Context: an optimization exercise on an open-source flow, tuned for small area, a short achievable clock period and few clock cycles per item. The choices shown serve that exercise and are no tape-out recipe. Only simulation tests tie the RTL to the original design; equivalence was not proved. Not every run is shown, and edits may drop behaviour that the tests do not exercise.

Fig. 1: run 1, cell classes on the final placement
The bar under the picture is 100 microns long.
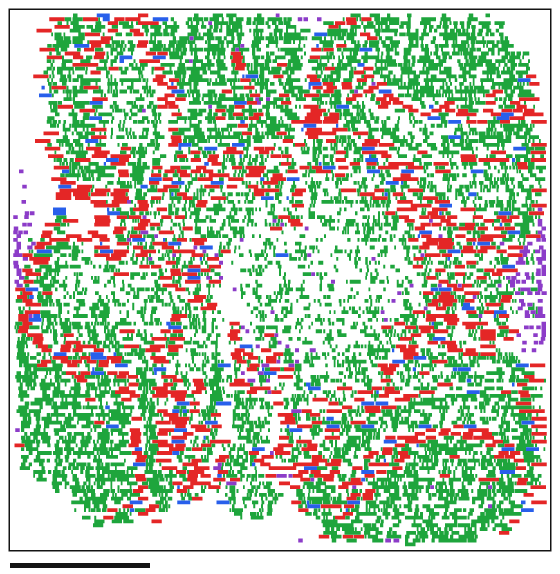
Fig. 2: run 1, where the registers sit
Other sequential cells in the stronger grey, the rest of the logic in the fainter grey.
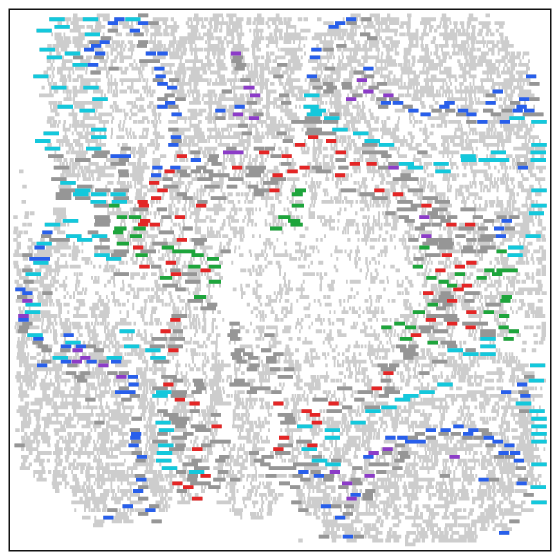
Fig. 3: run 1, close-up of the layout
Window x 265 to 315, y 72 to 122 microns. Cells in grey, sequential cells in the stronger grey; small squares are vias.
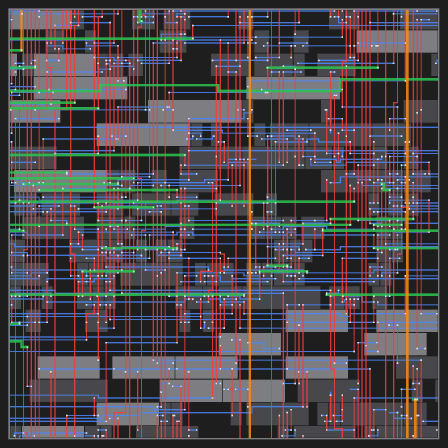
Fig. 4: run 1, clock distribution
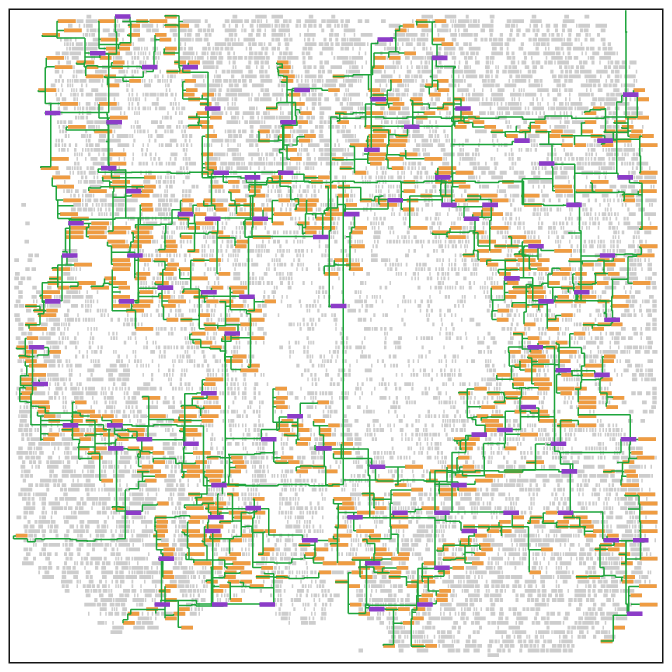
<file path="flow/config.mk">
export PLATFORM = sky130hd
export DESIGN_NAME = lstm
export DESIGN_NICKNAME = lstm
export VERILOG_FILES = /design/flow/design.v
export SDC_FILE = /design/flow/constraint.sdc
export NUM_CORES = 4
export LEC_CHECK = 0
export ABC_AREA = 1
export CAP_MARGIN = 20
export CORE_MARGIN = 2
export CORE_UTILIZATION = 45
export PLACE_DENSITY = 0.6
export SETUP_SLACK_MARGIN = 5
export SLEW_MARGIN = 20
</file>
<file path="flow/constraint.sdc">
create_clock -name core_clock -period 12.0 [get_ports {clock}]
set_input_delay 2.4000 -clock core_clock [delete_from_list [all_inputs] [get_ports {clock}]]
set_output_delay 2.4000 -clock core_clock [all_outputs]
set_load 0.01 [all_outputs]
</file>
<file path="flow/design.v">
module lstm (inputVec, trainingFlag, clock, reset, newSample, dataoutReady, outputVec);
    input  [35:0] inputVec;
    input         trainingFlag;
    input         clock;
    input         reset;
    input         newSample;
    output reg    dataoutReady;
    output [71:0] outputVec;
    localparam LAST = 6'd40;
    reg        busy;
    reg [5:0]  cnt;
    wire [5:0] cnt_n = reset ? 6'd0 : busy ? (cnt == LAST ? 6'd0 : cnt + 6'd1) : (newSample ? 6'd1 : 6'd0);
    wire [5:0] cnt_p = busy ? cnt + 6'd1 : 6'd1;
    wire [5:0] cnt_pp = (busy && cnt != LAST) ? cnt + 6'd2 : 6'd1;
    reg  [2:0] xsrc_n, bsrc_n, esrc_n;
    reg        psrc_n, ntanh_n;
    reg  [4:0] waddr_n;
    reg  [2:0] xsrc;
    reg  [2:0] bsrc_r, esrc_r;
    reg        psrc_r, ntanh_r;
    reg  [4:0] waddr;
    always @(*) begin
        xsrc_n = 3'd0; bsrc_n = 3'd0; esrc_n = 3'd0; psrc_n = 1'b0; ntanh_n = 1'b0; waddr_n = 5'd0;
        case (cnt_pp)
            6'd1: begin xsrc_n = 3'd0; bsrc_n = 3'd0; esrc_n = 3'd1; psrc_n = 1'b0; ntanh_n = 1'b0; waddr_n = 5'd0; end   
            6'd2: begin xsrc_n = 3'd1; bsrc_n = 3'd0; esrc_n = 3'd0; psrc_n = 1'b0; ntanh_n = 1'b0; waddr_n = 5'd1; end   
            6'd3: begin xsrc_n = 3'd2; bsrc_n = 3'd0; esrc_n = 3'd0; psrc_n = 1'b0; ntanh_n = 1'b0; waddr_n = 5'd2; end   
            6'd4: begin xsrc_n = 3'd3; bsrc_n = 3'd0; esrc_n = 3'd0; psrc_n = 1'b0; ntanh_n = 1'b0; waddr_n = 5'd3; end   
            6'd5: begin xsrc_n = 3'd4; bsrc_n = 3'd0; esrc_n = 3'd0; psrc_n = 1'b0; ntanh_n = 1'b0; waddr_n = 5'd4; end   
            6'd6: begin xsrc_n = 3'd5; bsrc_n = 3'd0; esrc_n = 3'd0; psrc_n = 1'b0; ntanh_n = 1'b0; waddr_n = 5'd5; end   
            6'd7: begin xsrc_n = 3'd0; bsrc_n = 3'd0; esrc_n = 3'd1; psrc_n = 1'b0; ntanh_n = 1'b0; waddr_n = 5'd8; end   
            6'd8: begin xsrc_n = 3'd1; bsrc_n = 3'd0; esrc_n = 3'd0; psrc_n = 1'b0; ntanh_n = 1'b0; waddr_n = 5'd9; end   
            6'd9: begin xsrc_n = 3'd0; bsrc_n = 3'd1; esrc_n = 3'd2; psrc_n = 1'b0; ntanh_n = 1'b1; waddr_n = 5'd0; end   
            6'd10: begin xsrc_n = 3'd2; bsrc_n = 3'd0; esrc_n = 3'd0; psrc_n = 1'b0; ntanh_n = 1'b0; waddr_n = 5'd10; end   
            6'd11: begin xsrc_n = 3'd0; bsrc_n = 3'd2; esrc_n = 3'd3; psrc_n = 1'b0; ntanh_n = 1'b1; waddr_n = 5'd0; end   
            6'd12: begin xsrc_n = 3'd3; bsrc_n = 3'd0; esrc_n = 3'd0; psrc_n = 1'b0; ntanh_n = 1'b0; waddr_n = 5'd11; end   
            6'd13: begin xsrc_n = 3'd4; bsrc_n = 3'd0; esrc_n = 3'd0; psrc_n = 1'b0; ntanh_n = 1'b0; waddr_n = 5'd12; end   
            6'd14: begin xsrc_n = 3'd5; bsrc_n = 3'd0; esrc_n = 3'd0; psrc_n = 1'b0; ntanh_n = 1'b0; waddr_n = 5'd13; end   
            6'd15: begin xsrc_n = 3'd0; bsrc_n = 3'd0; esrc_n = 3'd1; psrc_n = 1'b0; ntanh_n = 1'b0; waddr_n = 5'd16; end   
            6'd16: begin xsrc_n = 3'd1; bsrc_n = 3'd0; esrc_n = 3'd0; psrc_n = 1'b0; ntanh_n = 1'b0; waddr_n = 5'd17; end   
            6'd17: begin xsrc_n = 3'd0; bsrc_n = 3'd1; esrc_n = 3'd2; psrc_n = 1'b0; ntanh_n = 1'b0; waddr_n = 5'd0; end   
            6'd18: begin xsrc_n = 3'd2; bsrc_n = 3'd0; esrc_n = 3'd0; psrc_n = 1'b0; ntanh_n = 1'b0; waddr_n = 5'd18; end   
            6'd19: begin xsrc_n = 3'd0; bsrc_n = 3'd2; esrc_n = 3'd3; psrc_n = 1'b0; ntanh_n = 1'b0; waddr_n = 5'd0; end   
            6'd20: begin xsrc_n = 3'd3; bsrc_n = 3'd0; esrc_n = 3'd0; psrc_n = 1'b0; ntanh_n = 1'b0; waddr_n = 5'd19; end   
            6'd21: begin xsrc_n = 3'd0; bsrc_n = 3'd2; esrc_n = 3'd0; psrc_n = 1'b0; ntanh_n = 1'b0; waddr_n = 5'd0; end   
            6'd22: begin xsrc_n = 3'd4; bsrc_n = 3'd0; esrc_n = 3'd0; psrc_n = 1'b0; ntanh_n = 1'b0; waddr_n = 5'd20; end   
            6'd23: begin xsrc_n = 3'd5; bsrc_n = 3'd0; esrc_n = 3'd0; psrc_n = 1'b0; ntanh_n = 1'b0; waddr_n = 5'd21; end   
            6'd24: begin xsrc_n = 3'd0; bsrc_n = 3'd0; esrc_n = 3'd1; psrc_n = 1'b0; ntanh_n = 1'b0; waddr_n = 5'd24; end   
            6'd25: begin xsrc_n = 3'd1; bsrc_n = 3'd0; esrc_n = 3'd0; psrc_n = 1'b0; ntanh_n = 1'b0; waddr_n = 5'd25; end   
            6'd26: begin xsrc_n = 3'd0; bsrc_n = 3'd1; esrc_n = 3'd2; psrc_n = 1'b0; ntanh_n = 1'b0; waddr_n = 5'd0; end   
            6'd27: begin xsrc_n = 3'd2; bsrc_n = 3'd0; esrc_n = 3'd0; psrc_n = 1'b0; ntanh_n = 1'b0; waddr_n = 5'd26; end   
            6'd28: begin xsrc_n = 3'd0; bsrc_n = 3'd2; esrc_n = 3'd3; psrc_n = 1'b0; ntanh_n = 1'b0; waddr_n = 5'd0; end   
            6'd29: begin xsrc_n = 3'd3; bsrc_n = 3'd0; esrc_n = 3'd0; psrc_n = 1'b0; ntanh_n = 1'b0; waddr_n = 5'd27; end   
            6'd30: begin xsrc_n = 3'd0; bsrc_n = 3'd2; esrc_n = 3'd4; psrc_n = 1'b0; ntanh_n = 1'b0; waddr_n = 5'd0; end   
            6'd31: begin xsrc_n = 3'd4; bsrc_n = 3'd0; esrc_n = 3'd0; psrc_n = 1'b0; ntanh_n = 1'b0; waddr_n = 5'd28; end   
            6'd32: begin xsrc_n = 3'd5; bsrc_n = 3'd0; esrc_n = 3'd0; psrc_n = 1'b0; ntanh_n = 1'b0; waddr_n = 5'd29; end   
            6'd34: begin xsrc_n = 3'd0; bsrc_n = 3'd1; esrc_n = 3'd2; psrc_n = 1'b1; ntanh_n = 1'b1; waddr_n = 5'd0; end   
            6'd35: begin xsrc_n = 3'd0; bsrc_n = 3'd1; esrc_n = 3'd2; psrc_n = 1'b0; ntanh_n = 1'b0; waddr_n = 5'd0; end   
            6'd36: begin xsrc_n = 3'd0; bsrc_n = 3'd2; esrc_n = 3'd3; psrc_n = 1'b1; ntanh_n = 1'b1; waddr_n = 5'd0; end   
            6'd37: begin xsrc_n = 3'd0; bsrc_n = 3'd2; esrc_n = 3'd3; psrc_n = 1'b0; ntanh_n = 1'b0; waddr_n = 5'd0; end   
            6'd39: begin xsrc_n = 3'd0; bsrc_n = 3'd2; esrc_n = 3'd0; psrc_n = 1'b0; ntanh_n = 1'b0; waddr_n = 5'd0; end   
            default: ;
        endcase
    end
    wire start = !busy && newSample && !reset;
    always @(*) begin
        if (reset) begin
            bsrc_r = 3'd0; esrc_r = 3'd1; psrc_r = 1'b0; ntanh_r = 1'b0;
        end else if (start) begin
            bsrc_r = 3'd0; esrc_r = 3'd0; psrc_r = 1'b0; ntanh_r = 1'b0;
        end else begin
            bsrc_r = bsrc_n; esrc_r = esrc_n; psrc_r = psrc_n; ntanh_r = ntanh_n;
        end
    end
    always @(posedge clock) begin
        if (reset) begin
            xsrc <= 3'd0; waddr <= 5'd0;
        end else if (start) begin
            xsrc <= 3'd1; waddr <= 5'd1;
        end else begin
            xsrc <= xsrc_n; waddr <= waddr_n;
        end
    end
    reg [1:0] asel_n;
    reg [1:0] kk_n;
    reg [4:0] en_n;    
    always @(*) begin
        asel_n = 2'd0;
        case (cnt_p)
            6'd1: asel_n = 2'd0;   
            6'd2: asel_n = 2'd0;   
            6'd3: asel_n = 2'd0;   
            6'd4: asel_n = 2'd0;   
            6'd5: asel_n = 2'd0;   
            6'd6: asel_n = 2'd0;   
            6'd7: asel_n = 2'd0;   
            6'd8: asel_n = 2'd0;   
            6'd9: asel_n = 2'd1;   
            6'd10: asel_n = 2'd0;   
            6'd11: asel_n = 2'd1;   
            6'd12: asel_n = 2'd0;   
            6'd13: asel_n = 2'd0;   
            6'd14: asel_n = 2'd0;   
            6'd15: asel_n = 2'd0;   
            6'd16: asel_n = 2'd0;   
            6'd17: asel_n = 2'd1;   
            6'd18: asel_n = 2'd0;   
            6'd19: asel_n = 2'd1;   
            6'd20: asel_n = 2'd0;   
            6'd21: asel_n = 2'd3;   
            6'd22: asel_n = 2'd0;   
            6'd23: asel_n = 2'd0;   
            6'd24: asel_n = 2'd0;   
            6'd25: asel_n = 2'd0;   
            6'd26: asel_n = 2'd1;   
            6'd27: asel_n = 2'd0;   
            6'd28: asel_n = 2'd1;   
            6'd29: asel_n = 2'd0;   
            6'd30: asel_n = 2'd2;   
            6'd31: asel_n = 2'd0;   
            6'd32: asel_n = 2'd0;   
            6'd34: asel_n = 2'd2;   
            6'd35: asel_n = 2'd1;   
            6'd36: asel_n = 2'd2;   
            6'd37: asel_n = 2'd1;   
            6'd39: asel_n = 2'd3;   
            default: ;
        endcase
    end
    always @(*) begin
        kk_n = 2'd0; en_n = 5'd0;
        case (cnt_p)
            6'd2: begin kk_n = 2'd0; en_n = 5'b00001; end   
            6'd3: begin kk_n = 2'd3; en_n = 5'b00001; end   
            6'd4: begin kk_n = 2'd2; en_n = 5'b00001; end   
            6'd5: begin kk_n = 2'd3; en_n = 5'b00001; end   
            6'd6: begin kk_n = 2'd3; en_n = 5'b00001; end   
            6'd7: begin kk_n = 2'd3; en_n = 5'b00011; end   
            6'd8: begin kk_n = 2'd0; en_n = 5'b00001; end   
            6'd9: begin kk_n = 2'd3; en_n = 5'b00001; end   
            6'd10: begin kk_n = 2'd0; en_n = 5'b00000; end   
            6'd11: begin kk_n = 2'd2; en_n = 5'b00001; end   
            6'd12: begin kk_n = 2'd0; en_n = 5'b00100; end   
            6'd13: begin kk_n = 2'd3; en_n = 5'b00001; end   
            6'd14: begin kk_n = 2'd3; en_n = 5'b00001; end   
            6'd15: begin kk_n = 2'd3; en_n = 5'b00011; end   
            6'd16: begin kk_n = 2'd0; en_n = 5'b00001; end   
            6'd17: begin kk_n = 2'd3; en_n = 5'b00001; end   
            6'd18: begin kk_n = 2'd0; en_n = 5'b00000; end   
            6'd19: begin kk_n = 2'd2; en_n = 5'b00001; end   
            6'd20: begin kk_n = 2'd0; en_n = 5'b00000; end   
            6'd21: begin kk_n = 2'd3; en_n = 5'b00001; end   
            6'd22: begin kk_n = 2'd0; en_n = 5'b00100; end   
            6'd23: begin kk_n = 2'd3; en_n = 5'b00001; end   
            6'd24: begin kk_n = 2'd3; en_n = 5'b00011; end   
            6'd25: begin kk_n = 2'd0; en_n = 5'b00001; end   
            6'd26: begin kk_n = 2'd3; en_n = 5'b00001; end   
            6'd27: begin kk_n = 2'd0; en_n = 5'b00000; end   
            6'd28: begin kk_n = 2'd2; en_n = 5'b00001; end   
            6'd29: begin kk_n = 2'd0; en_n = 5'b00000; end   
            6'd30: begin kk_n = 2'd3; en_n = 5'b00001; end   
            6'd31: begin kk_n = 2'd0; en_n = 5'b01000; end   
            6'd32: begin kk_n = 2'd3; en_n = 5'b00001; end   
            6'd33: begin kk_n = 2'd3; en_n = 5'b00011; end   
            6'd35: begin kk_n = 2'd0; en_n = 5'b00000; end   
            6'd36: begin kk_n = 2'd0; en_n = 5'b00000; end   
            6'd37: begin kk_n = 2'd0; en_n = 5'b00100; end   
            6'd38: begin kk_n = 2'd0; en_n = 5'b00000; end   
            6'd40: begin kk_n = 2'd0; en_n = 5'b10000; end   
            default: ;
        endcase
    end
    wire [4:0] en_r = reset ? 5'd0 : en_n;
    always @(posedge clock) begin
        cnt <= cnt_n;
        if (reset) begin
            busy <= 1'b0;
            dataoutReady <= 1'b0;
        end else begin
            dataoutReady <= busy && cnt == LAST;
            if (busy) busy <= cnt != LAST;
            else busy <= newSample;
        end
    end
    wire [12:0] h_q [0:3];
    reg  [17:0] xb;
    always @(*) begin
        case (xsrc)
            3'd0:    xb = inputVec[17:0];
            3'd1:    xb = inputVec[35:18];
            3'd2:    xb = {{5{h_q[0][12]}}, h_q[0]};
            3'd3:    xb = {{5{h_q[1][12]}}, h_q[1]};
            3'd4:    xb = {{5{h_q[2][12]}}, h_q[2]};
            default: xb = {{5{h_q[3][12]}}, h_q[3]};
        endcase
    end
    wire [71:0] wrow, brow;
    weightRAM ROM (.addr(waddr), .baddr({waddr[4:3], 3'd6}), .word(wrow), .bias(brow));
    genvar r;
    generate
        for (r = 0; r < 4; r = r + 1) begin : U
            gate LANE (.clock(clock), .reset(reset), .xb(xb),
                       .w_n(wrow[18*r +: 13]), .bias_n(brow[18*r +: 18]),
                       .bsrc_n(bsrc_r), .esrc_n(esrc_r), .psrc_n(psrc_r), .ntanh_n(ntanh_r),
                       .asel_n(asel_n), .kk_n(kk_n), .en_n(en_r), .h(h_q[r]));
            assign outputVec[18*r +: 18] = {{5{h_q[r][12]}}, h_q[r]};
        end
    endgenerate
endmodule
module gate (clock, reset, xb, w_n, bias_n, bsrc_n, esrc_n, psrc_n, ntanh_n,
             asel_n, kk_n, en_n, h);
    input             clock, reset;
    input      [17:0] xb;
    input      [12:0] w_n;
    input      [17:0] bias_n;
    input      [2:0]  bsrc_n, esrc_n;
    input             psrc_n, ntanh_n;
    input      [1:0]  asel_n;
    input      [1:0]  kk_n;
    input      [4:0]  en_n;
    output reg [12:0] h;
    localparam A_XB = 2'd0, A_GV = 2'd1, A_C = 2'd2, A_ZR = 2'd3;
    localparam B_W = 3'd0, B_P2 = 3'd1, B_Y = 3'd2, B_ZR = 3'd3;
    localparam E_ZERO = 3'd0, E_BIAS = 3'd1, E_P1 = 3'd2, E_P0 = 3'd3, E_ZR = 3'd4;
    reg  [2:0]  bsrc, esrc;
    reg         psrc, ntanh;
    reg  [1:0]  kk;
    reg  [4:0]  en;
    always @(posedge clock) begin
        bsrc <= bsrc_n; esrc <= esrc_n; psrc <= psrc_n; ntanh <= ntanh_n;
        kk <= kk_n; en <= en_n;
    end
    reg  [28:0] R;
    reg  [17:0] gv, c;
    reg  [12:0] zr;
    wire [28:0] Y;
    wire [17:0] pv = psrc ? c : gv;
    wire [2:0]  si, ti;
    wire [17:0] sp2, sp1, sp0, tp2, tp1, tp0;
    sigmoid SG (.operand(pv), .idx(si), .sel(si), .p2(sp2), .p1(sp1), .p0(sp0));
    tanh    TG (.operand(pv), .idx(ti), .sel(ti), .p2(tp2), .p1(tp1), .p0(tp0));
    wire [17:0] p2 = ntanh ? tp2 : sp2;
    wire [17:0] p1 = ntanh ? tp1 : sp1;
    wire [17:0] p0 = ntanh ? tp0 : sp0;
    reg  [12:0] b_n;
    always @(*) begin
        case (bsrc)
            B_W:     b_n = w_n;
            B_P2:    b_n = p2[12:0];
            B_Y:     b_n = Y[23:11];
            default: b_n = zr;
        endcase
    end
    wire [6:0] bone_n, btwo_n, bneg_n;
    booth_enc ENC (.b(b_n), .bone(bone_n), .btwo(btwo_n), .bneg(bneg_n));
    reg  [6:0] bone, btwo, bneg;
    reg [17:0] eq;
    always @(posedge clock) begin
        bone <= bone_n;
        btwo <= btwo_n;
        bneg <= bneg_n;
        case (esrc)
            E_BIAS:  eq <= bias_n;
            E_P1:    eq <= p1;
            E_P0:    eq <= p0;
            E_ZR:    eq <= {{5{zr[12]}}, zr};
            default: eq <= 18'd0;
        endcase
    end
    reg [17:0] A;
    always @(posedge clock) begin
        case (asel_n)
            A_XB:    A <= xb;
            A_GV:    A <= gv;
            A_C:     A <= c;
            default: A <= {{5{zr[12]}}, zr};
        endcase
    end
    wire [28:0] s_n, c_n;
    dot_prod CSA (.a(A), .bone(bone), .btwo(btwo), .bneg(bneg), .e(eq), .s(s_n), .c(c_n));
    reg  [28:0] S, C;
    always @(posedge clock) begin
        S <= s_n;
        C <= c_n;
    end
    wire [28:0] K = {R[28:11] & {18{kk[1]}}, R[10:0] & {11{kk[0]}}};
    wire [28:0] ks = S ^ C ^ K;
    wire [28:0] kc = (S & C) | (S & K) | (C & K);
    wire [28:0] Y3 = ks + {kc[27:0], 1'b0};
    assign Y = S + C;              
    always @(posedge clock) begin
        if (en[0]) R  <= Y3;
        if (en[1]) gv <= Y3[28:11];
        if (en[2]) zr <= Y[23:11];
        if (reset) begin
            c <= 18'd0;
            h <= 13'd0;
        end else begin
            if (en[3]) c <= Y[28:11];
            if (en[4]) h <= Y[23:11];
        end
    end
endmodule
module dot_prod (a, bone, btwo, bneg, e, s, c);
    input  [17:0] a;
    input  [6:0] bone, btwo, bneg;
    input  [17:0] e;
    output [28:0] s, c;
    wire neg0 = bneg[0];
    wire one0 = bone[0];
    wire two0 = btwo[0];
    wire pp0_0 = ((one0 & a[0])) ^ neg0;
    wire pp0_1 = ((one0 & a[1]) | (two0 & a[0])) ^ neg0;
    wire pp0_2 = ((one0 & a[2]) | (two0 & a[1])) ^ neg0;
    wire pp0_3 = ((one0 & a[3]) | (two0 & a[2])) ^ neg0;
    wire pp0_4 = ((one0 & a[4]) | (two0 & a[3])) ^ neg0;
    wire pp0_5 = ((one0 & a[5]) | (two0 & a[4])) ^ neg0;
    wire pp0_6 = ((one0 & a[6]) | (two0 & a[5])) ^ neg0;
    wire pp0_7 = ((one0 & a[7]) | (two0 & a[6])) ^ neg0;
    wire pp0_8 = ((one0 & a[8]) | (two0 & a[7])) ^ neg0;
    wire pp0_9 = ((one0 & a[9]) | (two0 & a[8])) ^ neg0;
    wire pp0_10 = ((one0 & a[10]) | (two0 & a[9])) ^ neg0;
    wire pp0_11 = ((one0 & a[11]) | (two0 & a[10])) ^ neg0;
    wire pp0_12 = ((one0 & a[12]) | (two0 & a[11])) ^ neg0;
    wire pp0_13 = ((one0 & a[13]) | (two0 & a[12])) ^ neg0;
    wire pp0_14 = ((one0 & a[14]) | (two0 & a[13])) ^ neg0;
    wire pp0_15 = ((one0 & a[15]) | (two0 & a[14])) ^ neg0;
    wire pp0_16 = ((one0 & a[16]) | (two0 & a[15])) ^ neg0;
    wire pp0_17 = ((one0 & a[17]) | (two0 & a[16])) ^ neg0;
    wire pp0_18 = ~(((one0 & a[17]) | (two0 & a[17])) ^ neg0);
    wire neg1 = bneg[1];
    wire one1 = bone[1];
    wire two1 = btwo[1];
    wire pp1_0 = ((one1 & a[0])) ^ neg1;
    wire pp1_1 = ((one1 & a[1]) | (two1 & a[0])) ^ neg1;
    wire pp1_2 = ((one1 & a[2]) | (two1 & a[1])) ^ neg1;
    wire pp1_3 = ((one1 & a[3]) | (two1 & a[2])) ^ neg1;
    wire pp1_4 = ((one1 & a[4]) | (two1 & a[3])) ^ neg1;
    wire pp1_5 = ((one1 & a[5]) | (two1 & a[4])) ^ neg1;
    wire pp1_6 = ((one1 & a[6]) | (two1 & a[5])) ^ neg1;
    wire pp1_7 = ((one1 & a[7]) | (two1 & a[6])) ^ neg1;
    wire pp1_8 = ((one1 & a[8]) | (two1 & a[7])) ^ neg1;
    wire pp1_9 = ((one1 & a[9]) | (two1 & a[8])) ^ neg1;
    wire pp1_10 = ((one1 & a[10]) | (two1 & a[9])) ^ neg1;
    wire pp1_11 = ((one1 & a[11]) | (two1 & a[10])) ^ neg1;
    wire pp1_12 = ((one1 & a[12]) | (two1 & a[11])) ^ neg1;
    wire pp1_13 = ((one1 & a[13]) | (two1 & a[12])) ^ neg1;
    wire pp1_14 = ((one1 & a[14]) | (two1 & a[13])) ^ neg1;
    wire pp1_15 = ((one1 & a[15]) | (two1 & a[14])) ^ neg1;
    wire pp1_16 = ((one1 & a[16]) | (two1 & a[15])) ^ neg1;
    wire pp1_17 = ((one1 & a[17]) | (two1 & a[16])) ^ neg1;
    wire pp1_18 = ~(((one1 & a[17]) | (two1 & a[17])) ^ neg1);
    wire neg2 = bneg[2];
    wire one2 = bone[2];
    wire two2 = btwo[2];
    wire pp2_0 = ((one2 & a[0])) ^ neg2;
    wire pp2_1 = ((one2 & a[1]) | (two2 & a[0])) ^ neg2;
    wire pp2_2 = ((one2 & a[2]) | (two2 & a[1])) ^ neg2;
    wire pp2_3 = ((one2 & a[3]) | (two2 & a[2])) ^ neg2;
    wire pp2_4 = ((one2 & a[4]) | (two2 & a[3])) ^ neg2;
    wire pp2_5 = ((one2 & a[5]) | (two2 & a[4])) ^ neg2;
    wire pp2_6 = ((one2 & a[6]) | (two2 & a[5])) ^ neg2;
    wire pp2_7 = ((one2 & a[7]) | (two2 & a[6])) ^ neg2;
    wire pp2_8 = ((one2 & a[8]) | (two2 & a[7])) ^ neg2;
    wire pp2_9 = ((one2 & a[9]) | (two2 & a[8])) ^ neg2;
    wire pp2_10 = ((one2 & a[10]) | (two2 & a[9])) ^ neg2;
    wire pp2_11 = ((one2 & a[11]) | (two2 & a[10])) ^ neg2;
    wire pp2_12 = ((one2 & a[12]) | (two2 & a[11])) ^ neg2;
    wire pp2_13 = ((one2 & a[13]) | (two2 & a[12])) ^ neg2;
    wire pp2_14 = ((one2 & a[14]) | (two2 & a[13])) ^ neg2;
    wire pp2_15 = ((one2 & a[15]) | (two2 & a[14])) ^ neg2;
    wire pp2_16 = ((one2 & a[16]) | (two2 & a[15])) ^ neg2;
    wire pp2_17 = ((one2 & a[17]) | (two2 & a[16])) ^ neg2;
    wire pp2_18 = ~(((one2 & a[17]) | (two2 & a[17])) ^ neg2);
    wire neg3 = bneg[3];
    wire one3 = bone[3];
    wire two3 = btwo[3];
    wire pp3_0 = ((one3 & a[0])) ^ neg3;
    wire pp3_1 = ((one3 & a[1]) | (two3 & a[0])) ^ neg3;
    wire pp3_2 = ((one3 & a[2]) | (two3 & a[1])) ^ neg3;
    wire pp3_3 = ((one3 & a[3]) | (two3 & a[2])) ^ neg3;
    wire pp3_4 = ((one3 & a[4]) | (two3 & a[3])) ^ neg3;
    wire pp3_5 = ((one3 & a[5]) | (two3 & a[4])) ^ neg3;
    wire pp3_6 = ((one3 & a[6]) | (two3 & a[5])) ^ neg3;
    wire pp3_7 = ((one3 & a[7]) | (two3 & a[6])) ^ neg3;
    wire pp3_8 = ((one3 & a[8]) | (two3 & a[7])) ^ neg3;
    wire pp3_9 = ((one3 & a[9]) | (two3 & a[8])) ^ neg3;
    wire pp3_10 = ((one3 & a[10]) | (two3 & a[9])) ^ neg3;
    wire pp3_11 = ((one3 & a[11]) | (two3 & a[10])) ^ neg3;
    wire pp3_12 = ((one3 & a[12]) | (two3 & a[11])) ^ neg3;
    wire pp3_13 = ((one3 & a[13]) | (two3 & a[12])) ^ neg3;
    wire pp3_14 = ((one3 & a[14]) | (two3 & a[13])) ^ neg3;
    wire pp3_15 = ((one3 & a[15]) | (two3 & a[14])) ^ neg3;
    wire pp3_16 = ((one3 & a[16]) | (two3 & a[15])) ^ neg3;
    wire pp3_17 = ((one3 & a[17]) | (two3 & a[16])) ^ neg3;
    wire pp3_18 = ~(((one3 & a[17]) | (two3 & a[17])) ^ neg3);
    wire neg4 = bneg[4];
    wire one4 = bone[4];
    wire two4 = btwo[4];
    wire pp4_0 = ((one4 & a[0])) ^ neg4;
    wire pp4_1 = ((one4 & a[1]) | (two4 & a[0])) ^ neg4;
    wire pp4_2 = ((one4 & a[2]) | (two4 & a[1])) ^ neg4;
    wire pp4_3 = ((one4 & a[3]) | (two4 & a[2])) ^ neg4;
    wire pp4_4 = ((one4 & a[4]) | (two4 & a[3])) ^ neg4;
    wire pp4_5 = ((one4 & a[5]) | (two4 & a[4])) ^ neg4;
    wire pp4_6 = ((one4 & a[6]) | (two4 & a[5])) ^ neg4;
    wire pp4_7 = ((one4 & a[7]) | (two4 & a[6])) ^ neg4;
    wire pp4_8 = ((one4 & a[8]) | (two4 & a[7])) ^ neg4;
    wire pp4_9 = ((one4 & a[9]) | (two4 & a[8])) ^ neg4;
    wire pp4_10 = ((one4 & a[10]) | (two4 & a[9])) ^ neg4;
    wire pp4_11 = ((one4 & a[11]) | (two4 & a[10])) ^ neg4;
    wire pp4_12 = ((one4 & a[12]) | (two4 & a[11])) ^ neg4;
    wire pp4_13 = ((one4 & a[13]) | (two4 & a[12])) ^ neg4;
    wire pp4_14 = ((one4 & a[14]) | (two4 & a[13])) ^ neg4;
    wire pp4_15 = ((one4 & a[15]) | (two4 & a[14])) ^ neg4;
    wire pp4_16 = ((one4 & a[16]) | (two4 & a[15])) ^ neg4;
    wire pp4_17 = ((one4 & a[17]) | (two4 & a[16])) ^ neg4;
    wire pp4_18 = ~(((one4 & a[17]) | (two4 & a[17])) ^ neg4);
    wire neg5 = bneg[5];
    wire one5 = bone[5];
    wire two5 = btwo[5];
    wire pp5_0 = ((one5 & a[0])) ^ neg5;
    wire pp5_1 = ((one5 & a[1]) | (two5 & a[0])) ^ neg5;
    wire pp5_2 = ((one5 & a[2]) | (two5 & a[1])) ^ neg5;
    wire pp5_3 = ((one5 & a[3]) | (two5 & a[2])) ^ neg5;
    wire pp5_4 = ((one5 & a[4]) | (two5 & a[3])) ^ neg5;
    wire pp5_5 = ((one5 & a[5]) | (two5 & a[4])) ^ neg5;
    wire pp5_6 = ((one5 & a[6]) | (two5 & a[5])) ^ neg5;
    wire pp5_7 = ((one5 & a[7]) | (two5 & a[6])) ^ neg5;
    wire pp5_8 = ((one5 & a[8]) | (two5 & a[7])) ^ neg5;
    wire pp5_9 = ((one5 & a[9]) | (two5 & a[8])) ^ neg5;
    wire pp5_10 = ((one5 & a[10]) | (two5 & a[9])) ^ neg5;
    wire pp5_11 = ((one5 & a[11]) | (two5 & a[10])) ^ neg5;
    wire pp5_12 = ((one5 & a[12]) | (two5 & a[11])) ^ neg5;
    wire pp5_13 = ((one5 & a[13]) | (two5 & a[12])) ^ neg5;
    wire pp5_14 = ((one5 & a[14]) | (two5 & a[13])) ^ neg5;
    wire pp5_15 = ((one5 & a[15]) | (two5 & a[14])) ^ neg5;
    wire pp5_16 = ((one5 & a[16]) | (two5 & a[15])) ^ neg5;
    wire pp5_17 = ((one5 & a[17]) | (two5 & a[16])) ^ neg5;
    wire pp5_18 = ~(((one5 & a[17]) | (two5 & a[17])) ^ neg5);
    wire neg6 = bneg[6];
    wire one6 = bone[6];
    wire two6 = btwo[6];
    wire pp6_0 = ((one6 & a[0])) ^ neg6;
    wire pp6_1 = ((one6 & a[1]) | (two6 & a[0])) ^ neg6;
    wire pp6_2 = ((one6 & a[2]) | (two6 & a[1])) ^ neg6;
    wire pp6_3 = ((one6 & a[3]) | (two6 & a[2])) ^ neg6;
    wire pp6_4 = ((one6 & a[4]) | (two6 & a[3])) ^ neg6;
    wire pp6_5 = ((one6 & a[5]) | (two6 & a[4])) ^ neg6;
    wire pp6_6 = ((one6 & a[6]) | (two6 & a[5])) ^ neg6;
    wire pp6_7 = ((one6 & a[7]) | (two6 & a[6])) ^ neg6;
    wire pp6_8 = ((one6 & a[8]) | (two6 & a[7])) ^ neg6;
    wire pp6_9 = ((one6 & a[9]) | (two6 & a[8])) ^ neg6;
    wire pp6_10 = ((one6 & a[10]) | (two6 & a[9])) ^ neg6;
    wire pp6_11 = ((one6 & a[11]) | (two6 & a[10])) ^ neg6;
    wire pp6_12 = ((one6 & a[12]) | (two6 & a[11])) ^ neg6;
    wire pp6_13 = ((one6 & a[13]) | (two6 & a[12])) ^ neg6;
    wire pp6_14 = ((one6 & a[14]) | (two6 & a[13])) ^ neg6;
    wire pp6_15 = ((one6 & a[15]) | (two6 & a[14])) ^ neg6;
    wire pp6_16 = ((one6 & a[16]) | (two6 & a[15])) ^ neg6;
    wire fs0 = pp0_10 ^ pp1_8;
    wire fc0 = pp0_10 & pp1_8;
    wire fs1 = pp0_11 ^ pp1_9 ^ pp2_7;
    wire fc1 = (pp0_11 & pp1_9) | (pp2_7 & (pp0_11 ^ pp1_9));
    wire fs2 = pp0_12 ^ pp1_10 ^ pp2_8;
    wire fc2 = (pp0_12 & pp1_10) | (pp2_8 & (pp0_12 ^ pp1_10));
    wire fs3 = pp3_6 ^ pp4_4 ^ pp5_2;
    wire fc3 = (pp3_6 & pp4_4) | (pp5_2 & (pp3_6 ^ pp4_4));
    wire fs4 = pp0_13 ^ pp1_11 ^ pp2_9;
    wire fc4 = (pp0_13 & pp1_11) | (pp2_9 & (pp0_13 ^ pp1_11));
    wire fs5 = pp3_7 ^ pp4_5 ^ pp5_3;
    wire fc5 = (pp3_7 & pp4_5) | (pp5_3 & (pp3_7 ^ pp4_5));
    wire fs6 = pp0_14 ^ pp1_12 ^ pp2_10;
    wire fc6 = (pp0_14 & pp1_12) | (pp2_10 & (pp0_14 ^ pp1_12));
    wire fs7 = pp3_8 ^ pp4_6 ^ pp5_4;
    wire fc7 = (pp3_8 & pp4_6) | (pp5_4 & (pp3_8 ^ pp4_6));
    wire fs8 = pp0_15 ^ pp1_13 ^ pp2_11;
    wire fc8 = (pp0_15 & pp1_13) | (pp2_11 & (pp0_15 ^ pp1_13));
    wire fs9 = pp3_9 ^ pp4_7 ^ pp5_5;
    wire fc9 = (pp3_9 & pp4_7) | (pp5_5 & (pp3_9 ^ pp4_7));
    wire fs10 = pp0_16 ^ pp1_14 ^ pp2_12;
    wire fc10 = (pp0_16 & pp1_14) | (pp2_12 & (pp0_16 ^ pp1_14));
    wire fs11 = pp3_10 ^ pp4_8 ^ pp5_6;
    wire fc11 = (pp3_10 & pp4_8) | (pp5_6 & (pp3_10 ^ pp4_8));
    wire fs12 = pp0_17 ^ pp1_15 ^ pp2_13;
    wire fc12 = (pp0_17 & pp1_15) | (pp2_13 & (pp0_17 ^ pp1_15));
    wire fs13 = pp3_11 ^ pp4_9 ^ pp5_7;
    wire fc13 = (pp3_11 & pp4_9) | (pp5_7 & (pp3_11 ^ pp4_9));
    wire fs14 = pp0_18 ^ pp1_16 ^ pp2_14;
    wire fc14 = (pp0_18 & pp1_16) | (pp2_14 & (pp0_18 ^ pp1_16));
    wire fs15 = pp3_12 ^ pp4_10 ^ pp5_8;
    wire fc15 = (pp3_12 & pp4_10) | (pp5_8 & (pp3_12 ^ pp4_10));
    wire fs16 = pp6_6 ^ e[7];
    wire fc16 = pp6_6 & e[7];
    wire fs17 = pp1_17 ^ pp2_15 ^ pp3_13;
    wire fc17 = (pp1_17 & pp2_15) | (pp3_13 & (pp1_17 ^ pp2_15));
    wire fs18 = pp4_11 ^ pp5_9 ^ pp6_7;
    wire fc18 = (pp4_11 & pp5_9) | (pp6_7 & (pp4_11 ^ pp5_9));
    wire fs19 = e[8] ^ 1'b1;
    wire fc19 = e[8] & 1'b1;
    wire fs20 = pp1_18 ^ pp2_16 ^ pp3_14;
    wire fc20 = (pp1_18 & pp2_16) | (pp3_14 & (pp1_18 ^ pp2_16));
    wire fs21 = pp4_12 ^ pp5_10 ^ pp6_8;
    wire fc21 = (pp4_12 & pp5_10) | (pp6_8 & (pp4_12 ^ pp5_10));
    wire fs22 = pp2_17 ^ pp3_15 ^ pp4_13;
    wire fc22 = (pp2_17 & pp3_15) | (pp4_13 & (pp2_17 ^ pp3_15));
    wire fs23 = pp5_11 ^ pp6_9;
    wire fc23 = pp5_11 & pp6_9;
    wire fs24 = pp2_18 ^ pp3_16 ^ pp4_14;
    wire fc24 = (pp2_18 & pp3_16) | (pp4_14 & (pp2_18 ^ pp3_16));
    wire fs25 = pp3_17 ^ pp4_15;
    wire fc25 = pp3_17 & pp4_15;
    wire fs26 = pp0_6 ^ pp1_4;
    wire fc26 = pp0_6 & pp1_4;
    wire fs27 = pp0_7 ^ pp1_5;
    wire fc27 = pp0_7 & pp1_5;
    wire fs28 = pp0_8 ^ pp1_6 ^ pp2_4;
    wire fc28 = (pp0_8 & pp1_6) | (pp2_4 & (pp0_8 ^ pp1_6));
    wire fs29 = pp3_2 ^ pp4_0;
    wire fc29 = pp3_2 & pp4_0;
    wire fs30 = pp0_9 ^ pp1_7 ^ pp2_5;
    wire fc30 = (pp0_9 & pp1_7) | (pp2_5 & (pp0_9 ^ pp1_7));
    wire fs31 = pp3_3 ^ pp4_1;
    wire fc31 = pp3_3 & pp4_1;
    wire fs32 = pp2_6 ^ pp3_4 ^ pp4_2;
    wire fc32 = (pp2_6 & pp3_4) | (pp4_2 & (pp2_6 ^ pp3_4));
    wire fs33 = pp5_0 ^ neg5 ^ fs0;
    wire fc33 = (pp5_0 & neg5) | (fs0 & (pp5_0 ^ neg5));
    wire fs34 = pp3_5 ^ pp4_3 ^ pp5_1;
    wire fc34 = (pp3_5 & pp4_3) | (pp5_1 & (pp3_5 ^ pp4_3));
    wire fs35 = e[0] ^ fs1 ^ fc0;
    wire fc35 = (e[0] & fs1) | (fc0 & (e[0] ^ fs1));
    wire fs36 = pp6_0 ^ neg6 ^ e[1];
    wire fc36 = (pp6_0 & neg6) | (e[1] & (pp6_0 ^ neg6));
    wire fs37 = fs2 ^ fs3 ^ fc1;
    wire fc37 = (fs2 & fs3) | (fc1 & (fs2 ^ fs3));
    wire fs38 = pp6_1 ^ e[2] ^ fs4;
    wire fc38 = (pp6_1 & e[2]) | (fs4 & (pp6_1 ^ e[2]));
    wire fs39 = fs5 ^ fc2 ^ fc3;
    wire fc39 = (fs5 & fc2) | (fc3 & (fs5 ^ fc2));
    wire fs40 = pp6_2 ^ e[3] ^ fs6;
    wire fc40 = (pp6_2 & e[3]) | (fs6 & (pp6_2 ^ e[3]));
    wire fs41 = fs7 ^ fc4 ^ fc5;
    wire fc41 = (fs7 & fc4) | (fc5 & (fs7 ^ fc4));
    wire fs42 = pp6_3 ^ e[4] ^ fs8;
    wire fc42 = (pp6_3 & e[4]) | (fs8 & (pp6_3 ^ e[4]));
    wire fs43 = fs9 ^ fc6 ^ fc7;
    wire fc43 = (fs9 & fc6) | (fc7 & (fs9 ^ fc6));
    wire fs44 = pp6_4 ^ e[5] ^ fs10;
    wire fc44 = (pp6_4 & e[5]) | (fs10 & (pp6_4 ^ e[5]));
    wire fs45 = fs11 ^ fc8 ^ fc9;
    wire fc45 = (fs11 & fc8) | (fc9 & (fs11 ^ fc8));
    wire fs46 = pp6_5 ^ e[6] ^ fs12;
    wire fc46 = (pp6_5 & e[6]) | (fs12 & (pp6_5 ^ e[6]));
    wire fs47 = fs13 ^ fc10 ^ fc11;
    wire fc47 = (fs13 & fc10) | (fc11 & (fs13 ^ fc10));
    wire fs48 = 1'b1 ^ fs14 ^ fs15;
    wire fc48 = (1'b1 & fs14) | (fs15 & (1'b1 ^ fs14));
    wire fs49 = fs16 ^ fc12 ^ fc13;
    wire fc49 = (fs16 & fc12) | (fc13 & (fs16 ^ fc12));
    wire fs50 = fs17 ^ fs18 ^ fs19;
    wire fc50 = (fs17 & fs18) | (fs19 & (fs17 ^ fs18));
    wire fs51 = fc14 ^ fc15 ^ fc16;
    wire fc51 = (fc14 & fc15) | (fc16 & (fc14 ^ fc15));
    wire fs52 = e[9] ^ fs20 ^ fs21;
    wire fc52 = (e[9] & fs20) | (fs21 & (e[9] ^ fs20));
    wire fs53 = fc17 ^ fc18 ^ fc19;
    wire fc53 = (fc17 & fc18) | (fc19 & (fc17 ^ fc18));
    wire fs54 = e[10] ^ 1'b1 ^ fs22;
    wire fc54 = (e[10] & 1'b1) | (fs22 & (e[10] ^ 1'b1));
    wire fs55 = fs23 ^ fc20 ^ fc21;
    wire fc55 = (fs23 & fc20) | (fc21 & (fs23 ^ fc20));
    wire fs56 = pp5_12 ^ pp6_10 ^ e[11];
    wire fc56 = (pp5_12 & pp6_10) | (e[11] & (pp5_12 ^ pp6_10));
    wire fs57 = fs24 ^ fc22 ^ fc23;
    wire fc57 = (fs24 & fc22) | (fc23 & (fs24 ^ fc22));
    wire fs58 = pp5_13 ^ pp6_11 ^ e[12];
    wire fc58 = (pp5_13 & pp6_11) | (e[12] & (pp5_13 ^ pp6_11));
    wire fs59 = 1'b1 ^ fs25 ^ fc24;
    wire fc59 = (1'b1 & fs25) | (fc24 & (1'b1 ^ fs25));
    wire fs60 = pp3_18 ^ pp4_16 ^ pp5_14;
    wire fc60 = (pp3_18 & pp4_16) | (pp5_14 & (pp3_18 ^ pp4_16));
    wire fs61 = pp6_12 ^ e[13] ^ fc25;
    wire fc61 = (pp6_12 & e[13]) | (fc25 & (pp6_12 ^ e[13]));
    wire fs62 = pp4_17 ^ pp5_15 ^ pp6_13;
    wire fc62 = (pp4_17 & pp5_15) | (pp6_13 & (pp4_17 ^ pp5_15));
    wire fs63 = e[14] ^ 1'b1;
    wire fc63 = e[14] & 1'b1;
    wire fs64 = pp4_18 ^ pp5_16 ^ pp6_14;
    wire fc64 = (pp4_18 & pp5_16) | (pp6_14 & (pp4_18 ^ pp5_16));
    wire fs65 = pp5_17 ^ pp6_15;
    wire fc65 = pp5_17 & pp6_15;
    wire fs66 = pp0_4 ^ pp1_2;
    wire fc66 = pp0_4 & pp1_2;
    wire fs67 = pp0_5 ^ pp1_3;
    wire fc67 = pp0_5 & pp1_3;
    wire fs68 = pp2_2 ^ pp3_0 ^ neg3;
    wire fc68 = (pp2_2 & pp3_0) | (neg3 & (pp2_2 ^ pp3_0));
    wire fs69 = pp2_3 ^ pp3_1 ^ fs27;
    wire fc69 = (pp2_3 & pp3_1) | (fs27 & (pp2_3 ^ pp3_1));
    wire fs70 = neg4 ^ fs28 ^ fs29;
    wire fc70 = (neg4 & fs28) | (fs29 & (neg4 ^ fs28));
    wire fs71 = fs30 ^ fs31 ^ fc28;
    wire fc71 = (fs30 & fs31) | (fc28 & (fs30 ^ fs31));
    wire fs72 = fs32 ^ fs33 ^ fc30;
    wire fc72 = (fs32 & fs33) | (fc30 & (fs32 ^ fs33));
    wire fs73 = fs34 ^ fs35 ^ fc32;
    wire fc73 = (fs34 & fs35) | (fc32 & (fs34 ^ fs35));
    wire fs74 = fs36 ^ fs37 ^ fc34;
    wire fc74 = (fs36 & fs37) | (fc34 & (fs36 ^ fs37));
    wire fs75 = fs38 ^ fs39 ^ fc36;
    wire fc75 = (fs38 & fs39) | (fc36 & (fs38 ^ fs39));
    wire fs76 = fs40 ^ fs41 ^ fc38;
    wire fc76 = (fs40 & fs41) | (fc38 & (fs40 ^ fs41));
    wire fs77 = fs42 ^ fs43 ^ fc40;
    wire fc77 = (fs42 & fs43) | (fc40 & (fs42 ^ fs43));
    wire fs78 = fs44 ^ fs45 ^ fc42;
    wire fc78 = (fs44 & fs45) | (fc42 & (fs44 ^ fs45));
    wire fs79 = fs46 ^ fs47 ^ fc44;
    wire fc79 = (fs46 & fs47) | (fc44 & (fs46 ^ fs47));
    wire fs80 = fs48 ^ fs49 ^ fc46;
    wire fc80 = (fs48 & fs49) | (fc46 & (fs48 ^ fs49));
    wire fs81 = fs50 ^ fs51 ^ fc48;
    wire fc81 = (fs50 & fs51) | (fc48 & (fs50 ^ fs51));
    wire fs82 = fs52 ^ fs53 ^ fc50;
    wire fc82 = (fs52 & fs53) | (fc50 & (fs52 ^ fs53));
    wire fs83 = fs54 ^ fs55 ^ fc52;
    wire fc83 = (fs54 & fs55) | (fc52 & (fs54 ^ fs55));
    wire fs84 = fs56 ^ fs57 ^ fc54;
    wire fc84 = (fs56 & fs57) | (fc54 & (fs56 ^ fs57));
    wire fs85 = fs58 ^ fs59 ^ fc56;
    wire fc85 = (fs58 & fs59) | (fc56 & (fs58 ^ fs59));
    wire fs86 = fs60 ^ fs61 ^ fc58;
    wire fc86 = (fs60 & fs61) | (fc58 & (fs60 ^ fs61));
    wire fs87 = fs62 ^ fs63 ^ fc60;
    wire fc87 = (fs62 & fs63) | (fc60 & (fs62 ^ fs63));
    wire fs88 = e[15] ^ fs64 ^ fc62;
    wire fc88 = (e[15] & fs64) | (fc62 & (e[15] ^ fs64));
    wire fs89 = e[16] ^ 1'b1 ^ fs65;
    wire fc89 = (e[16] & 1'b1) | (fs65 & (e[16] ^ 1'b1));
    wire fs90 = pp5_18 ^ pp6_16 ^ e[17];
    wire fc90 = (pp5_18 & pp6_16) | (e[17] & (pp5_18 ^ pp6_16));
    wire fs91 = pp0_2 ^ pp1_0;
    wire fc91 = pp0_2 & pp1_0;
    wire fs92 = pp0_3 ^ pp1_1;
    wire fc92 = pp0_3 & pp1_1;
    wire fs93 = pp2_0 ^ neg2 ^ fs66;
    wire fc93 = (pp2_0 & neg2) | (fs66 & (pp2_0 ^ neg2));
    wire fs94 = pp2_1 ^ fs67 ^ fc66;
    wire fc94 = (pp2_1 & fs67) | (fc66 & (pp2_1 ^ fs67));
    wire fs95 = fs26 ^ fs68 ^ fc67;
    wire fc95 = (fs26 & fs68) | (fc67 & (fs26 ^ fs68));
    wire fs96 = fc26 ^ fs69 ^ fc68;
    wire fc96 = (fc26 & fs69) | (fc68 & (fc26 ^ fs69));
    wire fs97 = fc27 ^ fs70 ^ fc69;
    wire fc97 = (fc27 & fs70) | (fc69 & (fc27 ^ fs70));
    wire fs98 = fc29 ^ fs71 ^ fc70;
    wire fc98 = (fc29 & fs71) | (fc70 & (fc29 ^ fs71));
    wire fs99 = fc31 ^ fs72 ^ fc71;
    wire fc99 = (fc31 & fs72) | (fc71 & (fc31 ^ fs72));
    wire fs100 = fc33 ^ fs73 ^ fc72;
    wire fc100 = (fc33 & fs73) | (fc72 & (fc33 ^ fs73));
    wire fs101 = fc35 ^ fs74 ^ fc73;
    wire fc101 = (fc35 & fs74) | (fc73 & (fc35 ^ fs74));
    wire fs102 = fc37 ^ fs75 ^ fc74;
    wire fc102 = (fc37 & fs75) | (fc74 & (fc37 ^ fs75));
    wire fs103 = fc39 ^ fs76 ^ fc75;
    wire fc103 = (fc39 & fs76) | (fc75 & (fc39 ^ fs76));
    wire fs104 = fc41 ^ fs77 ^ fc76;
    wire fc104 = (fc41 & fs77) | (fc76 & (fc41 ^ fs77));
    wire fs105 = fc43 ^ fs78 ^ fc77;
    wire fc105 = (fc43 & fs78) | (fc77 & (fc43 ^ fs78));
    wire fs106 = fc45 ^ fs79 ^ fc78;
    wire fc106 = (fc45 & fs79) | (fc78 & (fc45 ^ fs79));
    wire fs107 = fc47 ^ fs80 ^ fc79;
    wire fc107 = (fc47 & fs80) | (fc79 & (fc47 ^ fs80));
    wire fs108 = fc49 ^ fs81 ^ fc80;
    wire fc108 = (fc49 & fs81) | (fc80 & (fc49 ^ fs81));
    wire fs109 = fc51 ^ fs82 ^ fc81;
    wire fc109 = (fc51 & fs82) | (fc81 & (fc51 ^ fs82));
    wire fs110 = fc53 ^ fs83 ^ fc82;
    wire fc110 = (fc53 & fs83) | (fc82 & (fc53 ^ fs83));
    wire fs111 = fc55 ^ fs84 ^ fc83;
    wire fc111 = (fc55 & fs84) | (fc83 & (fc55 ^ fs84));
    wire fs112 = fc57 ^ fs85 ^ fc84;
    wire fc112 = (fc57 & fs85) | (fc84 & (fc57 ^ fs85));
    wire fs113 = fc59 ^ fs86 ^ fc85;
    wire fc113 = (fc59 & fs86) | (fc85 & (fc59 ^ fs86));
    wire fs114 = fc61 ^ fs87 ^ fc86;
    wire fc114 = (fc61 & fs87) | (fc86 & (fc61 ^ fs87));
    wire fs115 = fc63 ^ fs88 ^ fc87;
    wire fc115 = (fc63 & fs88) | (fc87 & (fc63 ^ fs88));
    wire fs116 = fc64 ^ fs89 ^ fc88;
    wire fc116 = (fc64 & fs89) | (fc88 & (fc64 ^ fs89));
    wire fs117 = fc65 ^ fs90 ^ fc89;
    wire fc117 = (fc65 & fs90) | (fc89 & (fc65 ^ fs90));
    assign s[0] = pp0_0;
    assign c[0] = neg0;
    assign s[1] = pp0_1;
    assign c[1] = 1'b0;
    assign s[2] = neg1;
    assign c[2] = fs91;
    assign s[3] = fs92;
    assign c[3] = fc91;
    assign s[4] = fs93;
    assign c[4] = fc92;
    assign s[5] = fs94;
    assign c[5] = fc93;
    assign s[6] = fs95;
    assign c[6] = fc94;
    assign s[7] = fs96;
    assign c[7] = fc95;
    assign s[8] = fs97;
    assign c[8] = fc96;
    assign s[9] = fs98;
    assign c[9] = fc97;
    assign s[10] = fs99;
    assign c[10] = fc98;
    assign s[11] = fs100;
    assign c[11] = fc99;
    assign s[12] = fs101;
    assign c[12] = fc100;
    assign s[13] = fs102;
    assign c[13] = fc101;
    assign s[14] = fs103;
    assign c[14] = fc102;
    assign s[15] = fs104;
    assign c[15] = fc103;
    assign s[16] = fs105;
    assign c[16] = fc104;
    assign s[17] = fs106;
    assign c[17] = fc105;
    assign s[18] = fs107;
    assign c[18] = fc106;
    assign s[19] = fs108;
    assign c[19] = fc107;
    assign s[20] = fs109;
    assign c[20] = fc108;
    assign s[21] = fs110;
    assign c[21] = fc109;
    assign s[22] = fs111;
    assign c[22] = fc110;
    assign s[23] = fs112;
    assign c[23] = fc111;
    assign s[24] = fs113;
    assign c[24] = fc112;
    assign s[25] = fs114;
    assign c[25] = fc113;
    assign s[26] = fs115;
    assign c[26] = fc114;
    assign s[27] = fs116;
    assign c[27] = fc115;
    assign s[28] = fs117;
    assign c[28] = fc116;
endmodule
module booth_enc (b, bone, btwo, bneg);
    input  [12:0] b;
    output [6:0] bone, btwo, bneg;
    assign bneg[0] = b[1];
    assign bone[0] = b[0] ^ 1'b0;
    assign btwo[0] = (b[1] & ~b[0] & ~1'b0) | (~b[1] & b[0] & 1'b0);
    assign bneg[1] = b[3];
    assign bone[1] = b[2] ^ b[1];
    assign btwo[1] = (b[3] & ~b[2] & ~b[1]) | (~b[3] & b[2] & b[1]);
    assign bneg[2] = b[5];
    assign bone[2] = b[4] ^ b[3];
    assign btwo[2] = (b[5] & ~b[4] & ~b[3]) | (~b[5] & b[4] & b[3]);
    assign bneg[3] = b[7];
    assign bone[3] = b[6] ^ b[5];
    assign btwo[3] = (b[7] & ~b[6] & ~b[5]) | (~b[7] & b[6] & b[5]);
    assign bneg[4] = b[9];
    assign bone[4] = b[8] ^ b[7];
    assign btwo[4] = (b[9] & ~b[8] & ~b[7]) | (~b[9] & b[8] & b[7]);
    assign bneg[5] = b[11];
    assign bone[5] = b[10] ^ b[9];
    assign btwo[5] = (b[11] & ~b[10] & ~b[9]) | (~b[11] & b[10] & b[9]);
    assign bneg[6] = b[12];
    assign bone[6] = b[12] ^ b[11];
    assign btwo[6] = (b[12] & ~b[12] & ~b[11]) | (~b[12] & b[12] & b[11]);
endmodule
module weightRAM (addr, baddr, word, bias);
    input  [4:0]  addr, baddr;
    output [71:0] word, bias;
    reg [71:0] ROM_matrix [0:31];
    initial begin
        $readmemh("weights.hex", ROM_matrix);
    end
    assign word = ROM_matrix[addr];
    assign bias = ROM_matrix[baddr];
endmodule
module sigmoid (operand, idx, sel, p2, p1, p0);
    input  signed [17:0] operand;
    output [2:0] idx;
    input  [2:0] sel;
    output reg signed [17:0] p2, p1, p0;
    assign idx = operand < -18'sd12288 ? 3'd0 :
                 operand < -18'sd6144 ? 3'd1 :
                 operand < 18'sd0 ? 3'd2 :
                 operand < 18'sd6144 ? 3'd3 :
                 operand < 18'sd12288 ? 3'd4 :
                 3'd5;
    always @(*) begin
        case (sel)
            3'd0: begin p2 = 18'sd0; p1 = 18'sd0; p0 = 18'sd0; end
            3'd1: begin p2 = 18'sd13; p1 = 18'sd147; p0 = 18'sd416; end
            3'd2: begin p2 = 18'sd83; p1 = 18'sd558; p0 = 18'sd1028; end
            3'd3: begin p2 = -18'sd83; p1 = 18'sd558; p0 = 18'sd1020; end
            3'd4: begin p2 = -18'sd13; p1 = 18'sd147; p0 = 18'sd1632; end
            default: begin p2 = 18'sd0; p1 = 18'sd0; p0 = 18'sd2048; end
        endcase
    end
endmodule
module tanh (operand, idx, sel, p2, p1, p0);
    input  signed [17:0] operand;
    output [2:0] idx;
    input  [2:0] sel;
    output reg signed [17:0] p2, p1, p0;
    assign idx = operand < -18'sd6144 ? 3'd0 :
                 operand < -18'sd2048 ? 3'd1 :
                 operand < 18'sd0 ? 3'd2 :
                 operand < 18'sd2048 ? 3'd3 :
                 operand < 18'sd6144 ? 3'd4 :
                 3'd5;
    always @(*) begin
        case (sel)
            3'd0: begin p2 = 18'sd0; p1 = 18'sd0; p0 = -18'sd2048; end
            3'd1: begin p2 = 18'sd184; p1 = 18'sd953; p0 = -18'sd815; end
            3'd2: begin p2 = 18'sd647; p1 = 18'sd2220; p0 = 18'sd6; end
            3'd3: begin p2 = -18'sd649; p1 = 18'sd2223; p0 = -18'sd7; end
            3'd4: begin p2 = -18'sd185; p1 = 18'sd953; p0 = 18'sd817; end
            default: begin p2 = 18'sd0; p1 = 18'sd0; p0 = 18'sd2048; end
        endcase
    end
endmodule
</file>
<file path="flow/weights.hex">
001b7ff4ffeac40132
006080396ffb6bfda1
005d7fc8400203fd1e
ff548049100e1bfeb5
000d7fd8500d840451
00f90012000c1ffbfd
ffb7bfea3ffad80010
000000000000000000
ffebfffffff64bfbc6
febdbfff60077ffae8
fea8ffa96004b402b3
ff59003d0ff4980527
004a404f8ff07fff1d
ff5c003c7015bffc39
0078ffefaffe3000fe
000000000000000000
fecb3ffcf0104402e8
ff7f80284ff1cbfe3f
ffa9ffd81014fc0369
ff26c02d2005e003f2
feabbff5aff4a3fb32
00ca00020ff8cbfcef
0207c085f01dd00832
000000000000000000
0069ffb81fed4bfabc
feadffd67002f7fbc9
00aec0563ff7e8006a
fee10047b008e7fc79
ffef8026601233fac0
ff70403540050c044a
0035c00b20047fff81
000000000000000000
</file>
<file path="flow/flow/run.sh">
#!/bin/bash
# The standard layout (standard.sh: the standard synthesis and ORFS
# flow, unchanged), with a larger setup-repair margin so that repair_timing
# keeps improving paths past what the 12 ns period alone asks for.
# ORFS writes each step's full log under orfs/logs; make's output goes to
# standard.log here.
bash standard.sh SETUP_SLACK_MARGIN=${FLOW_SETUP_MARGIN:-8.0} finish > standard.log 2>&1
</file>
<file path="flow/standard.sh">
#!/bin/bash
# synth_recipe.tcl (not shown) runs the flow's synth.tcl, then flattens the netlist and writes it again
# the make line also repeats each setting of config.mk as NAME=value (left out here)
make -C /OpenROAD-flow-scripts/flow DESIGN_CONFIG=/design/flow/config.mk WORK_HOME=/design/flow/orfs CLKGATE_MAP_FILE= SYNTH_SCRIPT=/design/flow/synth_recipe.tcl "${@:-finish}"
</file>
==> flow_summary.toml, run 1 <==
[run_status]
outcome = "finished clean"

[timing]
report.final.slew_viol_count = 0
maxSlewHeadroom = 0.249
rsz0062_at_grt = "true"
hold_slack_ns = 0.456
postLayoutSetupSlackWorst_ns = 8.04

[route]
drtIter0Drc = 6532
firstDrtPassIters = 6
routed.top_layer = "met5"

[synthesis]
synth_simple_gate_area_share = 0.179
synth_area_sq_um = 65700
synthArstFlopShare = 0
avgSynthCellArea_sq_um = 7.97
synthMuxAreaShare = 0.00181

[placed_design]
post-place-ws_ns = 6.98

[die]
die_area_sq_um = 149000
die_y_microns = 386

[clocking]
numCtsBuffers = 97
cts_root_buf = "clkbuf_16"
cts_tree = "built"

[layout]
final_common_cell = "nand2_1"
final_cells = 10190
n_all_inverters = 1387
antennaDiodeCount = 1
clkCellAreaFrac = 0.0456
final_cell_mix = "1486 x nand2_1, 1301 x inv_1, 636 x xor2_1, 561 x dfxtp_1, 529 x nor2_1"

[setup_path]
cp.arrival_ns = 4.57
critPathKind = "input pin to register"
path_depth = 4

[min_path]
holdPathStages = 2
min_path_type = "register to register"
hold_end = "U[0].LANE.A[3]"

[global_route]
grtUsageMet2 = 0.506
grt_most_used_layer = "met2"
met3_usage = 0.0617

[run]
cap_violations = 0
Testbench counts for the RTL of run 1, summed over its fixed seeds: cycles 13,128, items 320.
Back to the opening pictures, Fig. 1:
Blue is clock drivers and dummy loads, cells 184, share of their area 4.7%. Purple is remaining buffers and delay cells, cells 194, share of their area 2.4%. Green is combinational and other logic, cells 7057, share of their area 65%. Red is sequential cells, cells 837, share of their area 28%.
cell row count: 140
Core ar.: 145000 sq um
cell area after layout: 72000 sq um
final core area utilization: 0.496
Seq/total area: 0.268

Back to the opening pictures, Fig. 2:
Cyan is U.LANE.R, sequential cells 116, where all over the die. Red is U.LANE.c, sequential cells 72. Purple is U.LANE.bneg, sequential cells 28, where all over the die. Green is U.LANE.h, sequential cells 52, where a horizontal strip, middle. Blue is U.LANE.C, sequential cells 112, where all over the die.
storage element area: 19300 sq um

Back to the opening pictures, Fig. 3:
Green is metal 3. Blue is metal 1. Orange is metal 4. Red is metal 2.
152 logic cells have their middle in the window. Netlist names of flops here include U.LANE.C (6), U.LANE.R (5), U.LANE.S (5). Sequential cells in the window: 21. Most frequent: nand2_1 (21), inv_1 (21), a21oi_1 (19).

Back to the opening pictures, Fig. 4:
Green is clock wires, length 12200 microns. Orange is flip-flops, count 837. Purple is clock drivers, count 97.
Position of the flops: all over the die. There are 98 routed clock nets.

==> inputs of run 2 (changes only) <==
--- a/flow/config.mk
+++ b/flow/config.mk
@@ -8,7 +8,7 @@
 export ABC_AREA = 1
 export CAP_MARGIN = 20
 export CORE_MARGIN = 2
-export CORE_UTILIZATION = 45
-export PLACE_DENSITY = 0.6
+export CORE_UTILIZATION = 60
+export PLACE_DENSITY = 0.75
 export SETUP_SLACK_MARGIN = 5
 export SLEW_MARGIN = 20
Fig. 5: run 2, cell classes on the final placement
The bar under the picture is 100 microns long.
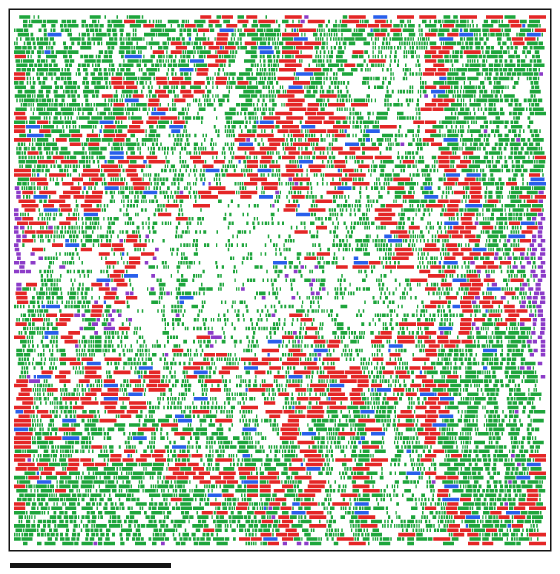
Green is combinational and other logic, cells 7058, share of their area 65%. Blue is clock drivers and dummy loads, cells 172, share of their area 4.6%. Purple is remaining buffers and delay cells, cells 192, share of their area 2.4%. Red is sequential cells, cells 837, share of their area 28%.
cell row count: 121
Core ar.: 109000 sq um
cell area after layout: 71200 sq um
final core area utilization: 0.655
Seq/total area: 0.271

Fig. 6: run 2, clock distribution
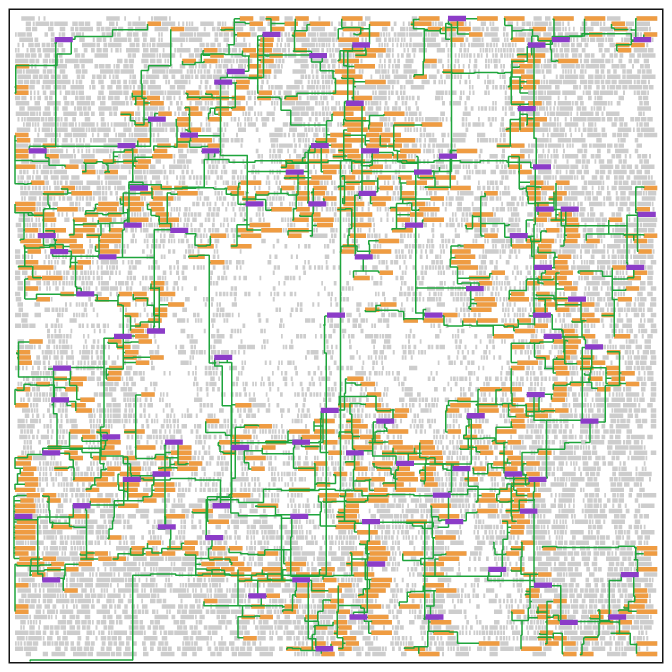
Purple is clock drivers, count 92. Green is clock wires, length 11500 microns. Orange is flip-flops, count 837.
Position of the flops: all over the die.
latest clock arrival within the worst-skew pair: 0.70 ns
Final Skew: 0.0329 ns

Fig. 7: run 2, where the registers sit
Other sequential cells in the stronger grey, the rest of the logic in the fainter grey.
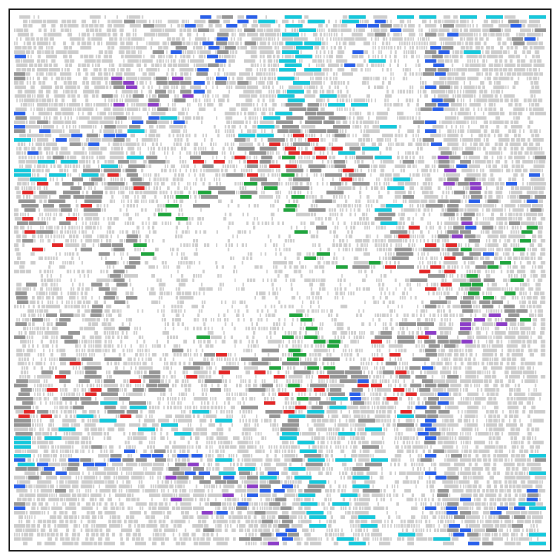
Green is U.LANE.h, sequential cells 52. Blue is U.LANE.C, sequential cells 112, where all over the die. Red is U.LANE.c, sequential cells 72. Purple is U.LANE.bneg, sequential cells 28, where all over the die. Cyan is U.LANE.R, sequential cells 116, where all over the die.
Another 457 sequential cells are not coloured.
storage element area: 19300 sq um

==> run 2 against run 1 <==
  * Via count is 3.1% higher
  * Fmax is 0.32% lower
  * Area after synthesis stayed put
  * Routed wire length is 3.2% lower
  * Non-clock buffer count is 2 lower
  * Count of clock-buffer cells in the layout is 7 lower
  * Hold slack better by 0.0010 ns
  * First-iteration DRC count is 22% higher
  * Design area is 1.2% lower
==> flow_summary.toml, run 2 <==
[setup_path]
cp.arrival_ns = 4.53
start_kind = "input pin"
path_depth = 7
setup.worst_path.end = "U[0].LANE.A[8]"
crit_start = "inputVec[26]"
cp_max_fo = 2
r2r-end = "U[2].LANE.S[20]"
critPathKind = "input pin to register"
r2r-start = "U[2].LANE.bone[3]"

[synthesis]
synth_top_family_by_area = "adder cells"
yosys-top-cells-area = "dfxtp_1 18%, fa_1 15%, edfxtp_1 11%"
synth_cell_types = 63
synth_area_sq_um = 65700
synth_top_cell_area_share = 0.182
avgSynthCellArea_sq_um = 7.97
synthArstFlopShare = 0
synth_compound_area_frac = 0.121
synth_simple_gate_area_share = 0.179
syn_inst = 8238
synthMuxAreaShare = 0.00181
ys_seq_area_frac = 0.292
synthXorXnorAreaFrac = 0.0940
ys_ff_latch = 837

[die]
die_y_microns = 335
die_w_microns = 335
ios = 113
tap_cells = 1414
die_area_sq_um = 112000

[layout]
final_cells = 9681
final_cell_mix = "1486 x nand2_1, 1303 x inv_1, 636 x xor2_1, 552 x dfxtp_1, 527 x nor2_1"
n_all_inverters = 1387
antennaDiodeCount = 8
final_common_cell = "nand2_1"
drive_above_1_share = 0.0532
multi_input_comb_area_sq_um = 40000
largest_cell_class = "multi-input combinational cells"
clkCellAreaFrac = 0.0444
nets = 9037
n_all_buffers = 192

[clocking]
numCtsBuffers = 92
cts_tree = "built"
cts_root_buf = "clkbuf_16"

[global_route]
grtUsageMet2 = 0.610
grt_pass1_wl_microns = 352000
grt_usage = 0.418
grt_use_met1 = 0.590
antenna_found_initial = 19
met3_usage = 0.119
grt_most_used_layer = "met2"

[route]
routed.top_layer = "met5"
firstDrtPassIters = 15
via_count = 59424
drtIter0Drc = 7966
dr_wl_met2_microns = 99500
wire_per_inst_microns = 24.6

[min_path]
min_path_type = "register to register"
holdPathStages = 2
hold_end = "U[2].LANE.A[3]"
holdCritStartpoint = "U[2].LANE.c[3]"

[timing]
report.final.slew_viol_count = 0
maxSlewHeadroom = 0.277
postLayoutSetupSlackWorst_ns = 8.03
hold_slack_ns = 0.457
worst-slew-pin-transition_ns = 1.08
rsz0062_at_grt = "true"
period_needed_ns = 3.97

[placed_design]
dpl_cell_area_sq_um = 67600
post-place-ws_ns = 7.33

[run]
cap_violations = 0

[run_status]
outcome = "finished clean"
==> inputs of run 3 (changes only) <==
==> flow/flow/run.sh (replaced) <==
#!/bin/bash
# The standard layout (standard.sh: the standard synthesis and ORFS
# flow, unchanged), with a larger setup-repair margin so that repair_timing
# keeps improving paths past what the 12 ns period alone asks for.
# ORFS writes each step's full log under orfs/logs; make's output goes to
# standard.log here.
bash standard.sh SETUP_SLACK_MARGIN=${FLOW_SETUP_MARGIN:-8.4} finish > standard.log 2>&1
--- a/flow/config.mk
+++ b/flow/config.mk
@@ -8,7 +8,7 @@
 export ABC_AREA = 1
 export CAP_MARGIN = 20
 export CORE_MARGIN = 2
-export CORE_UTILIZATION = 60
-export PLACE_DENSITY = 0.75
+export CORE_UTILIZATION = 45
+export PLACE_DENSITY = 0.6
 export SETUP_SLACK_MARGIN = 5
 export SLEW_MARGIN = 20
Fig. 8: run 3, cell classes on the final placement
The bar under the picture is 100 microns long.
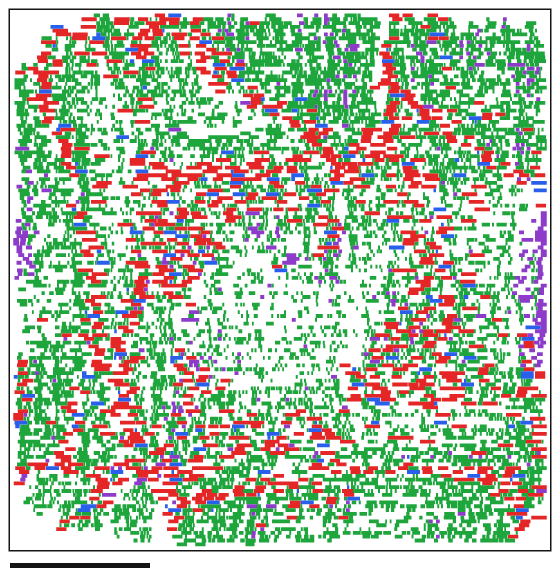
Red is sequential cells, cells 837, share of their area 27%. Blue is clock drivers and dummy loads, cells 182, share of their area 4.5%. Green is combinational and other logic, cells 7064, share of their area 64%. Purple is remaining buffers and delay cells, cells 407, share of their area 5.4%.
cell area after layout: 75400 sq um
cell row count: 140
Seq/total area: 0.258
final core area utilization: 0.519
Core ar.: 145000 sq um

Fig. 9: run 3, close-up of the layout
Window x 265 to 315, y 72 to 122 microns. Cells in grey, sequential cells in the stronger grey; small squares are vias.
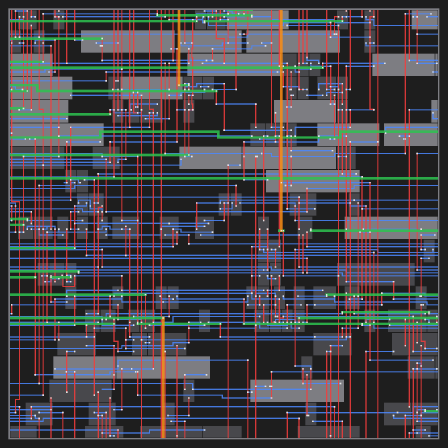

Fig. 10: run 3, routing congestion
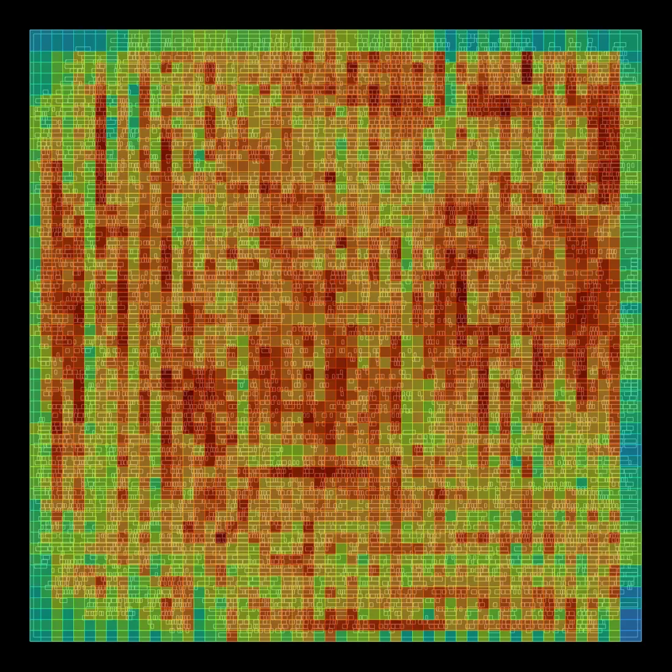
met1 usage: 0.478
Global Route Usage Sum: 0.353

==> run 3 against run 2 <==
  * Critical path type is now register to output pin
  * Fmax grew 5.1%
  * Flip-flop and latch count is the same
  * Synthesized cell count is the same
  * Design area grew 5.9%
  * Still clean on timing, DRC and antenna
  * Register-to-register slack gained 0.26 ns
  * Hold slack gained 0.0034 ns
  * First-iteration DRC count shrank 16%
  * Global-route usage shrank 6.5 points
  * Sequential share of layout area shrank 1.3 points
  * Largest cell class unchanged
==> flow_summary.toml, run 3 <==
[timing]
maxSlewHeadroom = 0.278
period_needed_ns = 3.78
hold_slack_ns = 0.461
report.final.slew_viol_count = 0
postLayoutSetupSlackWorst_ns = 8.22
fin_tns_setup_ns = 0
rsz0062_at_grt = "true"
fin_skew_ns = 0.0450
worst-slew-pin-transition_ns = 1.08

[layout]
largest_cell_class = "multi-input combinational cells"
drive_above_1_share = 0.116
final_cell_mix = "1475 x nand2_1, 1259 x inv_1, 630 x xor2_1, 521 x nor2_1, 489 x dfxtp_1"
final_common_cell = "nand2_1"
multi_input_comb_area_sq_um = 40800
nets = 9264
final_cells = 10414
fillCellCount = 14007
clkCellAreaFrac = 0.0436
num-clock-buffers = 131
seqCellArea_sq_um = 19400
antennaDiodeCount = 7
n_all_buffers = 407
n_all_inverters = 1392

[setup_path]
path_depth = 2
r2r-start = "U[3].LANE.kk[0]"
setup.worst_path.end = "outputVec[66]"
crit_path_frequent_cell = "buf_6"
r2r-end = "U[2].LANE.R[25]"
cp_max_fo = 7
cp.arrival_ns = 1.38
start_kind = "register"
critPathKind = "register to output pin"
crit_start = "U[3].LANE.h[12]"

[synthesis]
synthXorXnorAreaFrac = 0.0940
synthMuxAreaShare = 0.00181
synth_top_cell_area_share = 0.182
synthTopCellsByCount = "1494 x nand2_1, 1312 x inv_1, 636 x xor2_1, 597 x dfxtp_1, 536 x nor2_1"
synth_top_family_by_area = "adder cells"
synthArstFlopShare = 0
syn_inst = 8238
synth_cell_types = 63
synth_simple_gate_area_share = 0.179
yosys-top-cells-area = "dfxtp_1 18%, fa_1 15%, edfxtp_1 11%"
avgSynthCellArea_sq_um = 7.97
synth_area_sq_um = 65700
synth_compound_area_frac = 0.121
ys_ff_latch = 837
ys_seq_area_frac = 0.292

[route]
firstDrtPassIters = 6
wire_per_inst_microns = 25.9
routed.top_layer = "met5"
drtIter0Drc = 6653
dr_wl_met2_microns = 122000
ant_nets = 0
via_count = 59279
drcViolationCount = 0

[placed_design]
dpl_cell_area_sq_um = 68300
post-place-ws_ns = 7.01
io_buffers = 111
hpwl_microns = 208000

[min_path]
min_path_type = "register to register"
hold_end = "U[0].LANE.A[10]"
holdCritStartpoint = "U[0].LANE.gv[10]"
holdPathStages = 2

[run_status]
outcome = "finished clean"

[clocking]
worstSkewPairLatency_ns = 0.74
cts_root_buf = "clkbuf_16"
cts_tree = "built"
clockBufferDepth = 3
numCtsBuffers = 98

[die]
die_y_microns = 386
die_area_sq_um = 149000
die_w_microns = 386
tap_cells = 1917
ios = 113

[global_route]
grt_most_used_layer = "met2"
grt_pass1_wl_microns = 384000
grtUsageMet2 = 0.562
met3_usage = 0.0672
antenna_found_initial = 13

[run]
cap_violations = 0
==> inputs of run 4 (changes only) <==
--- a/flow/design.v
+++ b/flow/design.v
@@ -182,16 +182,16 @@
             else busy <= newSample;
         end
     end
-    wire [12:0] h_q [0:3];
+    wire [17:0] h_q [0:3];
     reg  [17:0] xb;
     always @(*) begin
         case (xsrc)
             3'd0:    xb = inputVec[17:0];
             3'd1:    xb = inputVec[35:18];
-            3'd2:    xb = {{5{h_q[0][12]}}, h_q[0]};
-            3'd3:    xb = {{5{h_q[1][12]}}, h_q[1]};
-            3'd4:    xb = {{5{h_q[2][12]}}, h_q[2]};
-            default: xb = {{5{h_q[3][12]}}, h_q[3]};
+            3'd2:    xb = h_q[0];
+            3'd3:    xb = h_q[1];
+            3'd4:    xb = h_q[2];
+            default: xb = h_q[3];
         endcase
     end
     wire [71:0] wrow, brow;
@@ -203,7 +203,7 @@
                        .w_n(wrow[18*r +: 13]), .bias_n(brow[18*r +: 18]),
                        .bsrc_n(bsrc_r), .esrc_n(esrc_r), .psrc_n(psrc_r), .ntanh_n(ntanh_r),
                        .asel_n(asel_n), .kk_n(kk_n), .en_n(en_r), .h(h_q[r]));
-            assign outputVec[18*r +: 18] = {{5{h_q[r][12]}}, h_q[r]};
+            assign outputVec[18*r +: 18] = h_q[r];
         end
     endgenerate
 endmodule
@@ -218,7 +218,7 @@
     input      [1:0]  asel_n;
     input      [1:0]  kk_n;
     input      [4:0]  en_n;
-    output reg [12:0] h;
+    output reg [17:0] h;
     localparam A_XB = 2'd0, A_GV = 2'd1, A_C = 2'd2, A_ZR = 2'd3;
     localparam B_W = 3'd0, B_P2 = 3'd1, B_Y = 3'd2, B_ZR = 3'd3;
     localparam E_ZERO = 3'd0, E_BIAS = 3'd1, E_P1 = 3'd2, E_P0 = 3'd3, E_ZR = 3'd4;
@@ -294,10 +294,10 @@
         if (en[2]) zr <= Y[23:11];
         if (reset) begin
             c <= 18'd0;
-            h <= 13'd0;
+            h <= 18'd0;
         end else begin
             if (en[3]) c <= Y[28:11];
-            if (en[4]) h <= Y[23:11];
+            if (en[4]) h <= Y[28:11];
         end
     end
 endmodule
Fig. 11: run 4, close-up of the layout
Window x 267 to 317, y 72 to 122 microns. Cells in grey, sequential cells in the stronger grey; small squares are vias.
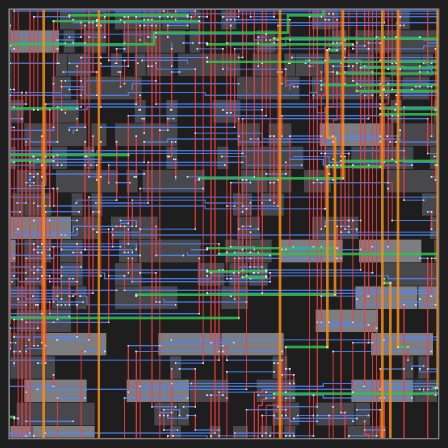
Blue is metal 1. Green is metal 3. Orange is metal 4. Red is metal 2.
Most frequent: xor2_1 (25), inv_1 (23). Sequential cells in the window: 15. 138 logic cells have their middle in the window. Netlist names of flops here include U.LANE.C (7), U.LANE.S (6).

Fig. 12: run 4, where the registers sit
Other sequential cells in the stronger grey, the rest of the logic in the fainter grey.
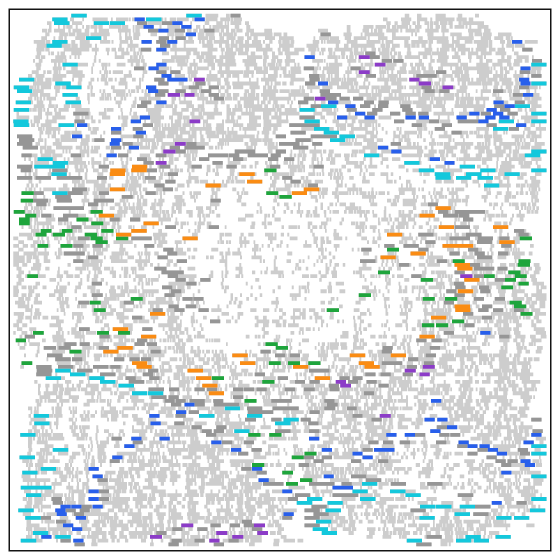
Purple is U.LANE.bneg, sequential cells 28. Orange is U.LANE.zr, sequential cells 52. Blue is U.LANE.C, sequential cells 112, where all over the die. Green is U.LANE.h, sequential cells 72. Cyan is U.LANE.R, sequential cells 116, where all over the die.
final core area utilization: 0.513
storage element area: 19900 sq um
Seq/total area: 0.263

Fig. 13: run 4, clock distribution
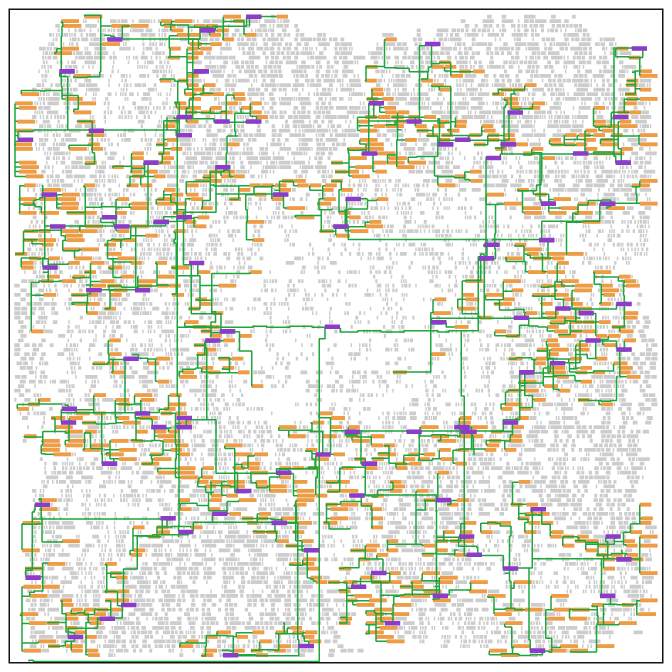
Green is clock wires, length 12300 microns. Purple is clock drivers, count 99. Orange is flip-flops, count 857.
There are 100 routed clock nets.
latest clock arrival within the worst-skew pair: 0.73 ns

==> run 4 against run 3 <==
  * Critical path depth decreased by 1
  * First-iteration DRC count decreased by 7.5%
  * Flip-flop and latch count increased by 20
  * Die area increased by 1.5%
  * Highest routed layer unchanged
  * Fmax increased by 1.7%
  * Count of clock-buffer cells in the layout increased by 3
  * Critical path type unchanged
  * Hold slack improved by 0.016 ns
  * Non-clock buffer count decreased by 33
==> flow_summary.toml, run 4 <==
[run_status]
outcome = "finished clean"

[setup_path]
critPathKind = "register to output pin"
path_cells = "buf_6"
start_kind = "register"
r2r-start = "U[3].LANE.A[7]"
crit_start = "U[1].LANE.h[11]"
r2r-end = "U[3].LANE.S[15]"
cp_max_fo = 2
cp.arrival_ns = 1.32
path_depth = 1
setup.worst_path.end = "outputVec[29]"

[placed_design]
dpl_cell_area_sq_um = 69300
post-place-ws_ns = 7.10
io_buffers = 111

[synthesis]
synthXorXnorAreaFrac = 0.0926
synth_top_family_by_area = "adder cells"
synth_top_cell_area_share = 0.185
synth_simple_gate_area_share = 0.168
synth_compound_area_frac = 0.133
yosysMostFrequentCell = "nand2_1"
synth_cell_types = 70
synth_area_sq_um = 66700
ys_seq_area_frac = 0.293
synth_top_area_cell = "dfxtp_1"
yosys_warnings = 5
synthArstFlopShare = 0
yosys-top-cells-area = "dfxtp_1 19%, fa_1 15%, edfxtp_1 11%"
syn_inst = 8279
synthMuxAreaShare = 0.00195

[global_route]
grt_usage = 0.339
grt_use_met1 = 0.492
grtUsageMet2 = 0.503
met3_usage = 0.0710
grt_most_used_layer = "met2"
grt_pass1_wl_microns = 380000

[layout]
num-clock-buffers = 134
n_all_buffers = 374
nets = 9277
n_all_inverters = 1463
fillCellCount = 14231
finalInstanceArea_sq_um = 75600
antennaDiodeCount = 6
final_cell_mix = "1414 x nand2_1, 1335 x inv_1, 635 x xor2_1, 502 x dfxtp_1, 484 x fa_1"
drive_above_1_share = 0.111
multi_input_comb_area_sq_um = 40800

[route]
via_count = 59205
wl_met3_microns = 26200
drcViolationCount = 0
dr_wl_met2_microns = 111000
firstDrtPassIters = 6
routed.top_layer = "met5"
wire_per_inst_microns = 25.0
drtIter0Drc = 6153

[timing]
worst-slew-pin-transition_ns = 1.36
rsz0062_at_grt = "true"
fin_tns_setup_ns = 0
fin_skew_ns = 0.0405
period_needed_ns = 3.72
hold_slack_ns = 0.477

[clocking]
cts_tree = "built"
cts_root_buf = "clkbuf_16"
cts_setup_buffers = 124

[run]
cap_violations = 0

[die]
row_count = 141
coreArea_sq_um = 147000
die_w_microns = 389
die_area_sq_um = 151000
die_y_microns = 389

[min_path]
min_path_type = "register to register"
holdPathStages = 0
hold_end = "U[3].LANE.S[2]"
holdCritStartpoint = "U[3].LANE.bneg[1]"
Testbench counts for the RTL of run 4, summed over its fixed seeds: cycles 13,128, items 320.
==> inputs of run 5 (changes only) <==
--- a/flow/config.mk
+++ b/flow/config.mk
@@ -8,7 +8,7 @@
 export ABC_AREA = 1
 export CAP_MARGIN = 20
 export CORE_MARGIN = 2
-export CORE_UTILIZATION = 45
-export PLACE_DENSITY = 0.6
+export CORE_UTILIZATION = 60
+export PLACE_DENSITY = 0.75
 export SETUP_SLACK_MARGIN = 5
 export SLEW_MARGIN = 20
Fig. 14: run 5, clock distribution
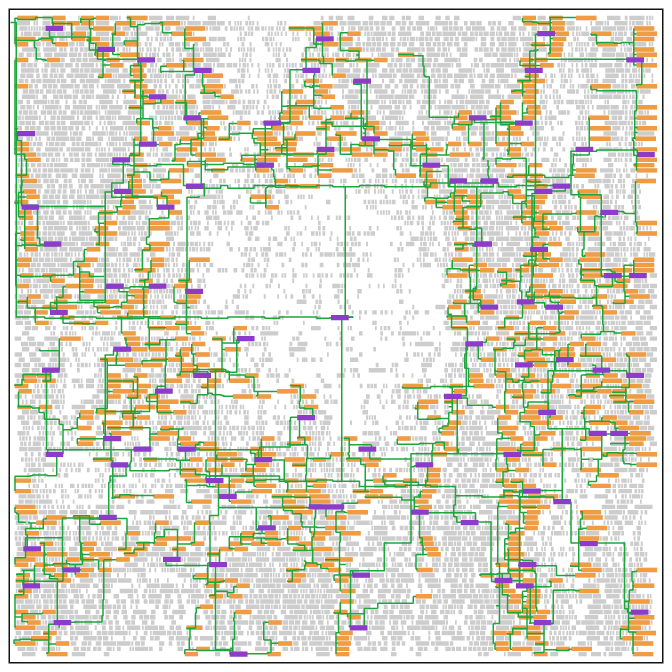
Purple is clock drivers, count 95. Orange is flip-flops, count 857. Green is clock wires, length 11900 microns.
Position of the flops: all over the die. There are 96 routed clock nets.
latest clock arrival within the worst-skew pair: 0.72 ns
Final Skew: 0.0323 ns

Fig. 15: run 5, where the registers sit
Other sequential cells in the stronger grey, the rest of the logic in the fainter grey.
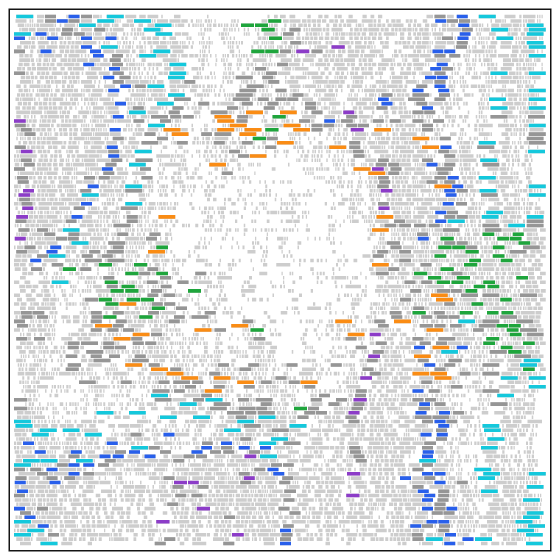
Purple is U.LANE.bneg, sequential cells 28, where all over the die. Cyan is U.LANE.R, sequential cells 116, where all over the die. Green is U.LANE.h, sequential cells 72. Blue is U.LANE.C, sequential cells 112, where all over the die. Orange is U.LANE.zr, sequential cells 52.
Another 477 sequential cells are not coloured.
storage element area: 19900 sq um
Seq/total area: 0.264
final core area utilization: 0.683

Fig. 16: run 5, close-up of the layout
Window x 228 to 278, y 59 to 109 microns. Cells in grey, sequential cells in the stronger grey; small squares are vias.
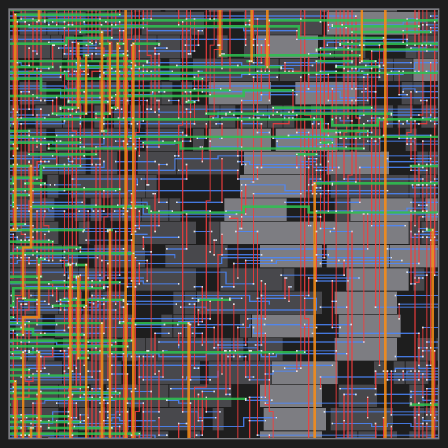
Orange is metal 4. Blue is metal 1. Red is metal 2. Green is metal 3.
Sequential cells in the window: 24. Netlist names of flops here include U.LANE.C (9), U.LANE.S (7), U.LANE.c (3). Most frequent: inv_1 (49), fa_1 (24), dfxtp_1 (19). 197 logic cells have their middle in the window.

==> run 5 against run 4 <==
  * Routed wire length shrank 1.7%
  * Count of clock-buffer cells in the layout shrank 10
  * Cell count fell by 4.1%
  * Still clean on timing, DRC and antenna
  * Critical path type is now register to register
  * Fmax is 1.0% higher
==> flow_summary.toml, run 5 <==
[synthesis]
ys_ff_latch = 857
yosys_warnings = 5
synthArstFlopShare = 0
synth_top_cell_area_share = 0.185
avgSynthCellArea_sq_um = 8.05
synth_area_sq_um = 66700
synth_top_area_cell = "dfxtp_1"
synthMuxAreaShare = 0.00195
synth_top_family_by_area = "adder cells"
ys_seq_area_frac = 0.293
yosysMostFrequentCell = "nand2_1"

[min_path]
holdPathStages = 2
holdCritStartpoint = "U[1].LANE.gv[0]"
min_path_type = "register to register"

[global_route]
antenna_found_initial = 21
met3_usage = 0.155
grt_usage = 0.433
grt_use_met1 = 0.579
grt_most_used_layer = "met2"

[timing]
period_needed_ns = 3.68
report.final.slew_viol_count = 0
rsz0062_at_grt = "true"
postLayoutSetupSlackWorst_ns = 8.32
fin_tns_setup_ns = 0

[die]
row_count = 122
die_y_microns = 337
die_w_microns = 337

[layout]
finalInstanceArea_sq_um = 75400
nets = 9289
final_cell_mix = "1412 x nand2_1, 1325 x inv_1, 634 x xor2_1, 494 x dfxtp_1, 480 x fa_1"
drive_above_1_share = 0.116
final_cells = 10016
final_common_cell = "nand2_1"

[setup_path]
setup.worst_path.end = "U[3].LANE.gv[16]"
crit_start = "U[3].LANE.kk[0]"

[route]
drcViolationCount = 0

[clocking]
clockBufferDepth = 3
cts_setup_buffers = 107
cts_root_buf = "clkbuf_16"

[placed_design]
io_buffers = 111

[run_status]
outcome = "finished clean"
==> inputs of run 6 (changes only) <==
--- a/flow/design.v
+++ b/flow/design.v
@@ -30,35 +30,35 @@
             6'd6: begin xsrc_n = 3'd5; bsrc_n = 3'd0; esrc_n = 3'd0; psrc_n = 1'b0; ntanh_n = 1'b0; waddr_n = 5'd5; end   
             6'd7: begin xsrc_n = 3'd0; bsrc_n = 3'd0; esrc_n = 3'd1; psrc_n = 1'b0; ntanh_n = 1'b0; waddr_n = 5'd8; end   
             6'd8: begin xsrc_n = 3'd1; bsrc_n = 3'd0; esrc_n = 3'd0; psrc_n = 1'b0; ntanh_n = 1'b0; waddr_n = 5'd9; end   
-            6'd9: begin xsrc_n = 3'd0; bsrc_n = 3'd1; esrc_n = 3'd2; psrc_n = 1'b0; ntanh_n = 1'b1; waddr_n = 5'd0; end   
+            6'd9: begin xsrc_n = 3'd2; bsrc_n = 3'd1; esrc_n = 3'd2; psrc_n = 1'b0; ntanh_n = 1'b1; waddr_n = 5'd0; end   
             6'd10: begin xsrc_n = 3'd2; bsrc_n = 3'd0; esrc_n = 3'd0; psrc_n = 1'b0; ntanh_n = 1'b0; waddr_n = 5'd10; end   
-            6'd11: begin xsrc_n = 3'd0; bsrc_n = 3'd2; esrc_n = 3'd3; psrc_n = 1'b0; ntanh_n = 1'b1; waddr_n = 5'd0; end   
+            6'd11: begin xsrc_n = 3'd2; bsrc_n = 3'd2; esrc_n = 3'd3; psrc_n = 1'b0; ntanh_n = 1'b1; waddr_n = 5'd0; end   
             6'd12: begin xsrc_n = 3'd3; bsrc_n = 3'd0; esrc_n = 3'd0; psrc_n = 1'b0; ntanh_n = 1'b0; waddr_n = 5'd11; end   
             6'd13: begin xsrc_n = 3'd4; bsrc_n = 3'd0; esrc_n = 3'd0; psrc_n = 1'b0; ntanh_n = 1'b0; waddr_n = 5'd12; end   
             6'd14: begin xsrc_n = 3'd5; bsrc_n = 3'd0; esrc_n = 3'd0; psrc_n = 1'b0; ntanh_n = 1'b0; waddr_n = 5'd13; end   
             6'd15: begin xsrc_n = 3'd0; bsrc_n = 3'd0; esrc_n = 3'd1; psrc_n = 1'b0; ntanh_n = 1'b0; waddr_n = 5'd16; end   
             6'd16: begin xsrc_n = 3'd1; bsrc_n = 3'd0; esrc_n = 3'd0; psrc_n = 1'b0; ntanh_n = 1'b0; waddr_n = 5'd17; end   
-            6'd17: begin xsrc_n = 3'd0; bsrc_n = 3'd1; esrc_n = 3'd2; psrc_n = 1'b0; ntanh_n = 1'b0; waddr_n = 5'd0; end   
+            6'd17: begin xsrc_n = 3'd2; bsrc_n = 3'd1; esrc_n = 3'd2; psrc_n = 1'b0; ntanh_n = 1'b0; waddr_n = 5'd0; end   
             6'd18: begin xsrc_n = 3'd2; bsrc_n = 3'd0; esrc_n = 3'd0; psrc_n = 1'b0; ntanh_n = 1'b0; waddr_n = 5'd18; end   
-            6'd19: begin xsrc_n = 3'd0; bsrc_n = 3'd2; esrc_n = 3'd3; psrc_n = 1'b0; ntanh_n = 1'b0; waddr_n = 5'd0; end   
+            6'd19: begin xsrc_n = 3'd2; bsrc_n = 3'd2; esrc_n = 3'd3; psrc_n = 1'b0; ntanh_n = 1'b0; waddr_n = 5'd0; end   
             6'd20: begin xsrc_n = 3'd3; bsrc_n = 3'd0; esrc_n = 3'd0; psrc_n = 1'b0; ntanh_n = 1'b0; waddr_n = 5'd19; end   
-            6'd21: begin xsrc_n = 3'd0; bsrc_n = 3'd2; esrc_n = 3'd0; psrc_n = 1'b0; ntanh_n = 1'b0; waddr_n = 5'd0; end   
+            6'd21: begin xsrc_n = 3'd2; bsrc_n = 3'd2; esrc_n = 3'd0; psrc_n = 1'b0; ntanh_n = 1'b0; waddr_n = 5'd0; end   
             6'd22: begin xsrc_n = 3'd4; bsrc_n = 3'd0; esrc_n = 3'd0; psrc_n = 1'b0; ntanh_n = 1'b0; waddr_n = 5'd20; end   
             6'd23: begin xsrc_n = 3'd5; bsrc_n = 3'd0; esrc_n = 3'd0; psrc_n = 1'b0; ntanh_n = 1'b0; waddr_n = 5'd21; end   
             6'd24: begin xsrc_n = 3'd0; bsrc_n = 3'd0; esrc_n = 3'd1; psrc_n = 1'b0; ntanh_n = 1'b0; waddr_n = 5'd24; end   
             6'd25: begin xsrc_n = 3'd1; bsrc_n = 3'd0; esrc_n = 3'd0; psrc_n = 1'b0; ntanh_n = 1'b0; waddr_n = 5'd25; end   
-            6'd26: begin xsrc_n = 3'd0; bsrc_n = 3'd1; esrc_n = 3'd2; psrc_n = 1'b0; ntanh_n = 1'b0; waddr_n = 5'd0; end   
+            6'd26: begin xsrc_n = 3'd2; bsrc_n = 3'd1; esrc_n = 3'd2; psrc_n = 1'b0; ntanh_n = 1'b0; waddr_n = 5'd0; end   
             6'd27: begin xsrc_n = 3'd2; bsrc_n = 3'd0; esrc_n = 3'd0; psrc_n = 1'b0; ntanh_n = 1'b0; waddr_n = 5'd26; end   
-            6'd28: begin xsrc_n = 3'd0; bsrc_n = 3'd2; esrc_n = 3'd3; psrc_n = 1'b0; ntanh_n = 1'b0; waddr_n = 5'd0; end   
+            6'd28: begin xsrc_n = 3'd2; bsrc_n = 3'd2; esrc_n = 3'd3; psrc_n = 1'b0; ntanh_n = 1'b0; waddr_n = 5'd0; end   
             6'd29: begin xsrc_n = 3'd3; bsrc_n = 3'd0; esrc_n = 3'd0; psrc_n = 1'b0; ntanh_n = 1'b0; waddr_n = 5'd27; end   
-            6'd30: begin xsrc_n = 3'd0; bsrc_n = 3'd2; esrc_n = 3'd4; psrc_n = 1'b0; ntanh_n = 1'b0; waddr_n = 5'd0; end   
+            6'd30: begin xsrc_n = 3'd2; bsrc_n = 3'd2; esrc_n = 3'd4; psrc_n = 1'b0; ntanh_n = 1'b0; waddr_n = 5'd0; end   
             6'd31: begin xsrc_n = 3'd4; bsrc_n = 3'd0; esrc_n = 3'd0; psrc_n = 1'b0; ntanh_n = 1'b0; waddr_n = 5'd28; end   
             6'd32: begin xsrc_n = 3'd5; bsrc_n = 3'd0; esrc_n = 3'd0; psrc_n = 1'b0; ntanh_n = 1'b0; waddr_n = 5'd29; end   
-            6'd34: begin xsrc_n = 3'd0; bsrc_n = 3'd1; esrc_n = 3'd2; psrc_n = 1'b1; ntanh_n = 1'b1; waddr_n = 5'd0; end   
-            6'd35: begin xsrc_n = 3'd0; bsrc_n = 3'd1; esrc_n = 3'd2; psrc_n = 1'b0; ntanh_n = 1'b0; waddr_n = 5'd0; end   
-            6'd36: begin xsrc_n = 3'd0; bsrc_n = 3'd2; esrc_n = 3'd3; psrc_n = 1'b1; ntanh_n = 1'b1; waddr_n = 5'd0; end   
-            6'd37: begin xsrc_n = 3'd0; bsrc_n = 3'd2; esrc_n = 3'd3; psrc_n = 1'b0; ntanh_n = 1'b0; waddr_n = 5'd0; end   
-            6'd39: begin xsrc_n = 3'd0; bsrc_n = 3'd2; esrc_n = 3'd0; psrc_n = 1'b0; ntanh_n = 1'b0; waddr_n = 5'd0; end   
+            6'd34: begin xsrc_n = 3'd2; bsrc_n = 3'd1; esrc_n = 3'd2; psrc_n = 1'b1; ntanh_n = 1'b1; waddr_n = 5'd0; end   
+            6'd35: begin xsrc_n = 3'd2; bsrc_n = 3'd1; esrc_n = 3'd2; psrc_n = 1'b0; ntanh_n = 1'b0; waddr_n = 5'd0; end   
+            6'd36: begin xsrc_n = 3'd2; bsrc_n = 3'd2; esrc_n = 3'd3; psrc_n = 1'b1; ntanh_n = 1'b1; waddr_n = 5'd0; end   
+            6'd37: begin xsrc_n = 3'd2; bsrc_n = 3'd2; esrc_n = 3'd3; psrc_n = 1'b0; ntanh_n = 1'b0; waddr_n = 5'd0; end   
+            6'd39: begin xsrc_n = 3'd2; bsrc_n = 3'd2; esrc_n = 3'd0; psrc_n = 1'b0; ntanh_n = 1'b0; waddr_n = 5'd0; end   
             default: ;
         endcase
     end
@@ -185,21 +185,21 @@
     wire [17:0] h_q [0:3];
     reg  [17:0] xb;
     always @(*) begin
-        case (xsrc)
-            3'd0:    xb = inputVec[17:0];
-            3'd1:    xb = inputVec[35:18];
-            3'd2:    xb = h_q[0];
-            3'd3:    xb = h_q[1];
-            3'd4:    xb = h_q[2];
+        case (xsrc[1:0])
+            2'd2:    xb = h_q[0];
+            2'd3:    xb = h_q[1];
+            2'd0:    xb = h_q[2];
             default: xb = h_q[3];
         endcase
     end
+    wire        use_x = xsrc[2:1] == 2'd0;
+    wire [17:0] xin = xsrc[0] ? inputVec[35:18] : inputVec[17:0];
     wire [71:0] wrow, brow;
     weightRAM ROM (.addr(waddr), .baddr({waddr[4:3], 3'd6}), .word(wrow), .bias(brow));
     genvar r;
     generate
         for (r = 0; r < 4; r = r + 1) begin : U
-            gate LANE (.clock(clock), .reset(reset), .xb(xb),
+            gate LANE (.clock(clock), .reset(reset), .xb(xb), .xin(xin), .use_x(use_x),
                        .w_n(wrow[18*r +: 13]), .bias_n(brow[18*r +: 18]),
                        .bsrc_n(bsrc_r), .esrc_n(esrc_r), .psrc_n(psrc_r), .ntanh_n(ntanh_r),
                        .asel_n(asel_n), .kk_n(kk_n), .en_n(en_r), .h(h_q[r]));
@@ -207,10 +207,11 @@
         end
     endgenerate
 endmodule
-module gate (clock, reset, xb, w_n, bias_n, bsrc_n, esrc_n, psrc_n, ntanh_n,
+module gate (clock, reset, xb, xin, use_x, w_n, bias_n, bsrc_n, esrc_n, psrc_n, ntanh_n,
              asel_n, kk_n, en_n, h);
     input             clock, reset;
-    input      [17:0] xb;
+    input      [17:0] xb, xin;
+    input             use_x;
     input      [12:0] w_n;
     input      [17:0] bias_n;
     input      [2:0]  bsrc_n, esrc_n;
@@ -268,14 +269,17 @@
         endcase
     end
     reg [17:0] A;
-    always @(posedge clock) begin
+    reg [17:0] A_n;
+    always @(*) begin
         case (asel_n)
-            A_XB:    A <= xb;
-            A_GV:    A <= gv;
-            A_C:     A <= c;
-            default: A <= {{5{zr[12]}}, zr};
+            A_XB:    A_n = xb;
+            A_GV:    A_n = gv;
+            A_C:     A_n = c;
+            default: A_n = {{5{zr[12]}}, zr};
         endcase
     end
+    always @(posedge clock)
+        A <= use_x ? xin : A_n;
     wire [28:0] s_n, c_n;
     dot_prod CSA (.a(A), .bone(bone), .btwo(btwo), .bneg(bneg), .e(eq), .s(s_n), .c(c_n));
     reg  [28:0] S, C;
==> flow/flow/run.sh (replaced) <==
#!/bin/bash
# The standard layout (standard.sh: the standard synthesis and ORFS
# flow, unchanged), with a larger setup-repair margin so that repair_timing
# keeps improving paths past what the 12 ns period alone asks for.
# ORFS writes each step's full log under orfs/logs; make's output goes to
# standard.log here.
bash standard.sh SETUP_SLACK_MARGIN=${FLOW_SETUP_MARGIN:-8.6} finish > standard.log 2>&1
--- a/flow/config.mk
+++ b/flow/config.mk
@@ -8,7 +8,7 @@
 export ABC_AREA = 1
 export CAP_MARGIN = 20
 export CORE_MARGIN = 2
-export CORE_UTILIZATION = 60
-export PLACE_DENSITY = 0.75
+export CORE_UTILIZATION = 45
+export PLACE_DENSITY = 0.6
 export SETUP_SLACK_MARGIN = 5
 export SLEW_MARGIN = 20
Fig. 17: run 6, where the registers sit
Other sequential cells in the stronger grey, the rest of the logic in the fainter grey.
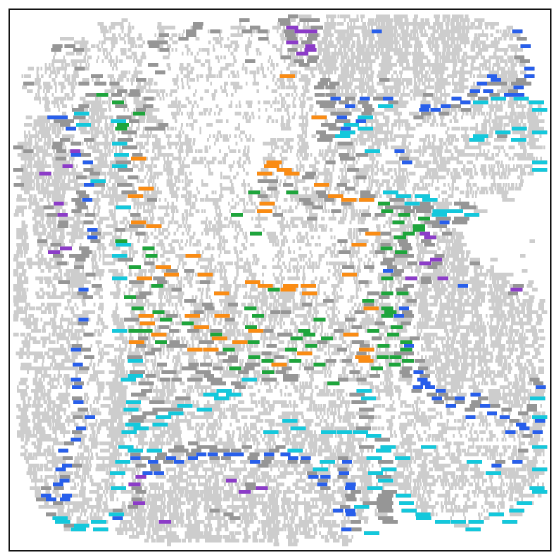
Green is U.LANE.h, sequential cells 72. Purple is U.LANE.bneg, sequential cells 28, where all over the die. Orange is U.LANE.zr, sequential cells 52, where centre. Cyan is U.LANE.R, sequential cells 116, where all over the die. Blue is U.LANE.C, sequential cells 112, where all over the die.
storage element area: 20100 sq um
Seq/total area: 0.248
final core area utilization: 0.540

Fig. 18: run 6, close-up of the layout
Window x 269 to 319, y 73 to 123 microns. Cells in grey, sequential cells in the stronger grey; small squares are vias.
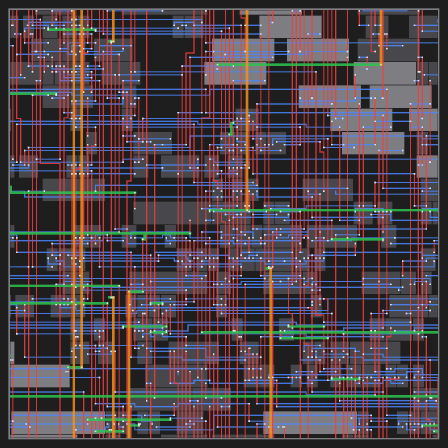

Fig. 19: run 6, clock distribution
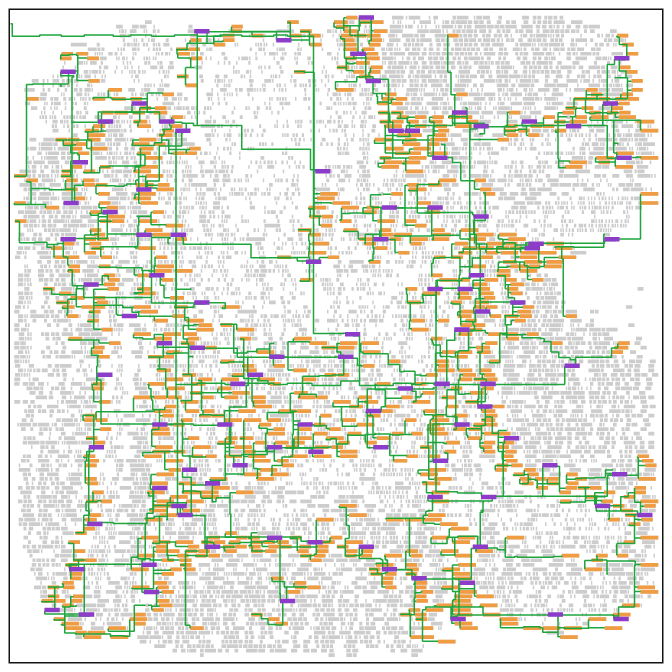
Orange is flip-flops, count 858. Green is clock wires, length 12500 microns. Purple is clock drivers, count 100.
There are 101 routed clock nets.
Final Skew: 0.0435 ns

==> run 6 against run 5 <==
  * The layout now fails its checks (antenna violations)
  * Clock skew up 0.011 ns
  * Flip-flop and latch count grew 1
  * Critical path type is now register to output pin
  * Synthesized cell count grew 4.3%
  * Design area rose by 7.4%
  * Hold slack better by 0.045 ns
==> flow_summary.toml, run 6 <==
[placed_design]
hpwl_microns = 215000
post-place-ws_ns = 7.28
dpl_cell_area_sq_um = 70600
io_buffers = 111

[timing]
hold_slack_ns = 0.506
fin_tns_setup_ns = 0
worst-slew-pin-transition_ns = 1.20
period_needed_ns = 3.73
rsz0062_at_grt = "true"
maxSlewHeadroom = 0.191

[layout]
n_all_buffers = 567
clkCellAreaFrac = 0.0434
final_common_cell = "nand2_1"
n_all_inverters = 1522
finalInstanceArea_sq_um = 80900
num-clock-buffers = 120
fillCellCount = 14160
final_cell_mix = "1488 x nand2_1, 1338 x inv_1, 622 x xor2_1, 477 x fa_1, 456 x a21oi_1"
final_cells = 11074
drive_above_1_share = 0.162
nets = 9819
multi_input_comb_area_sq_um = 43000

[global_route]
grt_use_met1 = 0.454
grtUsageMet2 = 0.569
grt_most_used_layer = "met2"
antenna_found_initial = 12
grt_usage = 0.363
met3_usage = 0.0836

[clocking]
cts_setup_buffers = 198
clockBufferDepth = 3
numCtsBuffers = 100
cts_tree = "built"
cts_root_buf = "clkbuf_16"

[min_path]
holdPathStages = 0
min_path_type = "register to register"
hold_end = "U[0].LANE.C[0]"

[route]
drcViolationCount = 0
drtIter0Drc = 7386
via_count = 64144
wire_per_inst_microns = 26.2
dr_wl_met2_microns = 128000
ant_nets = 1
routed.top_layer = "met5"

[run_status]
outcome = "complete, but fails checks"
check.faults = "antenna violations"

[synthesis]
syn_inst = 8636
synth_top_area_cell = "dfxtp_1"
synthTopCellsByCount = "1555 x nand2_1, 1433 x inv_1, 635 x xor2_1, 618 x dfxtp_1, 501 x a21oi_1"
synth_top_family_by_area = "adder cells"
synth_compound_area_frac = 0.139
synth_cell_types = 59
synthXorXnorAreaFrac = 0.0908
synthArstFlopShare = 0
ys_seq_area_frac = 0.289
synth_top_cell_area_share = 0.182
yosys-top-cells-area = "dfxtp_1 18%, fa_1 14%, edfxtp_1 11%"
yosys_warnings = 5
synth_area_sq_um = 67800

[run]
cap_violations = 0

[setup_path]
r2r-start = "U[1].LANE.A[16]"
critPathKind = "register to output pin"
cp_max_fo = 2
r2r-end = "U[1].LANE.S[16]"
cp.arrival_ns = 1.33
crit_start = "U[3].LANE.h[13]"
setup.worst_path.end = "outputVec[67]"
start_kind = "register"

[die]
die_w_microns = 392
coreArea_sq_um = 150000
row_count = 142
ios = 113
Testbench counts for the RTL of run 6, summed over its fixed seeds: cycles 13,128, items 320.
==> inputs of run 7 (changes only) <==
==> flow/flow/run.sh (replaced) <==
#!/bin/bash
# The standard layout (standard.sh: the standard synthesis and ORFS
# flow, unchanged), with a larger setup-repair margin so that repair_timing
# keeps improving paths past what the 12 ns period alone asks for, and
# plain buffers (buf_4) as the port buffers instead of the delay cells the
# resizer picks by default.  ORFS writes each step's full log under
# orfs/logs; make's output goes to standard.log here.
bash standard.sh SETUP_SLACK_MARGIN=${FLOW_SETUP_MARGIN:-8.6} \
  "BUFFER_PORTS_ARGS=-buffer_cell sky130_fd_sc_hd__buf_4" finish > standard.log 2>&1
Fig. 20: run 7, clock distribution
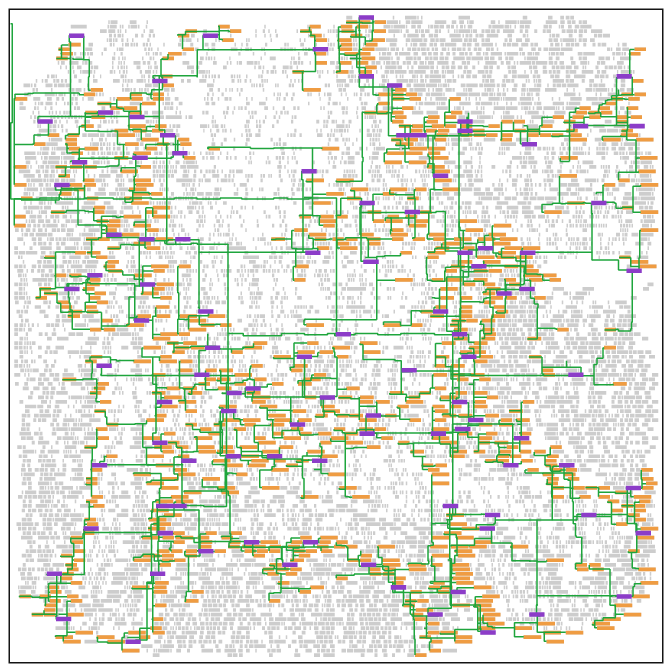
Orange is flip-flops, count 858. Purple is clock drivers, count 101. Green is clock wires, length 12600 microns.
Position of the flops: all over the die.
Final Skew: 0.0399 ns

Fig. 21: run 7, close-up of the layout
Window x 269 to 319, y 73 to 123 microns. Cells in grey, sequential cells in the stronger grey; small squares are vias.
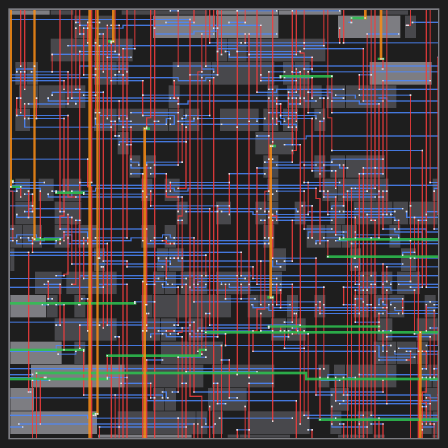
Blue is metal 1. Orange is metal 4. Red is metal 2. Green is metal 3.
Most frequent: nand2_1 (30), a21oi_1 (15). Netlist names of flops here include U.LANE.C (3), U.LANE.R (2). Sequential cells in the window: 7. 143 logic cells have their middle in the window.

Fig. 22: run 7, routing congestion
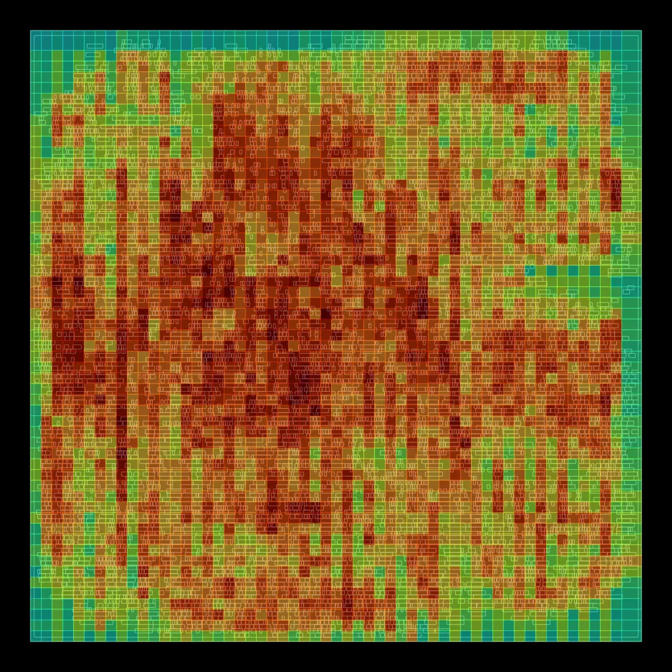
met1 usage: 0.468
met3 Track Usage GR: 0.0841
Routed WL per cell: 26.6 microns
GRT busiest layer: met2

==> run 7 against run 6 <==
  * Routed wire length up 1.6%
  * Hold slack gained 0.011 ns
  * The run now finishes clean
  * Register-to-register slack improved by 0.03 ns
  * Fmax increased by 1.0%
  * First-iteration DRC count down 3.6%
  * Sequential share of layout area increased by 0.073 points
  * Design area down 0.20%
  * Critical path type unchanged
  * Area after synthesis did not move
  * Non-clock buffer count down 4
  * Clock skew fell by 0.0036 ns
==> flow_summary.toml, run 7 <==
[timing]
maxSlewHeadroom = 0.239
period_needed_ns = 3.69
worst-slew-pin-transition_ns = 1.14
postLayoutSetupSlackWorst_ns = 8.31
rsz0062_at_grt = "true"
report.final.slew_viol_count = 0
fin_tns_setup_ns = 0

[layout]
num-clock-buffers = 134
antennaDiodeCount = 6
clkCellAreaFrac = 0.0421
nets = 9824
drive_above_1_share = 0.170
largest_cell_class = "multi-input combinational cells"
sh_seq_area = 0.249
final_common_cell = "nand2_1"
n_all_buffers = 563
seqCellArea_sq_um = 20100
fin_util = 0.539
final_cells = 11074
finalInstanceArea_sq_um = 80800
fillCellCount = 14240

[clocking]
clockBufferDepth = 3
numCtsBuffers = 101
worstSkewPairLatency_ns = 0.72
cts_root_buf = "clkbuf_16"
ctsResizeCount = 652
cts_setup_buffers = 208
cts_tree = "built"

[synthesis]
yosysMostFrequentCell = "nand2_1"
synthMuxAreaShare = 0.00175
synthTopCellsByCount = "1555 x nand2_1, 1433 x inv_1, 635 x xor2_1, 618 x dfxtp_1, 501 x a21oi_1"
yosys-top-cells-area = "dfxtp_1 18%, fa_1 14%, edfxtp_1 11%"
synthXorXnorAreaFrac = 0.0908
synth_simple_gate_area_share = 0.169
synthArstFlopShare = 0
yosys_warnings = 5
synth_top_family_by_area = "adder cells"
syn_inst = 8636
synth_compound_area_frac = 0.139
synth_area_sq_um = 67800
avgSynthCellArea_sq_um = 7.85
ys_seq_area_frac = 0.289
synth_top_area_cell = "dfxtp_1"
ys_ff_latch = 858

[setup_path]
r2r-start = "U[1].LANE.A[16]"
path_cells = "buf_6"
r2r-end = "U[1].LANE.S[16]"
path_depth = 1
critPathKind = "register to output pin"
crit_start = "U[3].LANE.h[16]"
start_kind = "register"
setup.worst_path.end = "outputVec[70]"
cp_max_fo = 2

[global_route]
grt_usage = 0.373
grtUsageMet2 = 0.583
antenna_found_initial = 11
grt_pass1_wl_microns = 416000
grt_max_degree = 102

[die]
tap_cells = 2016
ios = 113
coreArea_sq_um = 150000
die_w_microns = 392
die_area_sq_um = 154000
die_y_microns = 392

[placed_design]
hpwl_microns = 220000
io_buffers = 111
dpl_cell_area_sq_um = 70300
post-place-ws_ns = 7.21

[min_path]
min_path_type = "register to register"
hold_end = "U[0].LANE.c[14]"
holdCritStartpoint = "U[0].LANE.c[14]"
holdPathStages = 2

[run_status]
outcome = "finished clean"

[route]
wl_met3_microns = 30600
drtIter0Drc = 7119
ant_nets = 0
dr_wl_met2_microns = 130000
via_count = 63975
firstDrtPassIters = 7
drcViolationCount = 0
==> inputs of run 8 (changes only) <==
--- a/flow/flow/run.sh
+++ b/flow/flow/run.sh
@@ -5,5 +5,5 @@
 # plain buffers (buf_4) as the port buffers instead of the delay cells the
 # resizer picks by default.  ORFS writes each step's full log under
 # orfs/logs; make's output goes to standard.log here.
-bash standard.sh SETUP_SLACK_MARGIN=${FLOW_SETUP_MARGIN:-8.6} \
+bash standard.sh SETUP_SLACK_MARGIN=${FLOW_SETUP_MARGIN:-8.4} \
   "BUFFER_PORTS_ARGS=-buffer_cell sky130_fd_sc_hd__buf_4" finish > standard.log 2>&1
--- a/flow/config.mk
+++ b/flow/config.mk
@@ -12,3 +12,4 @@
 export PLACE_DENSITY = 0.6
 export SETUP_SLACK_MARGIN = 5
 export SLEW_MARGIN = 20
+export TNS_END_PERCENT = 5
Fig. 23: run 8, where the registers sit
Other sequential cells in the stronger grey, the rest of the logic in the fainter grey.
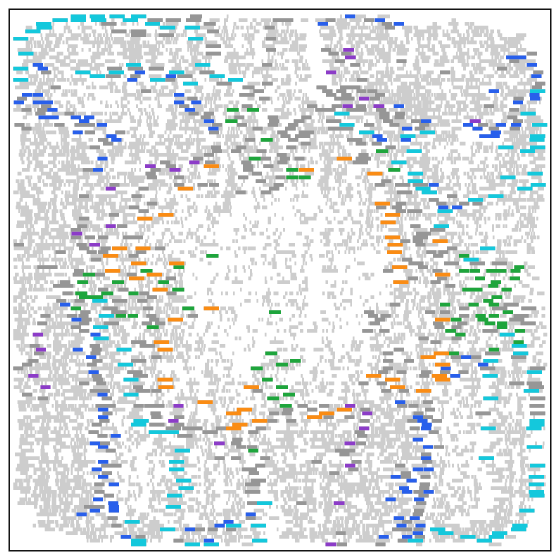
Cyan is U.LANE.R, sequential cells 116, where all over the die. Blue is U.LANE.C, sequential cells 112, where all over the die. Orange is U.LANE.zr, sequential cells 52. Purple is U.LANE.bneg, sequential cells 28. Green is U.LANE.h, sequential cells 72.
Another 478 sequential cells are not coloured.
final core area utilization: 0.507
storage element area: 19700 sq um
Seq/total area: 0.260

Fig. 24: run 8, cell classes on the final placement
The bar under the picture is 100 microns long.
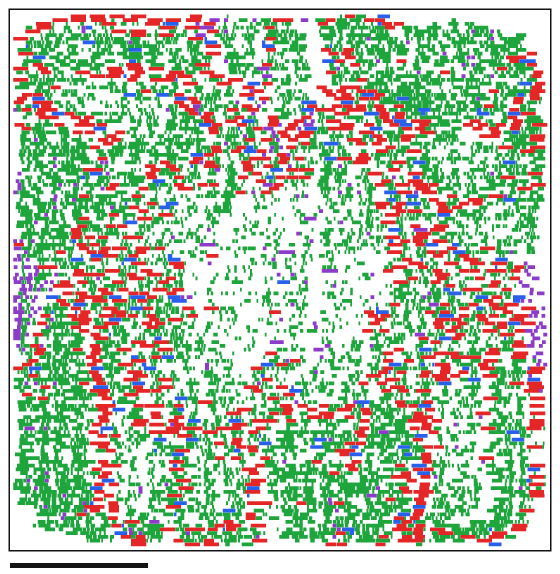
Green is combinational and other logic, cells 7428, share of their area 65%. Red is sequential cells, cells 858, share of their area 27%. Blue is clock drivers and dummy loads, cells 193, share of their area 4.9%. Purple is remaining buffers and delay cells, cells 295, share of their area 3.5%.
cell row count: 142
cell area after layout: 75900 sq um
Core ar.: 150000 sq um

Fig. 25: run 8, clock distribution
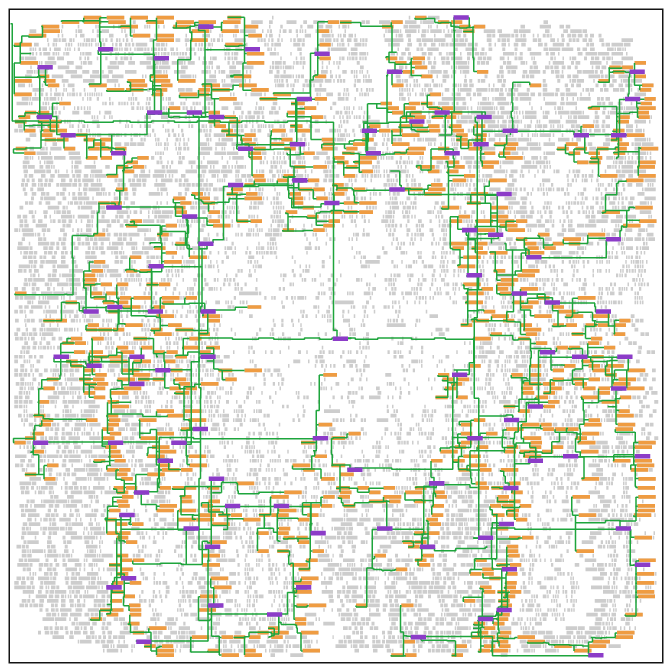
Orange is flip-flops, count 858. Purple is clock drivers, count 102. Green is clock wires, length 13000 microns.
There are 103 routed clock nets. Position of the flops: all over the die.
latest clock arrival within the worst-skew pair: 0.75 ns

==> run 8 against run 7 <==
  * Still clean
  * Area after synthesis did not move
  * Register-to-register slack worse by 0.40 ns
  * Critical path depth rose by 9
  * Clock skew decreased by 0.0074 ns
  * Flip-flop and latch count unchanged
  * Core utilization down 3.2 points
  * First-iteration DRC count decreased by 0.59%
  * Via count decreased by 3.0%
  * Critical path type is now register to register
  * Critical endpoint is now U[3].LANE.A[1]
  * Highest routed layer is now met5
==> flow_summary.toml, run 8 <==
[layout]
final_cell_mix = "1540 x nand2_1, 1411 x inv_1, 630 x xor2_1, 556 x dfxtp_1, 486 x a21oi_1"
largest_cell_class = "multi-input combinational cells"
antennaDiodeCount = 12
fillCellCount = 14691
drive_above_1_share = 0.0907
nets = 9544
final_cells = 10802

[route]
routed.top_layer = "met5"
wl_met3_microns = 29500
via_count = 62069

[timing]
hold_slack_ns = 0.507
rsz0062_at_grt = "true"
maxSlewHeadroom = 0.214

[run_status]
outcome = "finished clean"

[setup_path]
cp.arrival_ns = 4.41
r2r-start = "xsrc[0]"
start_kind = "register"

[synthesis]
yosys_warnings = 5
avgSynthCellArea_sq_um = 7.85
synth_simple_gate_area_share = 0.169
synthMuxAreaShare = 0.00175
synthArstFlopShare = 0
ys_seq_area_frac = 0.289
synth_area_sq_um = 67800
ys_ff_latch = 858
yosys-top-cells-area = "dfxtp_1 18%, fa_1 14%, edfxtp_1 11%"
synth_top_cell_area_share = 0.182
synth_cell_types = 59
syn_inst = 8636
synthTopCellsByCount = "1555 x nand2_1, 1433 x inv_1, 635 x xor2_1, 618 x dfxtp_1, 501 x a21oi_1"

[die]
die_area_sq_um = 154000
tap_cells = 2016

[min_path]
hold_end = "U[2].LANE.C[0]"

[global_route]
met3_usage = 0.0774
antenna_found_initial = 36
grt_pass1_wl_microns = 404000
grt_use_met1 = 0.501

[clocking]
ctsResizeCount = 158
clockBufferDepth = 3
cts_setup_buffers = 37

[run]
cap_violations = 0

==> screenshots <==
Cell classes on the final placement.
The bar under the picture is 100 microns long.
(a)
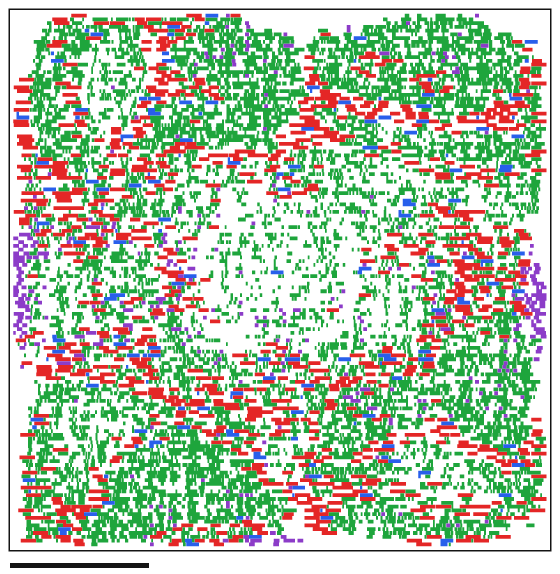
(b)
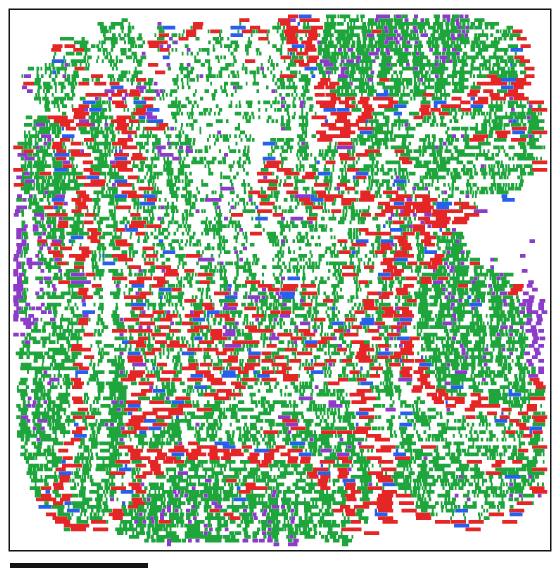
(c)
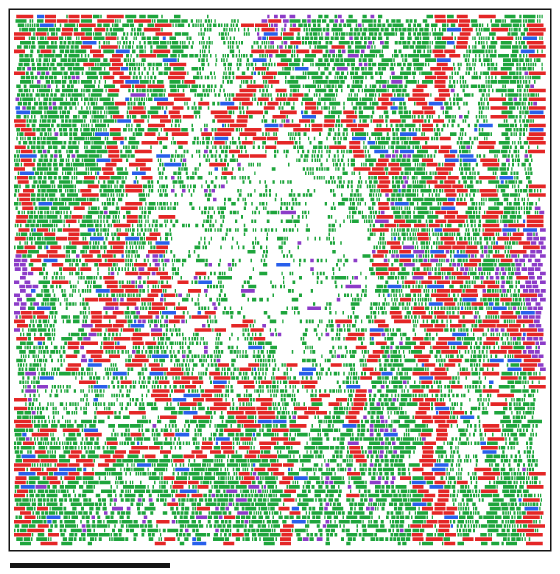
| picture | from |
|---|---|
| (b) | run 6 |
| (c) | run 5 |
| (a) | run 4 |
- smallest die: (c)

-- re-timing with driven ports --
The results above use ideal ports. As a check the final layouts listed here were re-extracted and re-timed, cells and wires unchanged.
Step 1: set_driving_cell puts a clkbuf_16 on clock and a buf_2 on each other input, an assumption about the parent block.
Step 2 adds t to the input delays and takes it off the output delays; t is the mean of the earliest and latest rising clock arrival at the registers after step 1. Input paths then give back, and output paths get back, about the clock's delay inside the block.
Three values: no drivers, after step 1, after step 2; two values: the first two.
run	t (ns)	slack for setup (ns)	worst hold slack (ns)
run 1	0.794	8.041 / 7.996 / 7.301	0.456 / 0.456 / 0.456
run 2	0.764	8.028 / 7.978 / 7.322	0.457 / 0.457 / 0.457
run 3	0.809	8.222 / 8.127 / 7.558	0.461 / 0.461 / 0.461
run 4	0.784	8.284 / 8.208 / 7.659	0.477 / 0.477 / 0.477
run 5	0.792	8.322 / 8.241 / 7.634	0.461 / 0.461 / 0.461
run 6	0.813	8.269 / 8.183 / 7.855	0.506 / 0.506 / 0.506
run 7	0.799	8.307 / 8.217 / 7.948	0.517 / 0.517 / 0.517
run 8	0.824	8.193 / 8.138 / 7.499	0.507 / 0.507 / 0.507
The setup slack of run 1, which loses most, moves by -0.045 ns with the drivers and by -0.740 ns with both steps.
